Background: an optimization exercise with open tools, aiming at small area, a short achievable clock period and few clock cycles. Do not read the settings as production practice.
At most, simulation tests tie the RTL to the original design; equivalence was not proved.
Some runs may be left out. An edit can pass the tests and still lose a function that they never use.
The RTL of runs 1 to 3 and 8 to 10 was laid out without a check of its function.

**Run 1: floorplan with the power grid**

Pins as bars on the die edge.
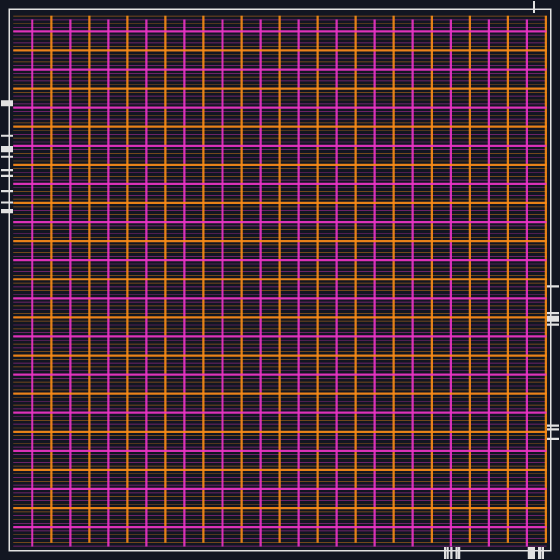
**Run 1: clock wires, drivers and flops**

Scale bar: 100 microns.
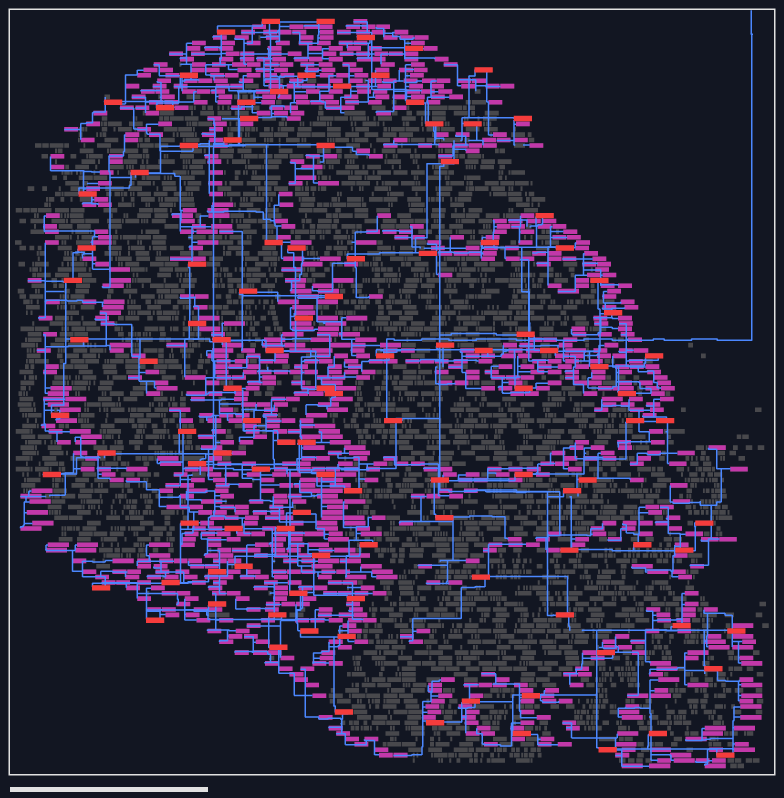
**Run 1: cell classes on the final placement**

Scale bar: 100 microns. Fill, decap, tap and diode cells in gray.
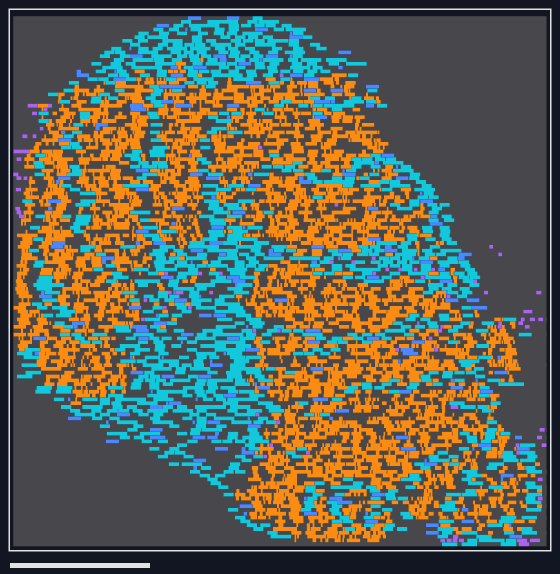
==> flow/design.v, too long to show whole: its modules and the start of the top module <==
// module CNN: 2733 lines
// module xnr: 3 lines
// module orr: 3 lines
// module fa: 4 lines
module CNN(
    input                       clk,
    input                       rst_n,
    input                       in_valid,
    input      signed [15:0]    in_data,
    input                       opt,
    output reg                  out_valid,
    output reg signed [15:0]    out_data
);
  // ...
==> flow/run.sh <==
#!/bin/bash
# synth_recipe.tcl (not shown) runs the flow's synth.tcl, then flattens the netlist and writes it again
# the make line also repeats each setting of config.mk as NAME=value (left out here)
make -C /OpenROAD-flow-scripts/flow DESIGN_CONFIG=/design/flow/config.mk WORK_HOME=/design/flow/orfs CLKGATE_MAP_FILE= SYNTH_SCRIPT=/design/flow/synth_recipe.tcl finish
==> flow/config.mk <==
export PLATFORM = sky130hd
export DESIGN_NAME = CNN
export DESIGN_NICKNAME = CNN
export VERILOG_FILES = /design/flow/design.v
export SDC_FILE = /design/flow/constraint.sdc
export NUM_CORES = 4
export LEC_CHECK = 0
export ABC_CLOCK_PERIOD_IN_PS = 3000
export CAP_MARGIN = 20
export CORE_MARGIN = 2
export CORE_UTILIZATION = 40
export PLACE_DENSITY = 0.6
export SLEW_MARGIN = 20
export SYNTH_HIERARCHICAL = 1
export SYNTH_MINIMUM_KEEP_SIZE = 0
==> flow/constraint.sdc <==
create_clock -name core_clock -period 14.0 [get_ports {clk}]
set_input_delay 2.8000 -clock core_clock [delete_from_list [all_inputs] [get_ports {clk}]]
set_output_delay 2.8000 -clock core_clock [all_outputs]
set_load 0.01 [all_outputs]
==> summary.md, run 1 <==
| Metric | Value |
|---|---|
| Routed length on met2 | 65,680 microns |
| Count of hold buffers inserted by post-cts repair | 0 |
| Iteration-0 DRC Markers | 2,567 |
| Port Buffers | 36 |
| Number of global-route vias before repair | 36,740 |
| Max Slew Vio Count | 0 |
| Antenna viol nets, final | 0 |
| Syn Area/Cell | 12.32 sq um |
| Distinct cells, synth | 71 |
| Multi-input gates | 3,339 |
| Hold/Removal Path Class | reg2reg |
| Setup ws final | 8.532 ns |
| Reg clk slew, reported paths | 0.06 ns |
| Diode count | 1 |
| Pin count of the biggest net entering global routing | 50 |
| Crit-path max cell delay | 0.69 ns |
| Buf+Inv Stages, Crit Path | 0 |
| TNS Setup | 0 ns |
| Commonest non-fill, non-tap cell in the layout | nand2_1 |
| Yosys top cell area share | 35.31% |
| Max reg flops | 576 |
| Initial Util | 40.41% |
| Slew Limit Headroom | 23.89% |
| Post_cts resized | 0 |
| WP depth | 16 |
| Synth-to-layout area growth | 10.55% |
| FFs & Latches | 1,095 |
| DRC viols | 0 |
| Worst-margin pin slew | 1.140 ns |
| Uppermost layer routed | met4 |
| Hold-critical path depth | 0 |
| DR vias | 33,510 |
| Clock-cell share of area | 6.154% |
| Total wire length | 136,200 microns |
| Fraction of area in multi-input gates | 51.83% |
| Average wire per standard cell | 20.43 microns |
| Most frequent cells after synthesis | nand2_1, fa_1, dfxtp_1 |
| Inverters | 30 |
| Global placer's final weighted congestion | 0.8698 |
| Ys async rst share | 0.8219% |
| Vias per cell | 5.023 |
| Buffers outside the clock class | 88 |
| Critical path peak fanout | 32 |
| Post-Synth Simple-Gate Area | 11.97% |
| F_max | 0.1829 GHz |
| Layout cells sized above 1 | 6.358% |
| Dominant cell type by area after synthesis | fa_1 |
| CP top delay family | simple AND/OR/NAND/NOR gates |
| H-tree Lvls | 3 |
| Post-Place Setup Slack | 8.500 ns |
| Critical Path AT | 5.98 ns |
| Setup bufs post-CTS | 0 |
| Setup violators final | 0 |
| Synthesized cell area | 58,120 sq um |
| First-pass GRT wire length | 212,800 microns |
| Synth Warn # | 8 |
| M1 WL | 55,990 microns |
| TritonCTS clock tree | yes |
| Most common cell in the synthesized netlist | nand2_1 |
| EDFF count, synth | 176 |
| Adder-Cell Fraction of Synth Area | 36.73% |
| Overall track demand over capacity in global routing | 18.81% |
| Status | no timing/DRC/antenna violations |
| WL met3 | 10,270 microns |
| Synth Flop Type | dfxtp_1 |
| First drt pass iteration count | 6 |
| Initial antenna violation count | 9 |
| Hold slack | 0.2959 ns |
| Mapped Cells | 4,717 |
| Sequential share of the synthesized area | 40.83% |
| NonClk Buf Share | 1.180% |
| Cells along the critical path | ha_1 > nor2b_1 > o31a_2 > o211ai_1 > o21ai_0 > a31oi_1 > mux2_2 > nor2_1 > ha_1 > and3_1 > nand4_2 > or4_4 > o211ai_1 > nand4bb_2 > or2_0 > o31ai_1 |
| Reg area | 23,740 sq um |
| # clock sinks | 1,095 |
| NumNets Final | 5,778 |
| Clkbuf count | 146 |
| CTS Root Buffer Type | clkbuf_16 |
| Boundary Pins | 37 |
| Global route overflow | 0 |
| Compound-gate portion of the synthesized area | 1.507% |
| CP Capture Type | flip-flop |
| Fill cells | 12,930 |
| Commonest non-fill, non-tap cells in the layout | nand2_1, fa_1, dfxtp_1 |
| MaxCap Viol Count | 0 |
| Main combinational cell family by area after synthesis | adder cells |
| Mux share of post-synthesis cell area | 0.7148% |
| Setup Crit Path Kind | reg2reg |
| RSZ-0062 raised after global routing | no |
| Crit start category | flip-flop |
| Clock Path Buffers | 3 |
| Post-synthesis xor/xnor area fraction | 6.300% |
| Worst R2R Path Depth | 16 |
| Fin crit share | 39.06% |
| Dpl cell area | 60,270 sq um |
| Slowest CP cell | nand4bb_2 |
| HPWL Detailed | 92,640 microns |
About 'floorplan with the power grid':
| net | color |
|---|---|
| VDD | orange |
| VSS | magenta |
met5 straps: 27
signal pins: 37
met1 rails: 140
rows: 139
met4 straps: 28
Core Region: 143,800 sq um
die span in y: 385.2 microns
Die W: 385.2 microns

About 'clock wires, drivers and flops':
[clock wires] blue | length: 13,200 microns
[flip-flops] magenta | count: 1,095
[clock drivers] red | count: 113
routed clock nets: 114
Setup Skew: 0.06176 ns

About 'cell classes on the final placement':
| class | color | cells | share of their area |
|---|---|---|---|
| combinational and other logic | orange | 3,369 | 54% |
| other buffers and delay cells | purple | 88 | 1.2% |
| clock drivers and dummy loads | blue | 214 | 6.4% |
| flops | cyan | 1,095 | 38% |
Final Cell Area: 64,250 sq um
row cnt: 139
sequential share of cell area: 36.95%
final core utilization: 44.67%

## run 1: per-stage QoR
stage,util (%),instances
6_report,44.67,6670
5_1_grt,44.67,6669
4_1_cts,44.66,6668
3_5_place_dp,41.91,6454
3_3_place_gp,41.91,6454
2_1_floorplan,-,4718
## run 1: routing by layer
| metal | vias to the layer above | track usage [%] |
|---|---|---|
| met2 | 1304 | 30.96 |
| met3 | 272 | 3.559 |
| met5 | - | 0 |
| li1 | 14490 | - |
| met1 | 17440 | 24.74 |
| met4 | 0 | 6.939 |
==> run 2, diff against run 1 <==
--- a/flow/config.mk
+++ b/flow/config.mk
@@ -7,3 +7,2 @@
 export LEC_CHECK = 0
-export ABC_CLOCK_PERIOD_IN_PS = 3000
 export CAP_MARGIN = 20
==> summary.md, run 2 <==
| Metric | Value |
|---|---|
| Status | no timing/DRC/antenna violations |
| GRT met3 Usage | 3.559% (unchanged) |
| Crit start category | flip-flop |
| DP Cell Count | 6,454 (unchanged) |
| Buf+Inv Stages, Crit Path | 0 (unchanged) |
| NumNets Final | 5,778 (unchanged) |
| Synthesized cell area | 58,120 sq um (unchanged) |
| Sequential share of cell area | 36.95% (unchanged) |
| Die span in y | 385.2 microns (unchanged) |
| Buffers outside the clock class | 88 (unchanged) |
| Synth Warn # | 8 (unchanged) |
| Met2 Track Usage GR | 30.96% (unchanged) |
| Die W | 385.2 microns (unchanged) |
| CTS Root Buffer Type | clkbuf_16 |
| Clkbuf count | 146 (unchanged) |
| Yosys top cell area share | 35.31% (unchanged) |
| First-pass GRT wire length | 212,800 microns (unchanged) |
| Hold/Removal Path Class | reg2reg |
| Syn Area/Cell | 12.32 sq um (unchanged) |
| CP Capture Type | flip-flop |
| Initial antenna violation count | 9 (unchanged) |
| Slowest CP cell | nand4bb_2 |
| Distinct cells, synth | 71 (unchanged) |
| Synth Flop Type | dfxtp_1 |
| Setup Crit Path Kind | reg2reg |
| Inverters | 30 (unchanged) |
| Diode count | 1 (unchanged) |
| Most common cell in the synthesized netlist | nand2_1 |
| H-tree Lvls | 3 (unchanged) |
| Uppermost layer routed | met4 |
| HPWL Detailed | 92,640 microns (unchanged) |
| Global placer's final weighted congestion | 0.8698 (unchanged) |
| M1 WL | 55,990 microns (unchanged) |
| Fill cells | 12,930 (unchanged) |
| RSZ-0062 raised after global routing | no |
| EDFF count, synth | 176 (unchanged) |
| Gr busiest metal | met2 |
| Synth-to-layout area growth | 10.55% (unchanged) |
| Ys async rst share | 0.8219% (unchanged) |
| Multi-input gates | 3,339 (unchanged) |
| Initial Util | 40.41% (unchanged) |
| Commonest non-fill, non-tap cells in the layout | nand2_1, fa_1, dfxtp_1 |
| MaxCap Viol Count | 0 (unchanged) |
| Boundary Pins | 37 (unchanged) |
| Setup violators final | 0 (unchanged) |
| Cells along the critical path | ha_1 > nor2b_1 > o31a_2 > o211ai_1 > o21ai_0 > a31oi_1 > mux2_2 > nor2_1 > ha_1 > and3_1 > nand4_2 > or4_4 > o211ai_1 > nand4bb_2 > or2_0 > o31ai_1 |
| Count of hold buffers inserted by post-cts repair | 0 (unchanged) |
| Pin count of the biggest net entering global routing | 50 (unchanged) |
| Setup Skew | 0.06176 ns (unchanged) |
| Mapped Cells | 4,717 (unchanged) |
| DR vias | 33,510 (unchanged) |
| Max reg flops | 576 (unchanged) |
| Overall track demand over capacity in global routing | 18.81% (unchanged) |
| Core Region | 143,800 sq um (unchanged) |
| Total wire length | 136,200 microns (unchanged) |
| Reg clk slew, reported paths | 0.06 ns (about the same) |
| Post_cts resized | 0 (unchanged) |
==> run 2: cell counts after synthesis <==
Identical to the previous run, type by type.
==> run 2: worst register-to-register path: stages (launching register included) <==
cell,delay [ns]
dfxtp_1,0.31
ha_1,0.28
nor2b_1,0.14
o31a_2,0.33
o211ai_1,0.35
o21ai_0,0.13
a31oi_1,0.22
mux2_2,0.67
nor2_1,0.13
ha_1,0.38
and3_1,0.24
nand4_2,0.14
or4_4,0.56
o211ai_1,0.11
nand4bb_2,0.69
or2_0,0.48
o31ai_1,0.11
==> run 2: cells by family (layout without fill, tap and decap cells) <==
family                   after synthesis  after routing  share of synthesized area [%]
AO/OA/AOI/OAI                        124            124                          1.507
XOR/XNOR                             418            418                          6.300
adder cells (fa/ha/maj)             1091           1091                          36.73
buffers and inverters                284            332                          1.942
flip-flops                          1095           1095                          40.83
multiplexers                          39             39                         0.7148
other                                  1              3                       0.006453
AND/OR/NAND/NOR                     1665           1665                          11.97
==> run 3: too many edits to list; what changed since run 2 <==
flow/design.v: 2743 -> 2826 lines; modules unchanged: 3
  CNN: edited, 2733 -> 2816 lines
==> flow/flow/run.sh (new file) <==
#!/bin/bash
# Standard ORFS layout, with faster port buffers and timing repair aimed
# below the clock period.
set -euo pipefail
bash standard.sh SETUP_SLACK_MARGIN=10 "BUFFER_PORTS_ARGS=-buffer_cell sky130_fd_sc_hd__buf_2" finish > make.log 2>&1
==> flow/standard.sh (new file) <==
#!/bin/bash
# synth_recipe.tcl (not shown) runs the flow's synth.tcl, then flattens the netlist and writes it again
# the make line also repeats each setting of config.mk as NAME=value (left out here)
make -C /OpenROAD-flow-scripts/flow DESIGN_CONFIG=/design/flow/config.mk WORK_HOME=/design/flow/orfs CLKGATE_MAP_FILE= SYNTH_SCRIPT=/design/flow/synth_recipe.tcl "${@:-finish}"
removed: flow/run.sh
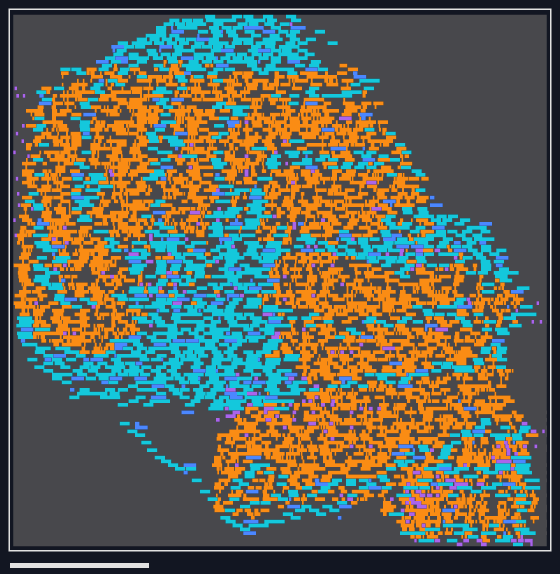
**Above:** run 3 (cell classes on the final placement).
Scale bar: 100 microns. Fill, decap, tap and diode cells in gray.
| class | color | cells | share of their area |
|---|---|---|---|
| clock drivers and dummy loads | blue | 209 | 5.8% |
| other buffers and delay cells | purple | 209 | 2.9% |
| combinational and other logic | orange | 3,514 | 54% |
| flops | cyan | 1,102 | 37% |
Core Region: 147,700 sq um
row cnt: 141

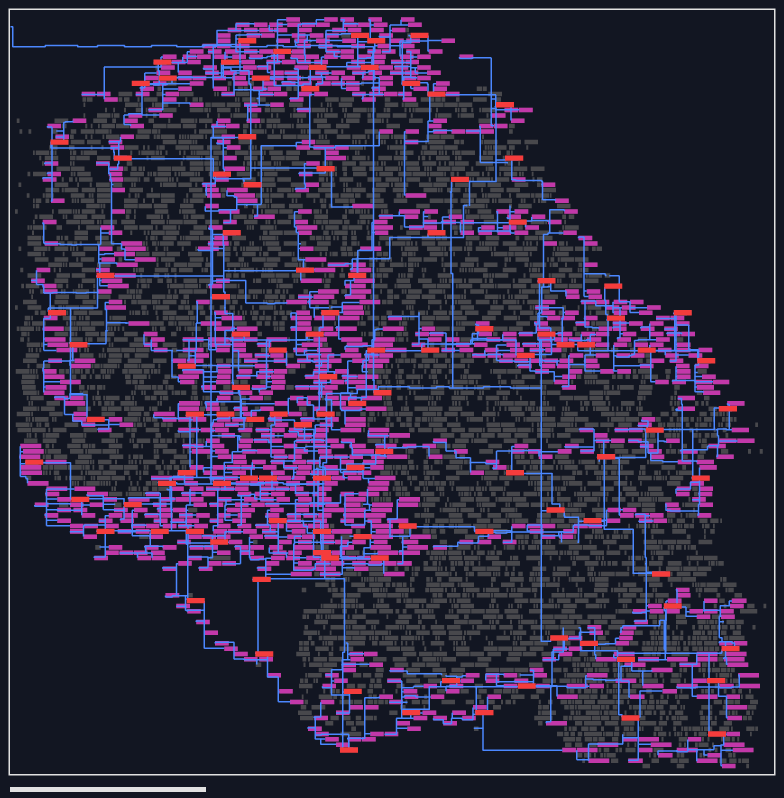
**Above:** run 3 (clock wires, drivers and flops).
Scale bar: 100 microns.
[flip-flops] magenta | count: 1,102
[clock wires] blue | length: 13,000 microns
[clock drivers] red | count: 110
flops lie: widely spread
Worst-Skew Late Latency: 0.75 ns
Setup Skew: 0.07210 ns

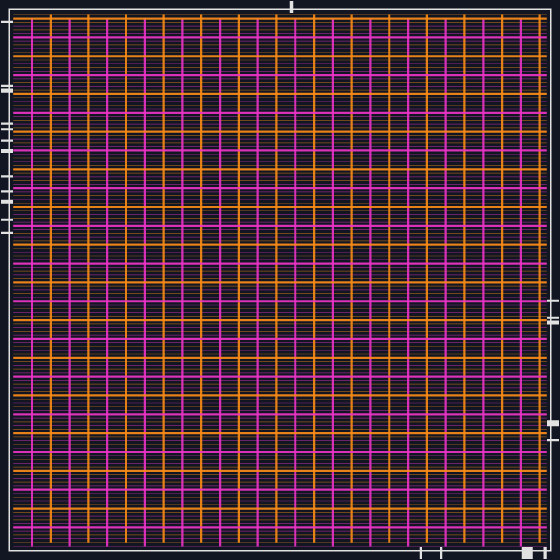
**Above:** run 3 (floorplan with the power grid).
Pins as bars on the die edge.
| net | color |
|---|---|
| VSS | magenta |
| VDD | orange |
met5 straps: 28
signal pins: 37
die span in y: 389.7 microns
Die W: 389.7 microns

==> summary.md, run 3 <==
| Metric | Value |
|---|---|
| Hold-critical path depth | 0 |
| Count of hold buffers inserted by post-cts repair | 0 (unchanged) |
| Syn Area/Cell | 12.28 sq um (-0.36%) |
| Global placer's final weighted congestion | 0.8487 (-2.4%) |
| Total wire length | 141,100 microns (+3.6%) |
| CTS Root Buffer Type | clkbuf_16 |
| Synth Flop Type | dfxtp_1 |
| Vias per cell | 5.038 |
| Commonest non-fill, non-tap cell in the layout | nand2_1 |
| Fin crit share | 34.14% |
| Initial Util | 40.30% (-0.11 points) |
| Dominant cell type by area after synthesis | fa_1 |
| Boundary Pins | 37 (unchanged) |
| DP Cell Count | 6,617 (+2.5%) |
| Setup bufs post-CTS | 54 |
| EDFF count, synth | 176 (unchanged) |
| Overall track demand over capacity in global routing | 18.81% (about the same) |
| HPWL Detailed | 94,470 microns (+2.0%) |
| Port Buffers | 36 |
| Layout cells sized above 1 | 10.91% |
| Most common cell in the synthesized netlist | nand2_1 |
| Sequential share of the synthesized area | 40.15% |
| Critical path peak fanout | 8 |
| Most frequent cells after synthesis | nand2_1, fa_1, dfxtp_1 |
| Count of final hold-check violations | 0 |
| Global route overflow | 0 |
| MaxCap Viol Count | 0 (unchanged) |
| Finished Layout Cells | 6,967 |
| First-pass GRT wire length | 219,500 microns (+3.2%) |
| F_max | 0.2092 GHz |
| RSZ-0062 raised after global routing | yes |
| TritonCTS clock tree | yes |
| H-tree Lvls | 3 (unchanged) |
| Post_cts resized | 102 (+102) |
| Synth-to-layout area growth | 12.86% |
| Post-Place Setup Slack | 8.517 ns |
| Ys async rst share | 1.270% (+0.45 points) |
| Crit start category | flip-flop |
| TNS Setup | 0 ns |
| Adder-Cell Fraction of Synth Area | 37.42% (+0.69 points) |
| Yosys top cell area share | 35.53% (+0.22 points) |
| Pin count of the biggest net entering global routing | 50 (unchanged) |
| NumNets Final | 6,103 (+5.6%) |
| Distinct cells, synth | 79 (+11%) |
| Setup ws final | 9.220 ns |
| Synth Warn # | 8 (unchanged) |
| Compound-gate portion of the synthesized area | 2.191% (+0.68 points) |
| Mapped Cells | 4,847 (+2.8%) |
| Synthesized cell area | 59,500 sq um (+2.4%) |
| CP Capture Type | flip-flop |
| Commonest non-fill, non-tap cells in the layout | nand2_1, fa_1, dfxtp_1 |
| Post-synthesis xor/xnor area fraction | 6.159% (-0.14 points) |
| Main combinational cell family by area after synthesis | adder cells |
| First drt pass iteration count | 5 |
| Final core utilization | 45.48% |
| Hold slack | 0.2854 ns |
| Mux share of post-synthesis cell area | 0.3406% (-0.37 points) |
| Setup Crit Path Kind | reg2reg |
| Dpl cell area | 61,580 sq um |
| Setup violators final | 0 (unchanged) |
| DR vias | 35,100 (+4.8%) |
| Max reg flops | 576 (unchanged) |
| Post-Synth Simple-Gate Area | 11.59% (-0.38 points) |
| Hold/Removal Path Class | reg2reg |
| Status | no timing/DRC/antenna violations |
| Initial antenna violation count | 5 (-4) |
| Min Tclk post-route | 4.780 ns |
| Reg clk slew, reported paths | 0.07 ns (about the same) |
[run 3: cell count changes after synthesis, moves of 19 or more]
cell	delta
inv_1	+44
mux2i_1	-19
nand2_1	+28
o21ai_0	+28
fa_1	+31
nor2_1	-35
ha_1	+24
[run 3: critical path: stages (launching register included)]
cell and delay, ns:
dfxtp_2 0.33, ha_4 0.16, fa_2 0.39, a211oi_4 0.27, o21bai_2 0.11, a221oi_4 0.27, o21bai_2 0.10, a21oi_2 0.18
nor2_1 0.07, a211oi_2 0.18, o21bai_1 0.11, a21o_1 0.16, ha_1 0.28, a211oi_2 0.06, o21ai_1 0.12, a21oi_1 0.07
o31a_1 0.35, nand3_2 0.14, o311ai_4 0.11, or4_4 0.58, and3_4 0.26, a22o_1 0.22
[run 3: per-layer routing]
layer	up-vias	routed length, microns	GRT usage, %
met4	4	4666	6.786
met1	18220	58450	24.67
met5	-	29	0
met3	304	9665	3.327
met2	1378	68340	31.32
li1	15190	-	-
[run 3: layout make-up]
class	count	area, sq um
fill	13230	80500
multi-input combinational	3439	34920
sequential	1102	23950
clock buffer	148	3119
tap	1930	2415
timing repair buffer	209	1854
clock inverter	61	609.3
inverter	75	281.5
antenna	3	7.507
==> run 4, diff against run 3 <==
--- a/flow/design.v
+++ b/flow/design.v
@@ -37,3 +37,3 @@
             end
-        end else if (cnt == 7'd67)
+        end else if (cnt == 7'd68)
             cnt <= 7'd0;
@@ -2188,4 +2188,4 @@
 orr uc1990 (.a(1'b0), .b(cs7a[10]), .y(c1990));
-wire s1991, c1992;
-fa us1991 (.a(1'b0), .b(cs7a[11]), .c(cs7b[11]), .s(s1991), .co(c1992));
+wire s1991 = cs7a[11] ^ cs7b[11];
+wire c1992 = cs7a[11] & cs7b[11];
 wire s1993, c1994;
@@ -2193,4 +2193,4 @@
 orr uc1994 (.a(~(tp8[0] & kr8[11])), .b(~(tp8[10] & kr8[1])), .y(c1994));
-wire s1995, c1996;
-fa us1995 (.a(1'b0), .b(cs7a[12]), .c(cs7b[12]), .s(s1995), .co(c1996));
+wire s1995 = cs7a[12] ^ cs7b[12];
+wire c1996 = cs7a[12] & cs7b[12];
 wire s1997, c1998;
@@ -2200,4 +2200,4 @@
 orr uc2000 (.a(~(tp8[12] & kr8[0])), .b(~(tp8[1] & kr8[11])), .y(c2000));
-wire s2001, c2002;
-fa us2001 (.a(1'b0), .b(cs7a[13]), .c(cs7b[13]), .s(s2001), .co(c2002));
+wire s2001 = cs7a[13] ^ cs7b[13];
+wire c2002 = cs7a[13] & cs7b[13];
 wire s2003, c2004;
@@ -2209,4 +2209,4 @@
 orr uc2008 (.a(~(tp8[2] & kr8[11])), .b(~(tp8[3] & kr8[10])), .y(c2008));
-wire s2009, c2010;
-fa us2009 (.a(1'b0), .b(cs7a[14]), .c(cs7b[14]), .s(s2009), .co(c2010));
+wire s2009 = cs7a[14] ^ cs7b[14];
+wire c2010 = cs7a[14] & cs7b[14];
 wire s2011, c2012;
@@ -2220,4 +2220,4 @@
 orr uc2018 (.a(~(tp8[4] & kr8[10])), .b(~(tp8[5] & kr8[9])), .y(c2018));
-wire s2019, c2020;
-fa us2019 (.a(1'b0), .b(cs7a[15]), .c(cs7b[15]), .s(s2019), .co(c2020));
+wire s2019 = cs7a[15] ^ cs7b[15];
+wire c2020 = cs7a[15] & cs7b[15];
 wire s2021, c2022;
@@ -2259,4 +2259,4 @@
 orr uc2052 (.a(1'b0), .b(cs7a[6]), .y(c2052));
-wire s2053, c2054;
-fa us2053 (.a(1'b0), .b(cs7a[7]), .c(cs7b[7]), .s(s2053), .co(c2054));
+wire s2053 = cs7a[7] ^ cs7b[7];
+wire c2054 = cs7a[7] & cs7b[7];
 wire s2055, c2056;
@@ -2264,4 +2264,4 @@
 orr uc2056 (.a(~(tp8[0] & kr8[7])), .b(~(tp8[1] & kr8[6])), .y(c2056));
-wire s2057, c2058;
-fa us2057 (.a(1'b0), .b(cs7a[8]), .c(cs7b[8]), .s(s2057), .co(c2058));
+wire s2057 = cs7a[8] ^ cs7b[8];
+wire c2058 = cs7a[8] & cs7b[8];
 wire s2059, c2060;
@@ -2271,4 +2271,4 @@
 orr uc2062 (.a(~(tp8[3] & kr8[5])), .b(~(tp8[4] & kr8[4])), .y(c2062));
-wire s2063, c2064;
-fa us2063 (.a(1'b0), .b(cs7a[9]), .c(cs7b[9]), .s(s2063), .co(c2064));
+wire s2063 = cs7a[9] ^ cs7b[9];
+wire c2064 = cs7a[9] & cs7b[9];
 wire s2065, c2066;
@@ -2387,4 +2387,4 @@
 orr uc2172 (.a(1'b0), .b(cs7a[3]), .y(c2172));
-wire s2173, c2174;
-fa us2173 (.a(1'b0), .b(cs7a[4]), .c(cs7b[4]), .s(s2173), .co(c2174));
+wire s2173 = cs7a[4] ^ cs7b[4];
+wire c2174 = cs7a[4] & cs7b[4];
 wire s2175, c2176;
@@ -2392,4 +2392,4 @@
 orr uc2176 (.a(~(tp8[0] & kr8[4])), .b(~(tp8[1] & kr8[3])), .y(c2176));
-wire s2177, c2178;
-fa us2177 (.a(1'b0), .b(cs7a[5]), .c(cs7b[5]), .s(s2177), .co(c2178));
+wire s2177 = cs7a[5] ^ cs7b[5];
+wire c2178 = cs7a[5] & cs7b[5];
 wire s2179, c2180;
@@ -2525,4 +2525,4 @@
 orr uc2304 (.a(1'b0), .b(cs7a[1]), .y(c2304));
-wire s2305, c2306;
-fa us2305 (.a(1'b0), .b(cs7a[2]), .c(cs7b[2]), .s(s2305), .co(c2306));
+wire s2305 = cs7a[2] ^ cs7b[2];
+wire c2306 = cs7a[2] & cs7b[2];
 wire s2307, c2308;
@@ -2762,8 +2762,5 @@
 always @(posedge clk) begin sa <= {1'b0, c2530, c2528, c2526, c2524, c2522, c2520, c2518, c2516, c2514, c2512, c2510, c2508, c2506, c2504, c2502, c2500, c2498, c2496, c2494, c2492, c2490, c2488, c2486, c2484, c2482, c2480, c2478, c2476, c2474, c2472, s2411}; sb <= {c2532, s2531, s2529, s2527, s2525, s2523, s2521, s2519, s2517, s2515, s2513, s2511, s2509, s2507, s2505, s2503, s2501, s2499, s2497, s2495, s2493, s2491, s2489, s2487, s2485, s2483, s2481, s2479, s2477, s2475, s2473, s2471}; end
-wire [1:0] l = {1'b0, lc[0]} + lc[2:1];
-wire [16:0] ul = {1'b0, sa[15:0]} + {1'b0, sb[15:0]};
-wire cl = ul[16];
-wire [15:0] uh = sa[31:16] + sb[31:16] + {14'd0, l} + {15'd0, cl};
-wire signed [15:0] fs = ~ul[15:0];
-wire z = !uh[15] && !opt_r;           
+wire [31:0] u = sa + sb + {14'd0, lc[2:1], 16'd0} + {15'd0, lc[0], 16'd0};   
+reg signed [15:0] f;
+always @(posedge clk) f <= (!u[31] && !opt_r) ? 16'sd0 : ~u[15:0];
 reg fv, g, first, last;
@@ -2772,18 +2769,18 @@
     case (cnt)
-        7'd45: begin fv = 1'b1; g = 1'b0; first = 1'b1; last = 1'b0; end
-        7'd46: begin fv = 1'b1; g = 1'b0; first = 1'b0; last = 1'b0; end
-        7'd47: begin fv = 1'b1; g = 1'b1; first = 1'b1; last = 1'b0; end
-        7'd48: begin fv = 1'b1; g = 1'b1; first = 1'b0; last = 1'b0; end
-        7'd51: begin fv = 1'b1; g = 1'b0; first = 1'b0; last = 1'b0; end
-        7'd52: begin fv = 1'b1; g = 1'b0; first = 1'b0; last = 1'b1; end
-        7'd53: begin fv = 1'b1; g = 1'b1; first = 1'b0; last = 1'b0; end
-        7'd54: begin fv = 1'b1; g = 1'b1; first = 1'b0; last = 1'b1; end
-        7'd57: begin fv = 1'b1; g = 1'b0; first = 1'b1; last = 1'b0; end
-        7'd58: begin fv = 1'b1; g = 1'b0; first = 1'b0; last = 1'b0; end
-        7'd59: begin fv = 1'b1; g = 1'b1; first = 1'b1; last = 1'b0; end
-        7'd60: begin fv = 1'b1; g = 1'b1; first = 1'b0; last = 1'b0; end
-        7'd63: begin fv = 1'b1; g = 1'b0; first = 1'b0; last = 1'b0; end
-        7'd64: begin fv = 1'b1; g = 1'b0; first = 1'b0; last = 1'b1; end
-        7'd65: begin fv = 1'b1; g = 1'b1; first = 1'b0; last = 1'b0; end
-        7'd66: begin fv = 1'b1; g = 1'b1; first = 1'b0; last = 1'b1; end
+        7'd46: begin fv = 1'b1; g = 1'b0; first = 1'b1; last = 1'b0; end
+        7'd47: begin fv = 1'b1; g = 1'b0; first = 1'b0; last = 1'b0; end
+        7'd48: begin fv = 1'b1; g = 1'b1; first = 1'b1; last = 1'b0; end
+        7'd49: begin fv = 1'b1; g = 1'b1; first = 1'b0; last = 1'b0; end
+        7'd52: begin fv = 1'b1; g = 1'b0; first = 1'b0; last = 1'b0; end
+        7'd53: begin fv = 1'b1; g = 1'b0; first = 1'b0; last = 1'b1; end
+        7'd54: begin fv = 1'b1; g = 1'b1; first = 1'b0; last = 1'b0; end
+        7'd55: begin fv = 1'b1; g = 1'b1; first = 1'b0; last = 1'b1; end
+        7'd58: begin fv = 1'b1; g = 1'b0; first = 1'b1; last = 1'b0; end
+        7'd59: begin fv = 1'b1; g = 1'b0; first = 1'b0; last = 1'b0; end
+        7'd60: begin fv = 1'b1; g = 1'b1; first = 1'b1; last = 1'b0; end
+        7'd61: begin fv = 1'b1; g = 1'b1; first = 1'b0; last = 1'b0; end
+        7'd64: begin fv = 1'b1; g = 1'b0; first = 1'b0; last = 1'b0; end
+        7'd65: begin fv = 1'b1; g = 1'b0; first = 1'b0; last = 1'b1; end
+        7'd66: begin fv = 1'b1; g = 1'b1; first = 1'b0; last = 1'b0; end
+        7'd67: begin fv = 1'b1; g = 1'b1; first = 1'b0; last = 1'b1; end
         default: ;
@@ -2800,8 +2797,4 @@
 reg signed [15:0] mx0, mx1;
-wire signed [15:0] a0 = (pfirst || fs > mx0) ? fs : mx0;
-wire signed [15:0] a1 = (pfirst || fs > mx1) ? fs : mx1;
-wire signed [15:0] b0 = (pfirst || mx0[15]) ? 16'sd0 : mx0;
-wire signed [15:0] b1 = (pfirst || mx1[15]) ? 16'sd0 : mx1;
-wire signed [15:0] n0 = z ? b0 : a0;
-wire signed [15:0] n1 = z ? b1 : a1;
+wire signed [15:0] n0 = (pfirst || f > mx0) ? f : mx0;
+wire signed [15:0] n1 = (pfirst || f > mx1) ? f : mx1;
 always @(posedge clk) begin
==> flow/flow/run.sh (replaced) <==
#!/bin/bash
# Standard ORFS layout, with faster port buffers and timing repair aimed
# below the clock period.
set -euo pipefail
bash standard.sh SETUP_SLACK_MARGIN=10 CTS_BUF_DISTANCE=120 "BUFFER_PORTS_ARGS=-buffer_cell sky130_fd_sc_hd__buf_2" finish > make.log 2>&1
--- a/flow/config.mk
+++ b/flow/config.mk
@@ -10,2 +10,4 @@
 export CORE_UTILIZATION = 40
+export CTS_CLUSTER_DIAMETER = 100
+export CTS_CLUSTER_SIZE = 25
 export PLACE_DENSITY = 0.6
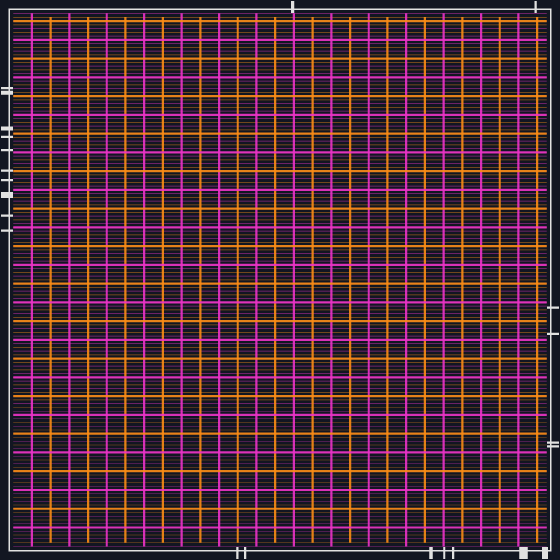
**Above:** run 4 (floorplan with the power grid).
Pins as bars on the die edge.
| net | color |
|---|---|
| VSS | magenta |
| VDD | orange |
met5 straps: 28
rows: 142
signal pins: 37
met1 rails: 143
met4 straps: 28
Core Region: 149,400 sq um
Die W: 391.6 microns
die span in y: 391.6 microns

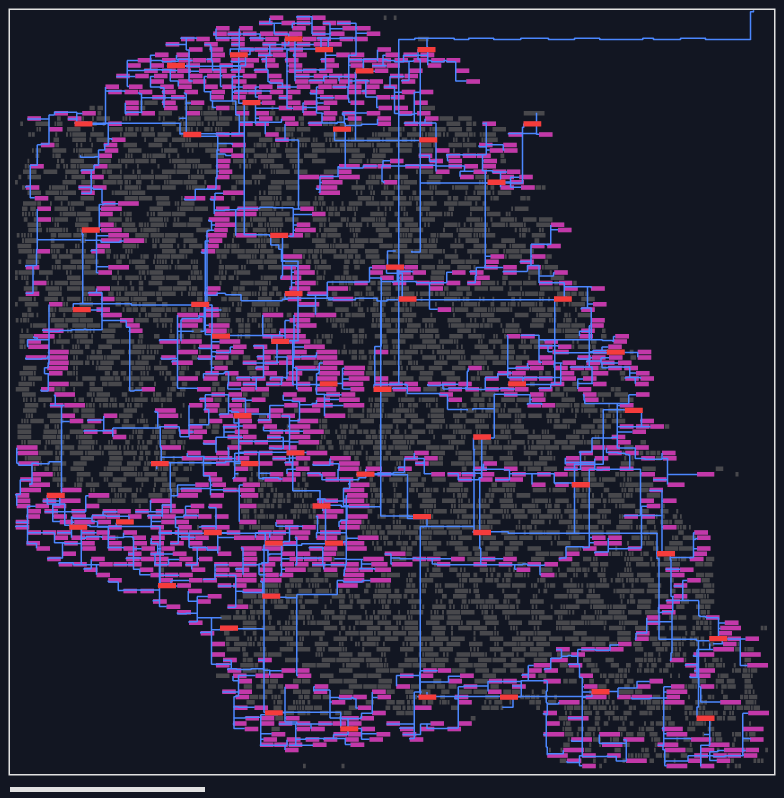
**Above:** run 4 (clock wires, drivers and flops).
Scale bar: 100 microns.
[clock drivers] red | count: 55
[clock wires] blue | length: 11,900 microns
[flip-flops] magenta | count: 1,118
flops lie: widely spread
Setup Skew: 0.04166 ns

==> summary.md, run 4 <==
| Metric | Value |
|---|---|
| Status | no timing/DRC/antenna violations |
| Fill cells | 13,680 (+3.4%) |
| Vias per cell | 4.961 (-1.5%) |
| Reg clk slew, reported paths | 0.10 ns (+0.03 ns) |
| Initial antenna violation count | 7 (+2) |
| Synth Warn # | 8 (unchanged) |
| Layout cells sized above 1 | 5.535% (-5.4 points) |
| Pin count of the biggest net entering global routing | 50 (unchanged) |
| Yosys top cell area share | 34.85% (-0.67 points) |
| First-pass GRT wire length | 215,200 microns (-2.0%) |
| Crit-path max cell delay | 0.38 ns (-0.20 ns) |
| Ys async rst share | 1.252% (-0.018 points) |
| Port Buffers | 36 (unchanged) |
| Total wire length | 138,500 microns (-1.9%) |
| Worst-Skew Late Latency | 0.68 ns (-0.07 ns) |
| Dpl cell area | 62,160 sq um (+0.95%) |
| Fin crit share | 28.46% (-5.7 points) |
| F_max | 0.2510 GHz (+20%) |
| CTS Root Buffer Type | clkbuf_16 |
| Syn Area/Cell | 12.31 sq um (+0.31%) |
| Hold/Removal Path Class | reg2reg |
| TritonCTS clock tree | yes |
| Slowest CP cell | dfrtp_1 |
| Cells along the critical path | buf_6 |
| Commonest non-fill, non-tap cell in the layout | nand2_1 |
| Distinct cells, synth | 56 (-29%) |
| Main combinational cell family by area after synthesis | adder cells |
| NumNets Final | 6,059 (-0.72%) |
| Dominant cell type by area after synthesis | fa_1 |
| EDFF count, synth | 176 (unchanged) |
| Crit start category | flip-flop |
| Synth-to-layout area growth | 7.597% |
| Adder-Cell Fraction of Synth Area | 37.98% (+0.56 points) |
| Finished Layout Cells | 6,895 (-1.0%) |
| DP Cell Count | 6,726 (+1.6%) |
| Overall track demand over capacity in global routing | 18.22% (-0.59 points) |
| Synthesized cell area | 60,080 sq um (+0.97%) |
| H-tree Lvls | 2 (-1) |
| Global route overflow | 0 (unchanged) |
| Hold slack | 0.3084 ns (+0.02294 ns) |
| Mapped Cells | 4,879 (+0.66%) |
| Commonest non-fill, non-tap cells in the layout | nand2_1, fa_1, dfxtp_1 |
| Row cnt | 142 (+0.71%) |
| Most frequent cells after synthesis | nand2_1, fa_1, dfxtp_1 |
| HPWL Detailed | 94,690 microns (+0.24%) |
| Global placer's final weighted congestion | 0.8772 (+3.4%) |
| Buf+Inv Stages, Crit Path | 1 (+1) |
| Compound-gate portion of the synthesized area | 1.002% (-1.2 points) |
| RSZ-0062 raised after global routing | yes |
| Setup Crit Path Kind | reg2out |
| Setup violators final | 0 (unchanged) |
Testbench counts for the RTL of run 4, summed over its fixed seeds: cycles 13,248.
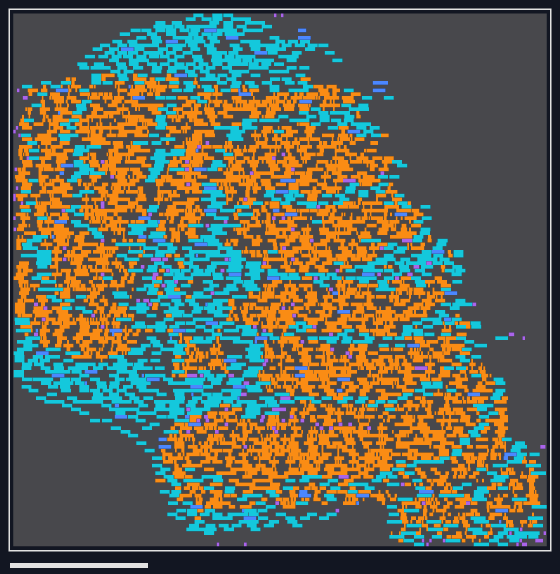
**Above:** run 4 (cell classes on the final placement).
Scale bar: 100 microns. Fill, decap, tap and diode cells in gray.
| class | color | cells | share of their area |
|---|---|---|---|
| combinational and other logic | orange | 3,519 | 56% |
| flops | cyan | 1,118 | 39% |
| other buffers and delay cells | purple | 149 | 1.9% |
| clock drivers and dummy loads | blue | 92 | 2.8% |
Final Cell Area: 64,650 sq um
final core utilization: 43.26%

run 4: stage by stage:
| step | setup slack, ns |
|---|---|
| detailed placement | 9.728 |
| finish | 10.02 |
| floorplan | 10.07 |
| global route | 9.933 |
| global placement | 9.778 |
| CTS | 9.974 |
run 4: final cells by class:
type | count | share of cell area [%]
Antenna cell | 1 | 0.003871
Clock buffer | 76 | 2.315
Clock inverter | 16 | 0.3368
Inverter | 101 | 0.5864
Multi-Input combinational cell | 3418 | 53.53
Sequential cell | 1118 | 37.51
Tap cell | 2016 | 3.902
Timing Repair Buffer | 149 | 1.823
run 4: timing repair:
item / in CTS / in global routing
gates cloned: 0 / 2
buffers inserted: 3 / 71
resized for setup: 9 / 33
endpoints found under the setup margin: 21 / 35
hold buffers: 0 / 0
run 4: layer usage:
metal / vias to the layer above / global-route usage [%] / wire, microns
met2: 1238 / 30.46 / 67370
met1: 17840 / 24.56 / 57810
met3: 205 / 2.801 / 9411
li1: 14920 / - / -
met5: - / 0 / 0
met4: 0 / 5.265 / 3876
==> run 5, diff against run 4 <==
--- a/flow/design.v
+++ b/flow/design.v
@@ -2797,8 +2797,8 @@
 reg signed [15:0] mx0, mx1;
-wire signed [15:0] n0 = (pfirst || f > mx0) ? f : mx0;
-wire signed [15:0] n1 = (pfirst || f > mx1) ? f : mx1;
+wire signed [15:0] mx = pg ? mx1 : mx0;
+wire signed [15:0] mxn = (pfirst || f > mx) ? f : mx;
 always @(posedge clk) begin
-    if (pv0) mx0 <= n0;
-    if (pv1) mx1 <= n1;
-    out_data <= pg ? n1 : n0;
+    if (pv0) mx0 <= mxn;
+    if (pv1) mx1 <= mxn;
+    out_data <= mxn;
 end
--- a/flow/config.mk
+++ b/flow/config.mk
@@ -12,3 +12,3 @@
 export CTS_CLUSTER_SIZE = 25
-export PLACE_DENSITY = 0.6
+export PLACE_DENSITY = 0.72
 export SLEW_MARGIN = 20
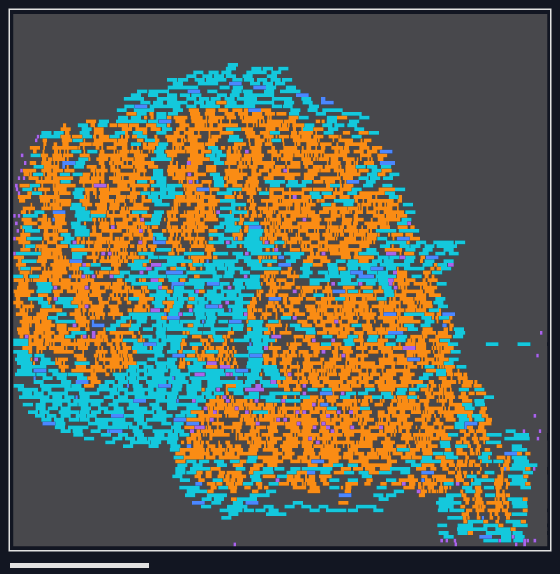
**Above:** run 5 (cell classes on the final placement).
Scale bar: 100 microns. Fill, decap, tap and diode cells in gray.
| class | color | cells | share of their area |
|---|---|---|---|
| other buffers and delay cells | purple | 155 | 2.0% |
| clock drivers and dummy loads | blue | 90 | 2.7% |
| combinational and other logic | orange | 3,396 | 56% |
| flops | cyan | 1,118 | 40% |
Final Cell Area: 63,760 sq um
sequential share of cell area: 38.02%
Core Region: 147,500 sq um

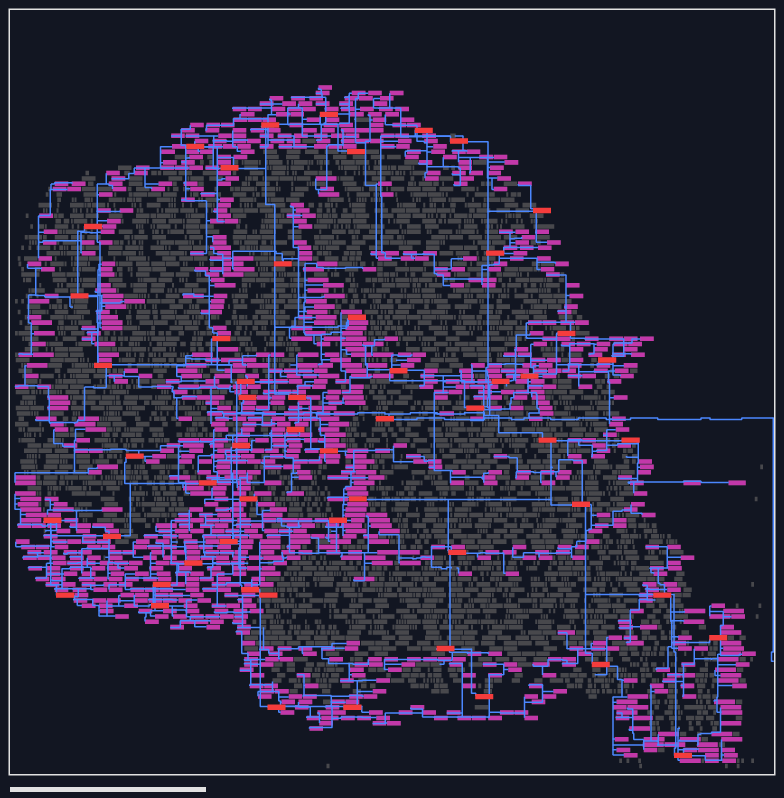
**Above:** run 5 (clock wires, drivers and flops).
Scale bar: 100 microns.
[flip-flops] magenta | count: 1,118
[clock drivers] red | count: 54
[clock wires] blue | length: 11,200 microns
routed clock nets: 55
Worst-Skew Late Latency: 0.68 ns

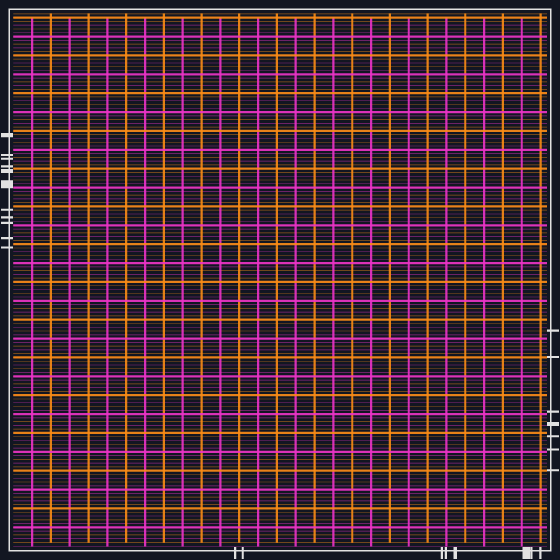
**Above:** run 5 (floorplan with the power grid).
Pins as bars on the die edge.
| net | color |
|---|---|
| VSS | magenta |
| VDD | orange |
met1 rails: 142
met5 straps: 28
rows: 141
met4 straps: 28
Die W: 389.0 microns
die span in y: 389.0 microns

==> summary.md, run 5 <==
| Metric | Value |
|---|---|
| Finished Layout Cells | 6,695 (-2.9%) |
| Synth-to-layout area growth | 7.524% (about the same) |
| Seq cells post-synth | 1,118 |
| Commonest non-fill, non-tap cell in the layout | nand2_1 |
| Dominant cell type by area after synthesis | fa_1 |
| WL met3 | 11,760 microns (+25%) |
| NumNets Final | 5,925 (-2.2%) |
| Gr busiest metal | met2 |
| Ys async rst share | 1.252% (unchanged) |
| MaxCap Viol Count | 0 |
| Fill cells | 13,340 (-2.5%) |
| Overall track demand over capacity in global routing | 17.64% (-0.58 points) |
| DP Cell Count | 6,512 (-3.2%) |
| Setup Skew | 0.07896 ns (+0.03731 ns) |
| Post-Place Setup Slack | 9.782 ns (+0.05393 ns) |
| Routed length on met2 | 64,190 microns (-4.7%) |
| DR vias | 34,170 |
| Synthesized cell area | 59,300 sq um (-1.3%) |
| CP top delay family | adder cells |
| EDFF count, synth | 176 (unchanged) |
| Status | no timing/DRC/antenna violations |
| Worst-margin pin slew | 0.9553 ns |
| Met1 Usage GRT | 23.07% (-1.5 points) |
| Commonest non-fill, non-tap cells in the layout | nand2_1, fa_1, dfxtp_1 |
| Crit-path max cell delay | 0.79 ns (+0.41 ns) |
| RSZ-0062 raised after global routing | yes |
| GRT met3 Usage | 3.722% (+0.92 points) |
| Yosys top cell area share | 35.31% (+0.46 points) |
| Initial antenna violation count | 7 (unchanged) |
| Met2 Track Usage GR | 29.09% (-1.4 points) |
| Main area contributors after synthesis | fa_1, dfxtp_1, edfxtp_1, nand2_1, xnor2_1 |
| Pin count of the biggest net entering global routing | 50 (unchanged) |
| Final core utilization | 43.23% (about the same) |
| Synth Warn # | 8 (unchanged) |
| Port Buffers | 36 (unchanged) |
| Critical Path AT | 4.54 ns |
| Global route overflow | 0 (unchanged) |
| HPWL Detailed | 91,280 microns (-3.6%) |
| Setup Crit Path Kind | reg2reg |
| Total wire length | 133,700 microns (-3.5%) |
| H-tree Lvls | 2 (unchanged) |
| Total CTS buffers | 54 |
| First-pass GRT wire length | 208,700 microns (-3.0%) |
| Buf+Inv Stages, Crit Path | 0 (-1) |
| Boundary Pins | 37 |
| TritonCTS clock tree | yes |
| Layout cells sized above 1 | 5.652% (+0.12 points) |
| M1 WL | 52,890 microns (-8.5%) |
| Setup ws final | 10.00 ns (-0.01130 ns) |
| Most frequent cells after synthesis | nand2_1, fa_1, dfxtp_1 |
| Clock Path Buffers | 3 |
| Slowest CP cell | dfxtp_1 |
| Setup violators final | 0 (unchanged) |
| CTS Root Buffer Type | clkbuf_16 |
| F_max | 0.2503 GHz (-0.28%) |
| Hold slack | 0.2987 ns (-0.009683 ns) |
| Cells along the critical path | nand2_1 > xnor2_1 > fa_1 > fa_1 > fa_1 > fa_1 > xnor2_1 > xnor2_1 > xnor2_1 > xnor2_1 > xnor2_1 |
| Mapped Cells | 4,758 (-2.5%) |
| Reg clk slew, reported paths | 0.09 ns (about the same) |
| Fin crit share | 28.54% (+0.081 points) |
| Vias per cell | 5.103 (+2.9%) |
| Row cnt | 141 (-0.70%) |
| Distinct cells, synth | 57 (+1.8%) |
| # clock sinks | 1,118 |
| Crit start category | flip-flop |
| Hold/Removal Path Class | reg2reg |
| CP Capture Type | flip-flop |
| Dpl cell area | 61,240 sq um (-1.5%) |
| Syn Area/Cell | 12.46 sq um (+1.2%) |
| Global placer's final weighted congestion | 0.8816 (+0.50%) |
| Initial Util | 40.21% |
Testbench counts for the RTL of run 5, summed over its fixed seeds: cycles 13,248.
run 5: cell type report:
class	instances	area [sq um]	area share [%]
clock buffers	76	1465	2.298
diodes	6	15.01	0.02355
clock inverters	14	190.2	0.2983
inverters	40	150.1	0.2355
multi-input cells	3356	34050	53.40
flip-flops and latches	1118	24240	38.02
repair buffers	155	1237	1.941
well taps	1930	2415	3.787
run 5: repair_timing:
action | CTS | global route
pin swaps | 0 | 1
hold buffers | 0 | 0
gates resized for setup | 10 | 29
cloned | 0 | 2
endpoints found under the setup margin | 21 | 24
buffers inserted | 4 | 81
run 5: logic make-up after synthesis:
family / Yosys count / synth area share [%]
AOI/OAI and AO/OA: 106 / 1.203
other: 2 / 0.01266
DFF: 1118 / 40.83
and+or+nand+nor: 1610 / 11.20
buffers and inverters: 294 / 1.876
xor gates and xnor gates: 412 / 6.085
adders and majority gates: 1180 / 38.14
muxes: 36 / 0.6499
==> run 6, diff against run 5 <==
--- a/flow/config.mk
+++ b/flow/config.mk
@@ -12,3 +12,3 @@
 export CTS_CLUSTER_SIZE = 25
-export PLACE_DENSITY = 0.72
+export PLACE_DENSITY = 0.6
 export SLEW_MARGIN = 20
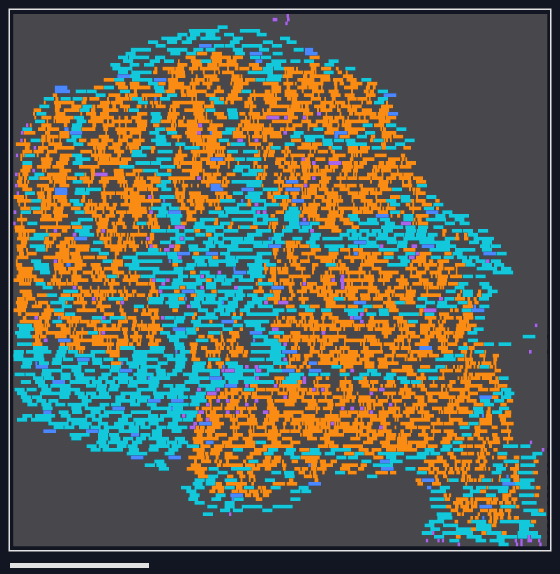
**Above:** run 6 (cell classes on the final placement).
Scale bar: 100 microns. Fill, decap, tap and diode cells in gray.
| class | color | cells | share of their area |
|---|---|---|---|
| clock drivers and dummy loads | blue | 101 | 3.1% |
| combinational and other logic | orange | 3,396 | 56% |
| flops | cyan | 1,118 | 39% |
| other buffers and delay cells | purple | 148 | 1.9% |
final core utilization: 43.36%
Final Cell Area: 63,950 sq um
sequential share of cell area: 37.92%

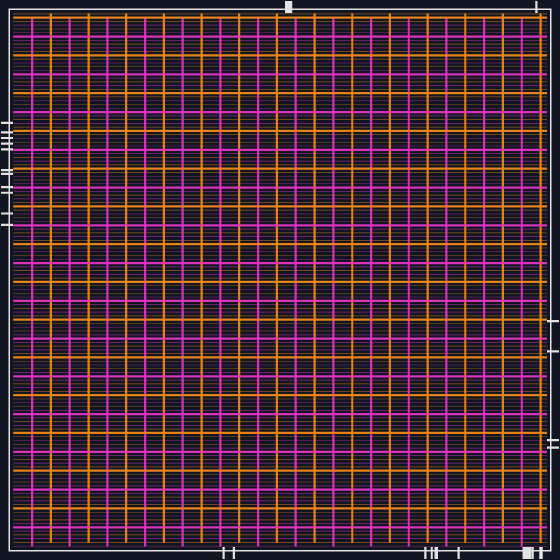
**Above:** run 6 (floorplan with the power grid).
Pins as bars on the die edge.
| net | color |
|---|---|
| VDD | orange |
| VSS | magenta |
rows: 141
met1 rails: 142

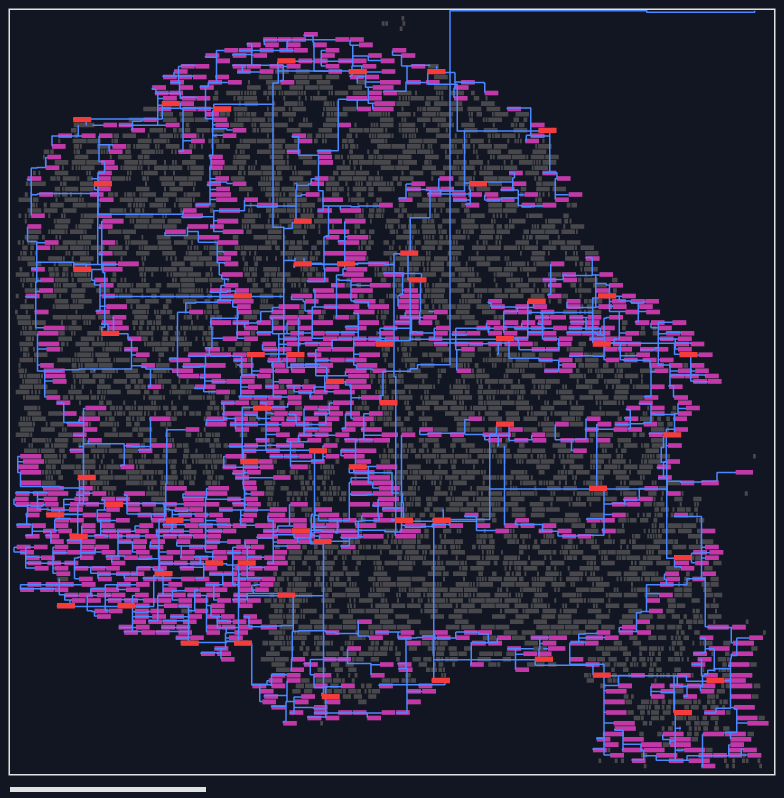
**Above:** run 6 (clock wires, drivers and flops).
Scale bar: 100 microns.
[clock wires] blue | length: 11,700 microns
[clock drivers] red | count: 58
[flip-flops] magenta | count: 1,118
routed clock nets: 59
flops lie: widely spread
Worst-Skew Late Latency: 0.72 ns

==> summary.md, run 6 <==
| Metric | Value |
|---|---|
| HPWL Detailed | 93,100 microns (+2.0%) |
| First-pass GRT wire length | 213,400 microns (+2.3%) |
| Pin count of the biggest net entering global routing | 50 (unchanged) |
| Commonest non-fill, non-tap cell in the layout | nand2_1 |
| DP Cell Count | 6,513 (+0.015%) |
| TritonCTS clock tree | yes |
| M1 WL | 57,340 microns (+8.4%) |
| Slowest CP cell | dfrtp_1 |
| Layout cells sized above 1 | 5.816% (+0.16 points) |
| Routed length on met2 | 65,720 microns (+2.4%) |
| Synth Warn # | 8 (unchanged) |
| CTS Root Buffer Type | clkbuf_16 |
| Die W | 389.0 microns (unchanged) |
| Global placer's final weighted congestion | 0.8700 (-1.3%) |
| Dominant cell type by area after synthesis | fa_1 |
| Main area contributors after synthesis | fa_1, dfxtp_1, edfxtp_1, nand2_1, xnor2_1 |
| Count of hold buffers inserted by post-cts repair | 0 (unchanged) |
| CP Capture Type | primary output |
| Status | no timing/DRC/antenna violations |
| Synth-to-layout area growth | 7.845% |
| Boundary Pins | 37 (unchanged) |
| EDFF count, synth | 176 (unchanged) |
| Setup Crit Path Kind | reg2out |
| Setup violators final | 0 (unchanged) |
| NumNets Final | 5,922 (-0.051%) |
| Setup Skew | 0.08722 ns (+0.008260 ns) |
| Total wire length | 137,200 microns (+2.6%) |
| Crit start category | flip-flop |
| Clock Path Buffers | 3 (unchanged) |
| Worst-margin pin slew | 1.013 ns (+0.05745 ns) |
| Yosys top cell area share | 35.31% (unchanged) |
| F_max | 0.2515 GHz (+0.48%) |
| Row cnt | 141 (unchanged) |
| Mapped Cells | 4,758 (unchanged) |
| Post-Place Setup Slack | 9.759 ns (-0.02316 ns) |
| Setup bufs post-CTS | 4 (unchanged) |
| RSZ-0062 raised after global routing | yes |
| Dpl cell area | 61,250 sq um (about the same) |
| Fin crit share | 28.40% (-0.14 points) |
| Die span in y | 389.0 microns (unchanged) |
| Port Buffers | 36 (unchanged) |
| Distinct cells, synth | 57 (unchanged) |
| DR vias | 33,570 (-1.7%) |
| Global route overflow | 0 (unchanged) |
| Initial Util | 40.21% (unchanged) |
| Post_cts resized | 13 (+3) |
| WL met3 | 10,150 microns (-14%) |
| CP top delay family | flip-flops |
| Critical Path AT | 1.18 ns (-3.36 ns) |
| MaxCap Viol Count | 0 (unchanged) |
| Initial antenna violation count | 6 (-1) |
| Ys async rst share | 1.252% (unchanged) |
| # clock sinks | 1,118 (unchanged) |
| Most frequent cells after synthesis | nand2_1, fa_1, dfxtp_1 |
| Buf+Inv Stages, Crit Path | 1 (+1) |
| Core Region | 147,500 sq um (unchanged) |
| Cells along the critical path | buf_2 |
[run 6: layer usage]
metal / track usage [%] / vias up
met5: 0 / -
met4: 5.638 / 0
met3: 3.190 / 255
met2: 30.06 / 1332
met1: 24.48 / 17430
li1: - / 14560
[run 6: cells by family (layout without fill, tap and decap cells)]
logic type / Yosys count / after routing / synth area share, %
adders and majority gates: 1180 / 1180 / 38.14
DFF: 1118 / 1118 / 40.83
AOI/OAI and AO/OA: 106 / 106 / 1.203
other: 2 / 14 / 0.01266
xor gates and xnor gates: 412 / 412 / 6.085
and+or+nand+nor: 1610 / 1610 / 11.20
buffers and inverters: 294 / 289 / 1.876
muxes: 36 / 36 / 0.6499
[run 6: final cells by class]
cell class | count | area (sq um)
multi-input cells | 3356 | 34040
well taps | 1930 | 2415
repair buffers | 148 | 1197
diodes | 2 | 5.005
flip-flops and latches | 1118 | 24250
fillers | 13560 | 83530
clock buffers | 80 | 1567
inverters | 40 | 150.1
clock inverters | 21 | 325.3
==> run 7, diff against run 6 <==
==> flow/run.sh (new file) <==
#!/bin/bash
# synth_recipe.tcl (not shown) runs the flow's synth.tcl, then flattens the netlist and writes it again
# the make line also repeats each setting of config.mk as NAME=value (left out here)
make -C /OpenROAD-flow-scripts/flow DESIGN_CONFIG=/design/flow/config.mk WORK_HOME=/design/flow/orfs CLKGATE_MAP_FILE= SYNTH_SCRIPT=/design/flow/synth_recipe.tcl finish
removed: flow/flow/run.sh
removed: flow/standard.sh
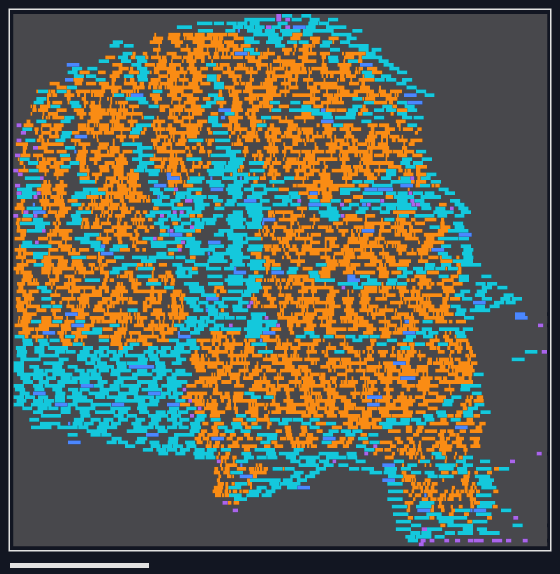
**Above:** run 7 (cell classes on the final placement).
Scale bar: 100 microns. Fill, decap, tap and diode cells in gray.
| class | color | cells | share of their area |
|---|---|---|---|
| combinational and other logic | orange | 3,396 | 56% |
| clock drivers and dummy loads | blue | 88 | 2.8% |
| other buffers and delay cells | purple | 78 | 1.1% |
| flops | cyan | 1,118 | 40% |
final core utilization: 42.88%
sequential share of cell area: 38.30%
Final Cell Area: 63,240 sq um

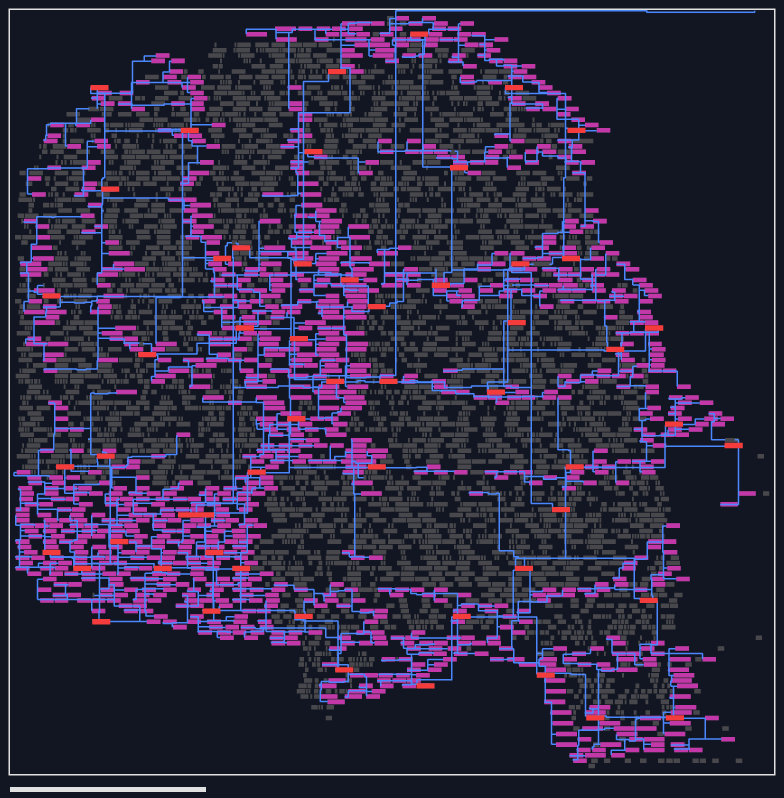
**Above:** run 7 (clock wires, drivers and flops).
Scale bar: 100 microns.
[clock drivers] red | count: 55
[flip-flops] magenta | count: 1,118
[clock wires] blue | length: 11,900 microns
routed clock nets: 56
Worst-Skew Late Latency: 0.73 ns
Setup Skew: 0.05688 ns

==> summary.md, run 7 <==
| Metric | Value |
|---|---|
| Synth Warn # | 8 (unchanged) |
| Worst-margin pin slew | 1.093 ns (+0.08055 ns) |
| Boundary Pins | 37 (unchanged) |
| Antenna viol nets, final | 0 |
| Seq cells post-synth | 1,118 |
| Crit-path max cell delay | 0.59 ns |
| Die span in y | 389.0 microns (unchanged) |
| Initial Util | 40.21% (unchanged) |
| GRT met3 Usage | 2.769% (-0.42 points) |
| CP Capture Type | primary output |
| NumNets Final | 5,849 (-1.2%) |
| Total wire length | 135,400 microns (-1.3%) |
| Number of global-route vias before repair | 36,670 |
| Die W | 389.0 microns (unchanged) |
| Met1 Usage GRT | 24.81% (+0.33 points) |
| Main area contributors after synthesis | fa_1, dfxtp_1, edfxtp_1, nand2_1, xnor2_1 |
| F_max | 0.2274 GHz (-9.6%) |
| Commonest non-fill, non-tap cells in the layout | nand2_1, fa_1, dfxtp_1 |
| Post_cts resized | 0 (-13) |
| RSZ-0062 raised after global routing | no |
| Max reg flops | 576 |
| Vias per cell | 5.050 |
| Main combinational cell family by area after synthesis | adder cells |
| Fin crit share | 31.42% (+3.0 points) |
| First drt pass iteration count | 7 |
| Worst R2R Path Depth | 7 |
| Compound-gate portion of the synthesized area | 1.203% (unchanged) |
| M1 WL | 56,430 microns (-1.6%) |
| MaxCap Viol Count | 0 (unchanged) |
| Distinct cells, synth | 57 (unchanged) |
| Count of hold buffers inserted by post-cts repair | 0 (unchanged) |
| Setup bufs post-CTS | 0 (-4) |
| Pin count of the biggest net entering global routing | 50 (unchanged) |
| Ys async rst share | 1.252% (unchanged) |
| Post-Synth Simple-Gate Area | 11.20% (unchanged) |
| Layout cells sized above 1 | 3.184% (-2.6 points) |
| Overall track demand over capacity in global routing | 18.29% |
| Slowest CP cell | clkdlybuf4s50_1 |
| Routed length on met2 | 65,780 microns (about the same) |
| Most frequent cells after synthesis | nand2_1, fa_1, dfxtp_1 |
| Port Buffers | 36 (unchanged) |
| Mapped Cells | 4,758 (unchanged) |
| CP top delay family | buffers and inverters |
| Clock Path Buffers | 3 (unchanged) |
| Synth-to-layout area growth | 6.650% |
| CTS Root Buffer Type | clkbuf_16 |
| Met2 Track Usage GR | 30.36% (+0.30 points) |
| Adder-Cell Fraction of Synth Area | 38.14% (unchanged) |
| Gr busiest metal | met2 |
| Setup violators final | 0 (unchanged) |
| First-pass GRT wire length | 213,100 microns (-0.16%) |
| Syn Area/Cell | 12.46 sq um |
| H-tree Lvls | 2 |
| Yosys top cell area share | 35.31% (unchanged) |
| # clock sinks | 1,118 (unchanged) |
| WL met3 | 9361 microns (-7.8%) |
| DRC viols | 0 |
| Critical Path AT | 1.60 ns (+0.42 ns) |
| Initial antenna violation count | 3 (-3) |
| Iteration-0 DRC Markers | 2,221 |
| TritonCTS clock tree | yes |
| Global placer's final weighted congestion | 0.8562 (-1.6%) |
| Commonest non-fill, non-tap cell in the layout | nand2_1 |
| EDFF count, synth | 176 (unchanged) |
| Status | no timing/DRC/antenna violations |
| Row cnt | 141 (unchanged) |
| Post-synthesis xor/xnor area fraction | 6.085% (unchanged) |
| Buf+Inv Stages, Crit Path | 1 (unchanged) |
| Synth Flop Type | dfxtp_1 |
| Worst Path Required | 11.20 ns |
| HPWL Detailed | 94,150 microns (+1.1%) |
| DR vias | 33,390 (-0.55%) |
| Reg clk slew, reported paths | 0.09 ns |
| Crit start category | flip-flop |
| Setup Crit Path Kind | reg2out |
| Hold-critical path depth | 0 |
| Mux share of post-synthesis cell area | 0.6499% (unchanged) |
| Dominant cell type by area after synthesis | fa_1 |
| Core Region | 147,500 sq um (unchanged) |
| Cells along the critical path | clkdlybuf4s50_1 |
| Global route overflow | 0 (unchanged) |
| Min Tclk post-route | 4.398 ns |
-- run 7: changes by cell type in the layout (fill, tap and decap cells not counted), moves of 6 or more --
cell	delta
buf_2	-36
buf_4	-50
buf_6	-10
clkbuf_16	-6
clkdlybuf4s50_1	+36
dfxtp_1	+11
dfxtp_2	-6
-- run 7: cell type report --
cell class                      instances  area (sq um)
Sequential cell                      1118         24220
Fill cell                           13630         84240
Tap cell                             1930          2415
Multi-Input combinational cell       3356         34040
Clock inverter                         16         250.2
Timing Repair Buffer                   78         675.6
Inverter                               40         150.1
Antenna cell                            2         5.005
Clock buffer                           72          1483
-- run 7: stage by stage --
step | area, sq um | std cells | hold slack (ns) | setup slack (ns)
after global routing | 63240 | 6610 | 0.3183 | 9.529
after detailed placement | 61490 | 6522 | 0.3121 | 9.668
final | 63240 | 6612 | 0.2918 | 9.602
after floorplan | 59340 | 4768 | 0.3096 | 10.07
after CTS | 63230 | 6610 | 0.3058 | 9.546
after global placement | 61490 | 6522 | 0.3095 | 9.668
## Run 8: large edit since run 7, in outline
flow/design.v: 2819 -> 3068 lines; modules unchanged: 3
  CNN: edited, 2809 -> 3058 lines
==> flow/flow/run.sh (new file) <==
#!/bin/bash
# Standard ORFS layout, with faster port buffers and timing repair aimed
# below the clock period.
set -euo pipefail
bash standard.sh SETUP_SLACK_MARGIN=10 "BUFFER_PORTS_ARGS=-buffer_cell sky130_fd_sc_hd__buf_2" finish > make.log 2>&1
==> flow/standard.sh (new file) <==
#!/bin/bash
# synth_recipe.tcl (not shown) runs the flow's synth.tcl, then flattens the netlist and writes it again
# the make line also repeats each setting of config.mk as NAME=value (left out here)
make -C /OpenROAD-flow-scripts/flow DESIGN_CONFIG=/design/flow/config.mk WORK_HOME=/design/flow/orfs CLKGATE_MAP_FILE= SYNTH_SCRIPT=/design/flow/synth_recipe.tcl "${@:-finish}"
--- a/flow/config.mk
+++ b/flow/config.mk
@@ -9,6 +9,4 @@
 export CORE_MARGIN = 2
 export CORE_UTILIZATION = 40
-export CTS_CLUSTER_DIAMETER = 100
-export CTS_CLUSTER_SIZE = 25
 export PLACE_DENSITY = 0.6
 export SLEW_MARGIN = 20
removed: flow/run.sh
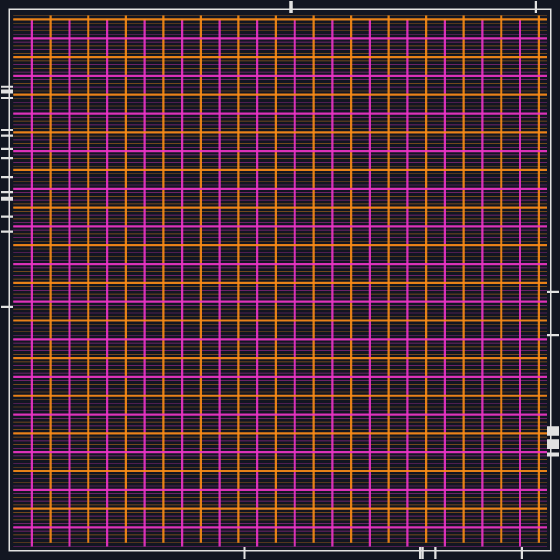
**Above:** run 8 (floorplan with the power grid).
Pins as bars on the die edge.
| net | color |
|---|---|
| VDD | orange |
| VSS | magenta |
signal pins: 37
met5 straps: 28
die span in y: 390.4 microns
Die W: 390.4 microns
Core Region: 148,000 sq um

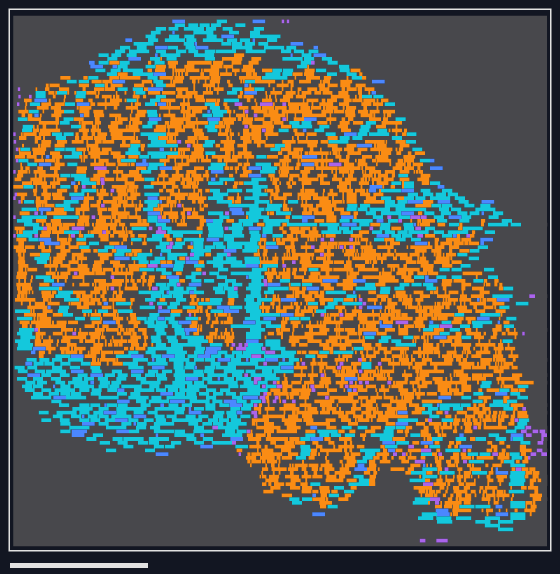
**Above:** run 8 (cell classes on the final placement).
Scale bar: 100 microns. Fill, decap, tap and diode cells in gray.
| class | color | cells | share of their area |
|---|---|---|---|
| flops | cyan | 1,102 | 37% |
| combinational and other logic | orange | 3,527 | 54% |
| clock drivers and dummy loads | blue | 214 | 6.3% |
| other buffers and delay cells | purple | 175 | 2.5% |
sequential share of cell area: 35.62%
Final Cell Area: 67,220 sq um
final core utilization: 45.41%

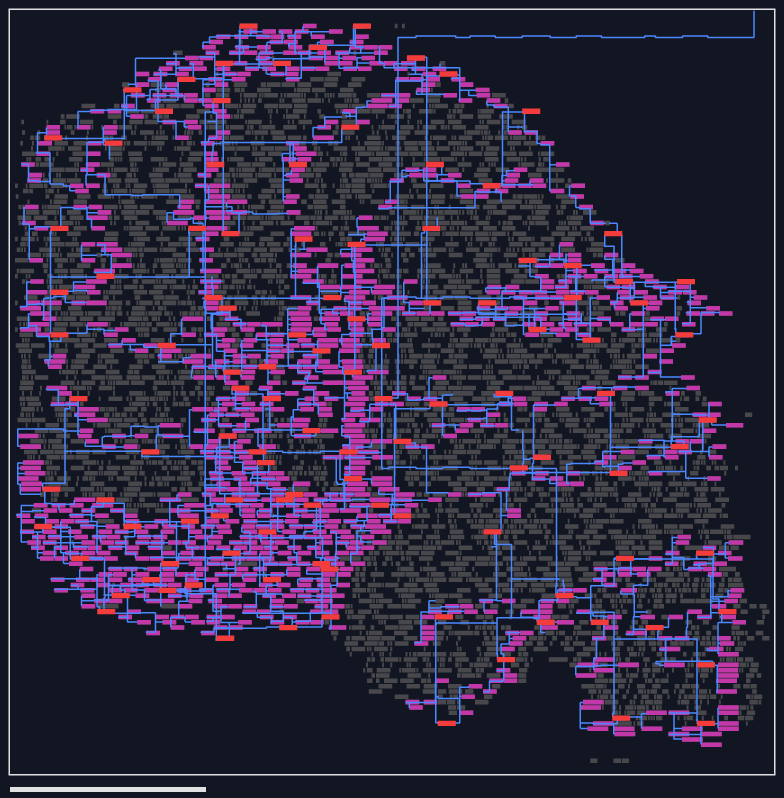
**Above:** run 8 (clock wires, drivers and flops).
Scale bar: 100 microns.
[clock drivers] red | count: 112
[flip-flops] magenta | count: 1,102
[clock wires] blue | length: 13,200 microns
routed clock nets: 113
Setup Skew: 0.06470 ns
Worst-Skew Late Latency: 0.76 ns

==> summary.md, run 8 <==
| Metric | Value |
|---|---|
| GRT met3 Usage | 3.417% (+0.65 points) |
| Number of global-route vias before repair | 38,610 (+5.3%) |
| HPWL Detailed | 95,820 microns (+1.8%) |
| Gr busiest metal | met2 |
| Reg clk slew, reported paths | 0.06 ns (-0.03 ns) |
| Pin count of the biggest net entering global routing | 50 (unchanged) |
| Setup Crit Path Kind | reg2out |
| CP Capture Type | primary output |
| Mapped Cells | 4,859 (+2.1%) |
| Distinct cells, synth | 74 (+30%) |
| CP top delay family | flip-flops |
| Met1 Usage GRT | 25.17% (+0.36 points) |
| Crit-path max cell delay | 0.36 ns (-0.23 ns) |
| Boundary Pins | 37 (unchanged) |
| First-pass GRT wire length | 221,200 microns (+3.8%) |
| M1 WL | 59,320 microns (+5.1%) |
| First drt pass iteration count | 5 (-2) |
| Commonest non-fill, non-tap cells in the layout | nand2_1, fa_1, dfxtp_1 |
| Yosys top cell area share | 35.40% (+0.092 points) |
| DRC viols | 0 (unchanged) |
| Met2 Track Usage GR | 31.35% (+0.99 points) |
| Initial antenna violation count | 9 (+6) |
| Buf+Inv Stages, Crit Path | 1 (unchanged) |
| Commonest non-fill, non-tap cell in the layout | nand2_1 |
| Cells along the critical path | buf_6 |
| MaxCap Viol Count | 0 (unchanged) |
| Status | no timing/DRC/antenna violations |
| H-tree Lvls | 3 (+1) |
| Vias per cell | 5.041 (-0.16%) |
| Most frequent cells after synthesis | nand2_1, fa_1, dfxtp_1 |
| RSZ-0062 raised after global routing | yes |
| NumNets Final | 6,103 (+4.3%) |
| Dominant cell type by area after synthesis | fa_1 |
| Initial Util | 40.34% (+0.13 points) |
| Clock Path Buffers | 3 (unchanged) |
| Row cnt | 141 (unchanged) |
| Critical Path AT | 1.23 ns (-0.37 ns) |
| Worst Path Required | 11.20 ns (about the same) |
| Antenna viol nets, final | 0 (unchanged) |
| Setup violators final | 0 (unchanged) |
| Hold-critical path depth | 0 (unchanged) |
| Synth Flop Type | dfxtp_1 |
| EDFF count, synth | 176 (unchanged) |
| Overall track demand over capacity in global routing | 18.92% (+0.63 points) |
| Min Tclk post-route | 4.034 ns (-0.3638 ns) |
| Routed length on met2 | 68,570 microns (+4.2%) |
| Fin crit share | 28.82% (-2.6 points) |
| Max reg flops | 576 (unchanged) |
| WL met3 | 10,400 microns (+11%) |
| TritonCTS clock tree | yes |
| Crit start category | flip-flop |
| Count of hold buffers inserted by post-cts repair | 0 (unchanged) |
| Layout cells sized above 1 | 9.386% (+6.2 points) |
| Global placer's final weighted congestion | 0.8570 (about the same) |
| Port Buffers | 36 (unchanged) |
| F_max | 0.2479 GHz (+9.0%) |
| Worst-margin pin slew | 1.049 ns (-0.04390 ns) |
| Ys async rst share | 1.270% (+0.018 points) |
| Synth-to-layout area growth | 12.57% |
| Iteration-0 DRC Markers | 2,308 (+3.9%) |
| Total wire length | 142,200 microns (+5.0%) |
| Synth Warn # | 8 (unchanged) |
| Main area contributors after synthesis | fa_1, dfxtp_1, edfxtp_1, nand2_1, xnor2_1 |
| # clock sinks | 1,102 (-1.4%) |
| Slowest CP cell | dfxtp_4 |
| Worst R2R Path Depth | 15 (+8) |
| DR vias | 35,040 (+5.0%) |
| Seq cells post-synth | 1,102 (-1.4%) |
| CTS Root Buffer Type | clkbuf_16 |
| Global route overflow | 0 (unchanged) |
## run 8: cell type report
type	count	area (sq um)
antenna	3	7.507
clock buffer	136	3162
clock inverter	78	915.9
fill	13280	80800
inverter	83	311.5
multi-input combinational	3444	34870
sequential	1102	23940
tap	1930	2415
timing repair buffer	175	1589
## run 8: timing repair
item / 4_1_cts / 5_1_grt
endpoints found under the setup margin: 110 / 119
buffers inserted: 23 / 70
pin swaps: 14 / 9
resized for setup: 49 / 59
cloned: 0 / 7
## run 8: logic make-up (layout without fill, tap and decap cells)
family,Yosys count,after routing,share of synthesized area [%]
other cells,2,26,0.01258
compound gates,139,139,1.739
simple gates,1662,1663,11.61
fa+ha+maj,1165,1165,37.69
xor+xnor,409,409,5.999
buf+inv,335,472,2.144
mux,45,45,0.7983
flops,1102,1102,40.01
## run 8: stage by stage
stage                     hold slack, ns  setup WS [ns]  cell area (sq um)  cells
final                             0.3162          9.966              67220   6951
after global routing              0.3161          9.785              67210   6948
after CTS                         0.3116          9.902              66250   6871
after detailed placement          0.3120          9.320              61770   6634
after global placement            0.3095          9.383              61760   6633
after floorplan                   0.3096          10.00              59820   4880
==> run 9, diff against run 8 <==
==> flow/flow/run.sh (replaced) <==
#!/bin/bash
# Standard ORFS layout, with faster port buffers and timing repair aimed
# below the clock period.
set -euo pipefail
bash standard.sh SETUP_SLACK_MARGIN=10 CTS_BUF_DISTANCE=120 "BUFFER_PORTS_ARGS=-buffer_cell sky130_fd_sc_hd__buf_2" finish > make.log 2>&1
--- a/flow/config.mk
+++ b/flow/config.mk
@@ -10,2 +10,4 @@
 export CORE_UTILIZATION = 40
+export CTS_CLUSTER_DIAMETER = 100
+export CTS_CLUSTER_SIZE = 25
 export PLACE_DENSITY = 0.6
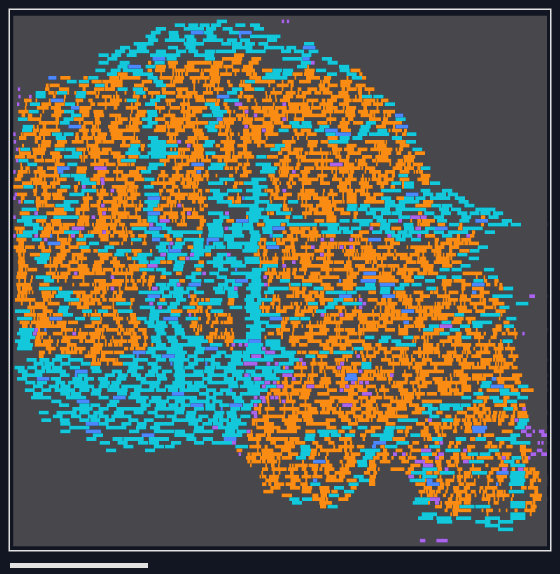
**Above:** run 9 (cell classes on the final placement).
Scale bar: 100 microns. Fill, decap, tap and diode cells in gray.
| class | color | cells | share of their area |
|---|---|---|---|
| combinational and other logic | orange | 3,527 | 56% |
| other buffers and delay cells | purple | 180 | 2.6% |
| clock drivers and dummy loads | blue | 96 | 2.9% |
| flops | cyan | 1,102 | 38% |
sequential share of cell area: 36.81%
final core utilization: 43.93%

==> summary.md, run 9 <==
| Metric | Value |
|---|---|
| Worst Path Required | 14.46 ns (+3.26 ns) |
| First drt pass iteration count | 6 (+1) |
| DRC viols | 0 (unchanged) |
| Die ar. | 152,400 sq um |
| First-pass GRT wire length | 218,000 microns (-1.5%) |
| Critical Path AT | 4.46 ns (+3.23 ns) |
| Port Buffers | 36 (unchanged) |
| CTS Root Buffer Type | clkbuf_16 |
| Fill cells | 13,480 (+1.6%) |
| Worst R2R Path Depth | 17 (+2) |
| Distinct cells, synth | 74 (unchanged) |
| Global route overflow | 0 (unchanged) |
| RSZ-0062 raised after global routing | yes |
| DP Cell Count | 6,634 (unchanged) |
| MaxCap Viol Count | 0 (unchanged) |
| Diode count | 1 (-2) |
| Setup Crit Path Kind | reg2reg |
| Area-dominant class | multi-input gates |
| Number of global-route vias before repair | 37,780 (-2.2%) |
| Cells along the critical path | ha_4 > fa_2 > a211o_1 > and3b_2 > o31ai_4 > nand2b_1 > a21oi_2 > o21ai_1 > ha_1 > a211oi_2 > o21ai_2 > a2111oi_4 > buf_4 > nand2b_4 > nand3_2 > o221a_4 > buf_12 |
| Worst-margin pin slew | 1.034 ns (-0.01541 ns) |
| Max Slew Vio Count | 0 |
| Mapped Cells | 4,859 (unchanged) |
| Seq cells post-synth | 1,102 (unchanged) |
| Yosys top cell area share | 35.40% (unchanged) |
| Buf+Inv Stages, Crit Path | 2 (+1) |
| HPWL Detailed | 95,820 microns (unchanged) |
| Reg clk slew, reported paths | 0.10 ns (+0.04 ns) |
| Overall track demand over capacity in global routing | 18.51% (-0.41 points) |
| NumNets Final | 6,052 (-0.84%) |
| H-tree Lvls | 2 (-1) |
| Commonest non-fill, non-tap cell in the layout | nand2_1 |
| F_max | 0.2499 GHz (+0.82%) |
| Worst-Skew Late Latency | 0.69 ns (-0.07 ns) |
| CP Capture Type | flip-flop |
| Inverters | 83 (unchanged) |
| Vias per cell | 5.050 (+0.17%) |
| Max reg flops | 576 (unchanged) |
| TritonCTS clock tree | yes |
| Count of hold buffers inserted by post-cts repair | 0 (unchanged) |
| Setup violators final | 0 (unchanged) |
| Fraction of area in multi-input gates | 53.67% (+1.8 points) |
| Final Cell Area | 65,020 sq um (-3.3%) |
| Commonest non-fill, non-tap cells in the layout | nand2_1, fa_1, dfxtp_1 |
| CP top delay family | compound AO/OA/AOI/OAI gates |
| Slew Limit Headroom | 31.07% |
| Setup ws final | 9.998 ns (+0.03271 ns) |
| Hold slack | 0.3204 ns (+0.004165 ns) |
| Synth-to-layout area growth | 8.897% |
| Crit start category | flip-flop |
| Slowest CP cell | dfxtp_2 |
| Clock-cell share of area | 2.823% (-3.2 points) |
| Initial antenna violation count | 12 (+3) |
| Initial Util | 40.34% (unchanged) |
| Post-Place Setup Slack | 9.320 ns (unchanged) |
| Finished Layout Cells | 6,836 (-1.7%) |
| Most frequent cells after synthesis | nand2_1, fa_1, dfxtp_1 |
| Antenna viol nets, final | 0 (unchanged) |
| # clock sinks | 1,102 (unchanged) |
| Iteration-0 DRC Markers | 2,527 (+9.5%) |
| Status | no timing/DRC/antenna violations |
| Buffers outside the clock class | 180 (+2.9%) |
| EDFF count, synth | 176 (unchanged) |
| Hold-critical path depth | 0 (unchanged) |
| Die span in y | 390.4 microns (unchanged) |
| Reg area | 23,940 sq um (about the same) |
| Pin count of the biggest net entering global routing | 50 (unchanged) |
| Synth Warn # | 8 (unchanged) |
| Global placer's final weighted congestion | 0.8570 (unchanged) |
| Tapcells | 1,930 (unchanged) |
| Synth Flop Type | dfxtp_1 |
| Layout cells sized above 1 | 7.054% (-2.3 points) |
| Fin crit share | 28.58% (-0.23 points) |
| Total wire length | 140,200 microns (-1.4%) |
| FFs & Latches | 1,102 (unchanged) |
| Dominant cell type by area after synthesis | fa_1 |
| Main area contributors after synthesis | fa_1, dfxtp_1, edfxtp_1, nand2_1, xnor2_1 |
| Core Region | 148,000 sq um (unchanged) |
| Clock Path Buffers | 3 (unchanged) |
| NonClk Buf Share | 2.501% (+0.14 points) |
| Multi-input logic area | 34,900 sq um (about the same) |
| Crit-path max cell delay | 0.34 ns (-0.02 ns) |
| Boundary Pins | 37 (unchanged) |
| Row cnt | 141 (unchanged) |
| Min Tclk post-route | 4.002 ns (-0.03271 ns) |
| Multi-input gates | 3,444 (unchanged) |
| Dpl cell area | 61,770 sq um (unchanged) |
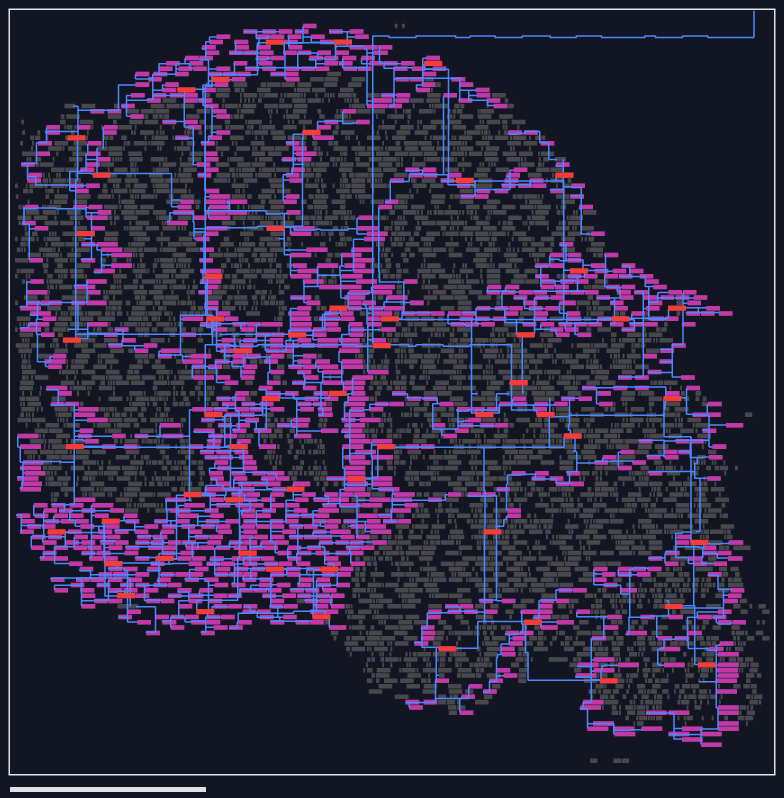
**Above:** run 9 (clock wires, drivers and flops).
Scale bar: 100 microns.
[clock drivers] red | count: 56
[flip-flops] magenta | count: 1,102
[clock wires] blue | length: 11,600 microns
routed clock nets: 57
Setup Skew: 0.06628 ns

==> run 9: changes by cell type in the layout (fill, tap and decap cells not counted), moves of 4 or more <==
cell | previous run | this run
clkbuf_1 | 5 | 18
clkbuf_16 | 125 | 61
clkinv_2 | 26 | 1
dfxtp_1 | 880 | 885
clkinv_4 | 7 | 0
o31ai_1 | 5 | 1
dfxtp_2 | 28 | 23
clkinvlp_4 | 13 | 1
inv_6 | 8 | 4
bufinv_16 | 12 | 2
clkbuf_8 | 12 | 2
==> run 9: metal layers <==
layer,track usage (%),up-vias,wire [microns]
li1,-,14990,-
met1,25.13,18060,59470
met2,31.18,1277,68070
met3,2.980,188,9562
met4,4.226,2,3058
met5,0,-,2
==> run 9: kinds of logic after synthesis <==
logic type / after synthesis / share of synthesized area, %
compound gates: 139 / 1.739
xor+xnor: 409 / 5.999
fa+ha+maj: 1165 / 37.69
buf+inv: 335 / 2.144
flops: 1102 / 40.01
mux: 45 / 0.7983
other cells: 2 / 0.01258
simple gates: 1662 / 11.61
==> run 9: timing repair <==
item,4_1_cts,5_1_grt
pin swaps,15,15
setup endpoints to repair,106,113
resized for setup,47,65
cloned,1,4
setup buffers,33,67
## Run 10: large edit since run 9, in outline
flow/design.v: 3068 -> 3164 lines; modules unchanged: 3
  CNN: edited, 3058 -> 3154 lines
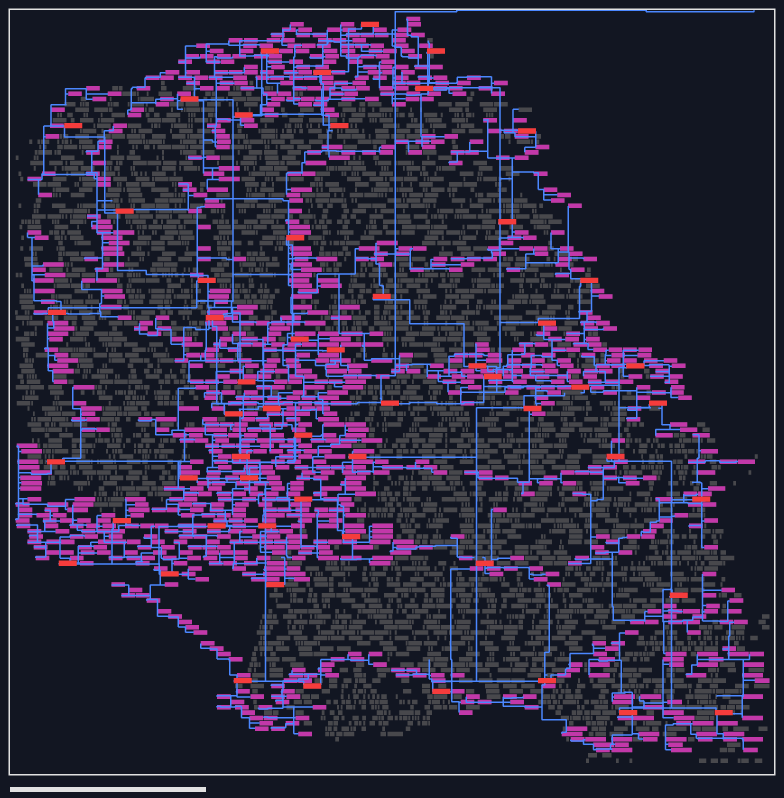
**Above:** run 10 (clock wires, drivers and flops).
Scale bar: 100 microns.
[clock drivers] red | count: 55
[flip-flops] magenta | count: 1,102
[clock wires] blue | length: 11,800 microns
flops lie: widely spread
routed clock nets: 56
Setup Skew: 0.1116 ns

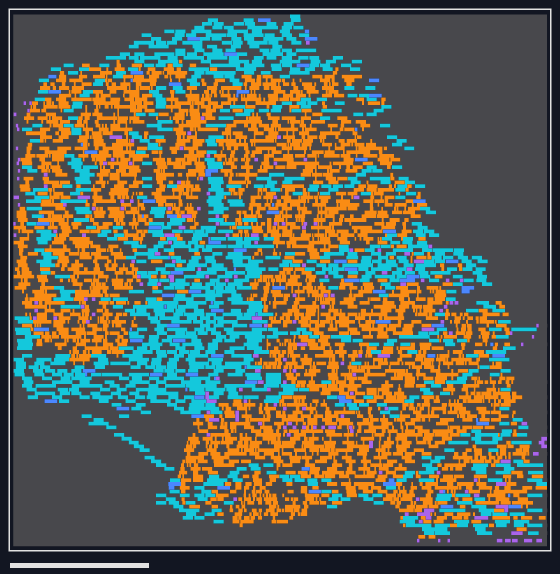
**Above:** run 10 (cell classes on the final placement).
Scale bar: 100 microns. Fill, decap, tap and diode cells in gray.
| class | color | cells | share of their area |
|---|---|---|---|
| clock drivers and dummy loads | blue | 93 | 2.8% |
| combinational and other logic | orange | 3,457 | 56% |
| other buffers and delay cells | purple | 195 | 2.8% |
| flops | cyan | 1,102 | 38% |
Final Cell Area: 64,780 sq um
Core Region: 147,700 sq um

==> summary.md, run 10 <==
| Metric | Value |
|---|---|
| Status | no timing/DRC/antenna violations |
| DP Cell Count | 6,567 (-1.0%) |
| Ys async rst share | 1.270% |
| Crit-path max cell delay | 0.55 ns (+0.21 ns) |
| Worst R2R Path Depth | 17 (unchanged) |
| Post-Place Setup Slack | 8.514 ns (-0.8062 ns) |
| Most common cell in the synthesized netlist | nand2_1 |
| CP Capture Type | flip-flop |
| Min Tclk post-route | 4.242 ns (+0.2400 ns) |
| Antenna viol nets, final | 0 (unchanged) |
| Pin count of the biggest net entering global routing | 50 (unchanged) |
| Total wire length | 139,300 microns (-0.64%) |
| Hold-critical path depth | 0 (unchanged) |
| Worst-Skew Late Latency | 0.71 ns (+0.02 ns) |
| Critical Path AT | 4.68 ns (+0.22 ns) |
| Hold slack | 0.2508 ns (-0.06954 ns) |
| Most frequent cells after synthesis | nand2_1, fa_1, dfxtp_1 |
| Max Slew Vio Count | 0 (unchanged) |
| F_max | 0.2358 GHz (-5.7%) |
| EDFF count, synth | 176 (unchanged) |
| Overall track demand over capacity in global routing | 18.47% (-0.042 points) |
| Boundary Pins | 37 (unchanged) |
| Global route overflow | 0 (unchanged) |
| First drt pass iteration count | 5 (-1) |
| Initial Util | 40.25% (-0.094 points) |
| Final core utilization | 43.87% (-0.062 points) |
| First-pass GRT wire length | 216,100 microns (-0.87%) |
| Finished Layout Cells | 6,777 (-0.86%) |
| Gr busiest metal | met2 |
| Slew Limit Headroom | 31.06% (about the same) |
| Number of global-route vias before repair | 37,370 (-1.1%) |
| Iteration-0 DRC Markers | 2,415 (-4.4%) |
| Diode count | 0 (-1) |
| Synth Warn # | 8 (unchanged) |
| Distinct cells, synth | 83 (+12%) |
| Reg clk slew, reported paths | 0.10 ns (about the same) |
| Slowest CP cell | dfrtp_4 |
| Mapped Cells | 4,802 (-1.2%) |
| Initial antenna violation count | 7 (-5) |
| Crit start category | flip-flop |
| Setup violators final | 0 (unchanged) |
| Count of hold buffers inserted by post-cts repair | 0 (unchanged) |
| M1 WL | 58,290 microns (-2.0%) |
| RSZ-0062 raised after global routing | yes |
| Cells along the critical path | buf_12 > mux2i_2 > inv_1 > fa_1 > ha_4 > nand2_1 > o31ai_2 > a31oi_1 > o211ai_1 > a21oi_1 > xnor2_1 > ha_1 > a21boi_1 > o211ai_1 > mux2_4 > clkbuf_16 > o22ai_2 |
| Met2 Track Usage GR | 31.23% (+0.043 points) |
| Reg-to-reg setup timing slack | 9.76 ns |
| Worst-margin pin slew | 1.034 ns (+0.00004709 ns) |
| Max reg flops | 576 (unchanged) |
| WL met3 | 9302 microns (-2.7%) |
| Met1 Usage GRT | 24.84% (-0.28 points) |
| Uppermost layer routed | met4 |
| Row cnt | 141 (unchanged) |
| DRC viols | 0 (unchanged) |
| Commonest non-fill, non-tap cells in the layout | nand2_1, fa_1, dfxtp_1 |
| TritonCTS clock tree | yes |
| MaxCap Viol Count | 0 (unchanged) |
| Main area contributors after synthesis | fa_1, dfxtp_1, edfxtp_1, nand2_1, xnor2_1 |
| GRT met3 Usage | 2.648% (-0.33 points) |
| Synth-to-layout area growth | 8.998% (about the same) |
| Clock Path Buffers | 3 (unchanged) |
| Buf+Inv Stages, Crit Path | 3 (+1) |
| Global placer's final weighted congestion | 0.8485 (-0.99%) |
| Synthesized cell area | 59,430 sq um |
| Yosys top cell area share | 35.77% (+0.37 points) |
| Layout cells sized above 1 | 7.778% (+0.72 points) |
| Fill cells | 13,450 (-0.22%) |
| Worst Path Required | 14.44 ns (-0.02 ns) |
| CTS Root Buffer Type | clkbuf_16 |
| Synth Flop Type | dfxtp_1 |
| Port Buffers | 36 (unchanged) |
| Dpl cell area | 61,440 sq um (-0.53%) |
| Vias per cell | 5.029 (-0.41%) |
| Die ar. | 151,700 sq um (-0.47%) |
| Commonest non-fill, non-tap cell in the layout | nand2_1 |
| Routed length on met2 | 67,710 microns (-0.53%) |
| HPWL Detailed | 94,980 microns (-0.88%) |
| Dominant cell type by area after synthesis | fa_1 |
| Average wire per standard cell | 20.55 microns |
| # clock sinks | 1,102 (unchanged) |
| Seq cells post-synth | 1,102 (unchanged) |
| CP top delay family | compound AO/OA/AOI/OAI gates |
| Fin crit share | 30.30% (+1.7 points) |
| Setup Crit Path Kind | reg2reg |
| Setup ws final | 9.758 ns (-0.2400 ns) |
| H-tree Lvls | 2 (unchanged) |
| NumNets Final | 5,987 (-1.1%) |
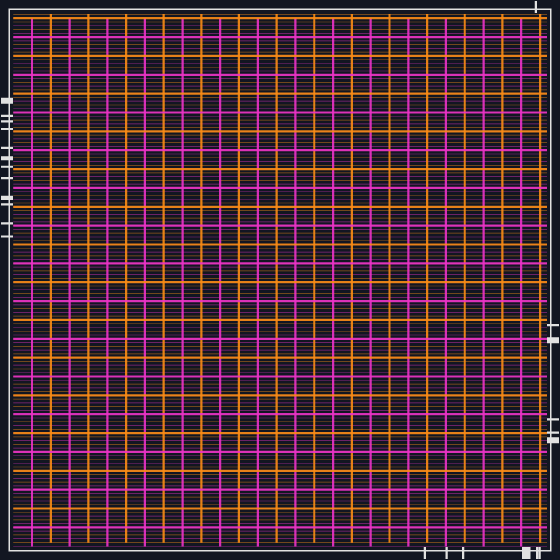
**Above:** run 10 (floorplan with the power grid).
Pins as bars on the die edge.
| net | color |
|---|---|
| VSS | magenta |
| VDD | orange |
rows: 141
met5 straps: 28
die span in y: 389.5 microns
Die W: 389.5 microns

-- run 10: what timing repair did --
action | in CTS | in global routing
gates cloned | 1 | 6
pin swaps | 3 | 9
resized for setup | 75 | 52
setup buffers | 38 | 72
setup endpoints to repair | 83 | 80
-- run 10: kinds of logic (layout without fill, tap and decap cells) --
kind of cell	count (synthesis)	in the layout	share of synthesized area (%)
AO/OA/AOI/OAI	150	150	1.817
XOR/XNOR	415	415	6.116
adder cells (fa/ha/maj)	1156	1156	37.75
buffers and inverters	319	353	2.063
flip-flops	1102	1102	40.20
multiplexers	38	38	0.6926
other	2	12	0.01264
AND/OR/NAND/NOR	1620	1621	11.34
-- run 10: final cells by class --
type	instances	area [sq um]	area share [%]
multi-input combinational	3392	34690	53.55
sequential	1102	23950	36.98
tap	1930	2415	3.728
timing repair buffer	195	1737	2.681
clock buffer	75	1451	2.241
clock inverter	18	289.0	0.4462
inverter	65	244.0	0.3766

## re-timing with driven ports
How much do the figures lean on ideal ports? The routed layouts below were timed once more, with nothing changed but the port constraints.
Step 1 (the two cells are an assumption about what drives the block):
set clk [get_ports {clk}]
set_driving_cell -lib_cell sky130_fd_sc_hd__clkbuf_16 $clk
set_driving_cell -lib_cell sky130_fd_sc_hd__buf_2 [delete_from_list [all_inputs] $clk]
Step 2, shift: input delay + t, output delay - t, t = (earliest + latest rising clock arrival at the registers) / 2. This alone moves slack from input paths to output paths.
a / b / c = ideal ports / drivers / drivers and shift; a / b = the first two.
| run | t (ns) | setup WS [ns] | worst setup path after step 2 | slew at the worst register clock pin (ns) |
|---|---|---|---|---|
| run 1 | 0.801 | 8.532 / 8.532 / 8.532 | register to register | 0.07 / 0.07 |
| run 2 | 0.801 | 8.532 / 8.532 / 8.532 | register to register | 0.07 / 0.07 |
| run 3 | 0.799 | 9.220 / 9.220 / 9.220 | register to register | 0.07 / 0.07 |
| run 4 | 0.737 | 10.016 / 9.937 / 10.102 | register to register | 0.11 / 0.11 |
| run 5 | 0.713 | 10.005 / 9.962 / 10.005 | register to register | 0.10 / 0.10 |
| run 6 | 0.756 | 10.024 / 9.946 / 10.062 | register to register | 0.11 / 0.11 |
| run 7 | 0.774 | 9.602 / 9.522 / 9.648 | input to register | 0.10 / 0.10 |
| run 8 | 0.805 | 9.966 / 9.886 / 9.989 | register to register | 0.07 / 0.07 |
| run 9 | 0.736 | 9.998 / 9.950 / 9.998 | register to register | 0.11 / 0.11 |
| run 10 | 0.736 | 9.758 / 9.758 / 9.758 | register to register | 0.11 / 0.11 |
After both steps every run listed still meets setup and hold.
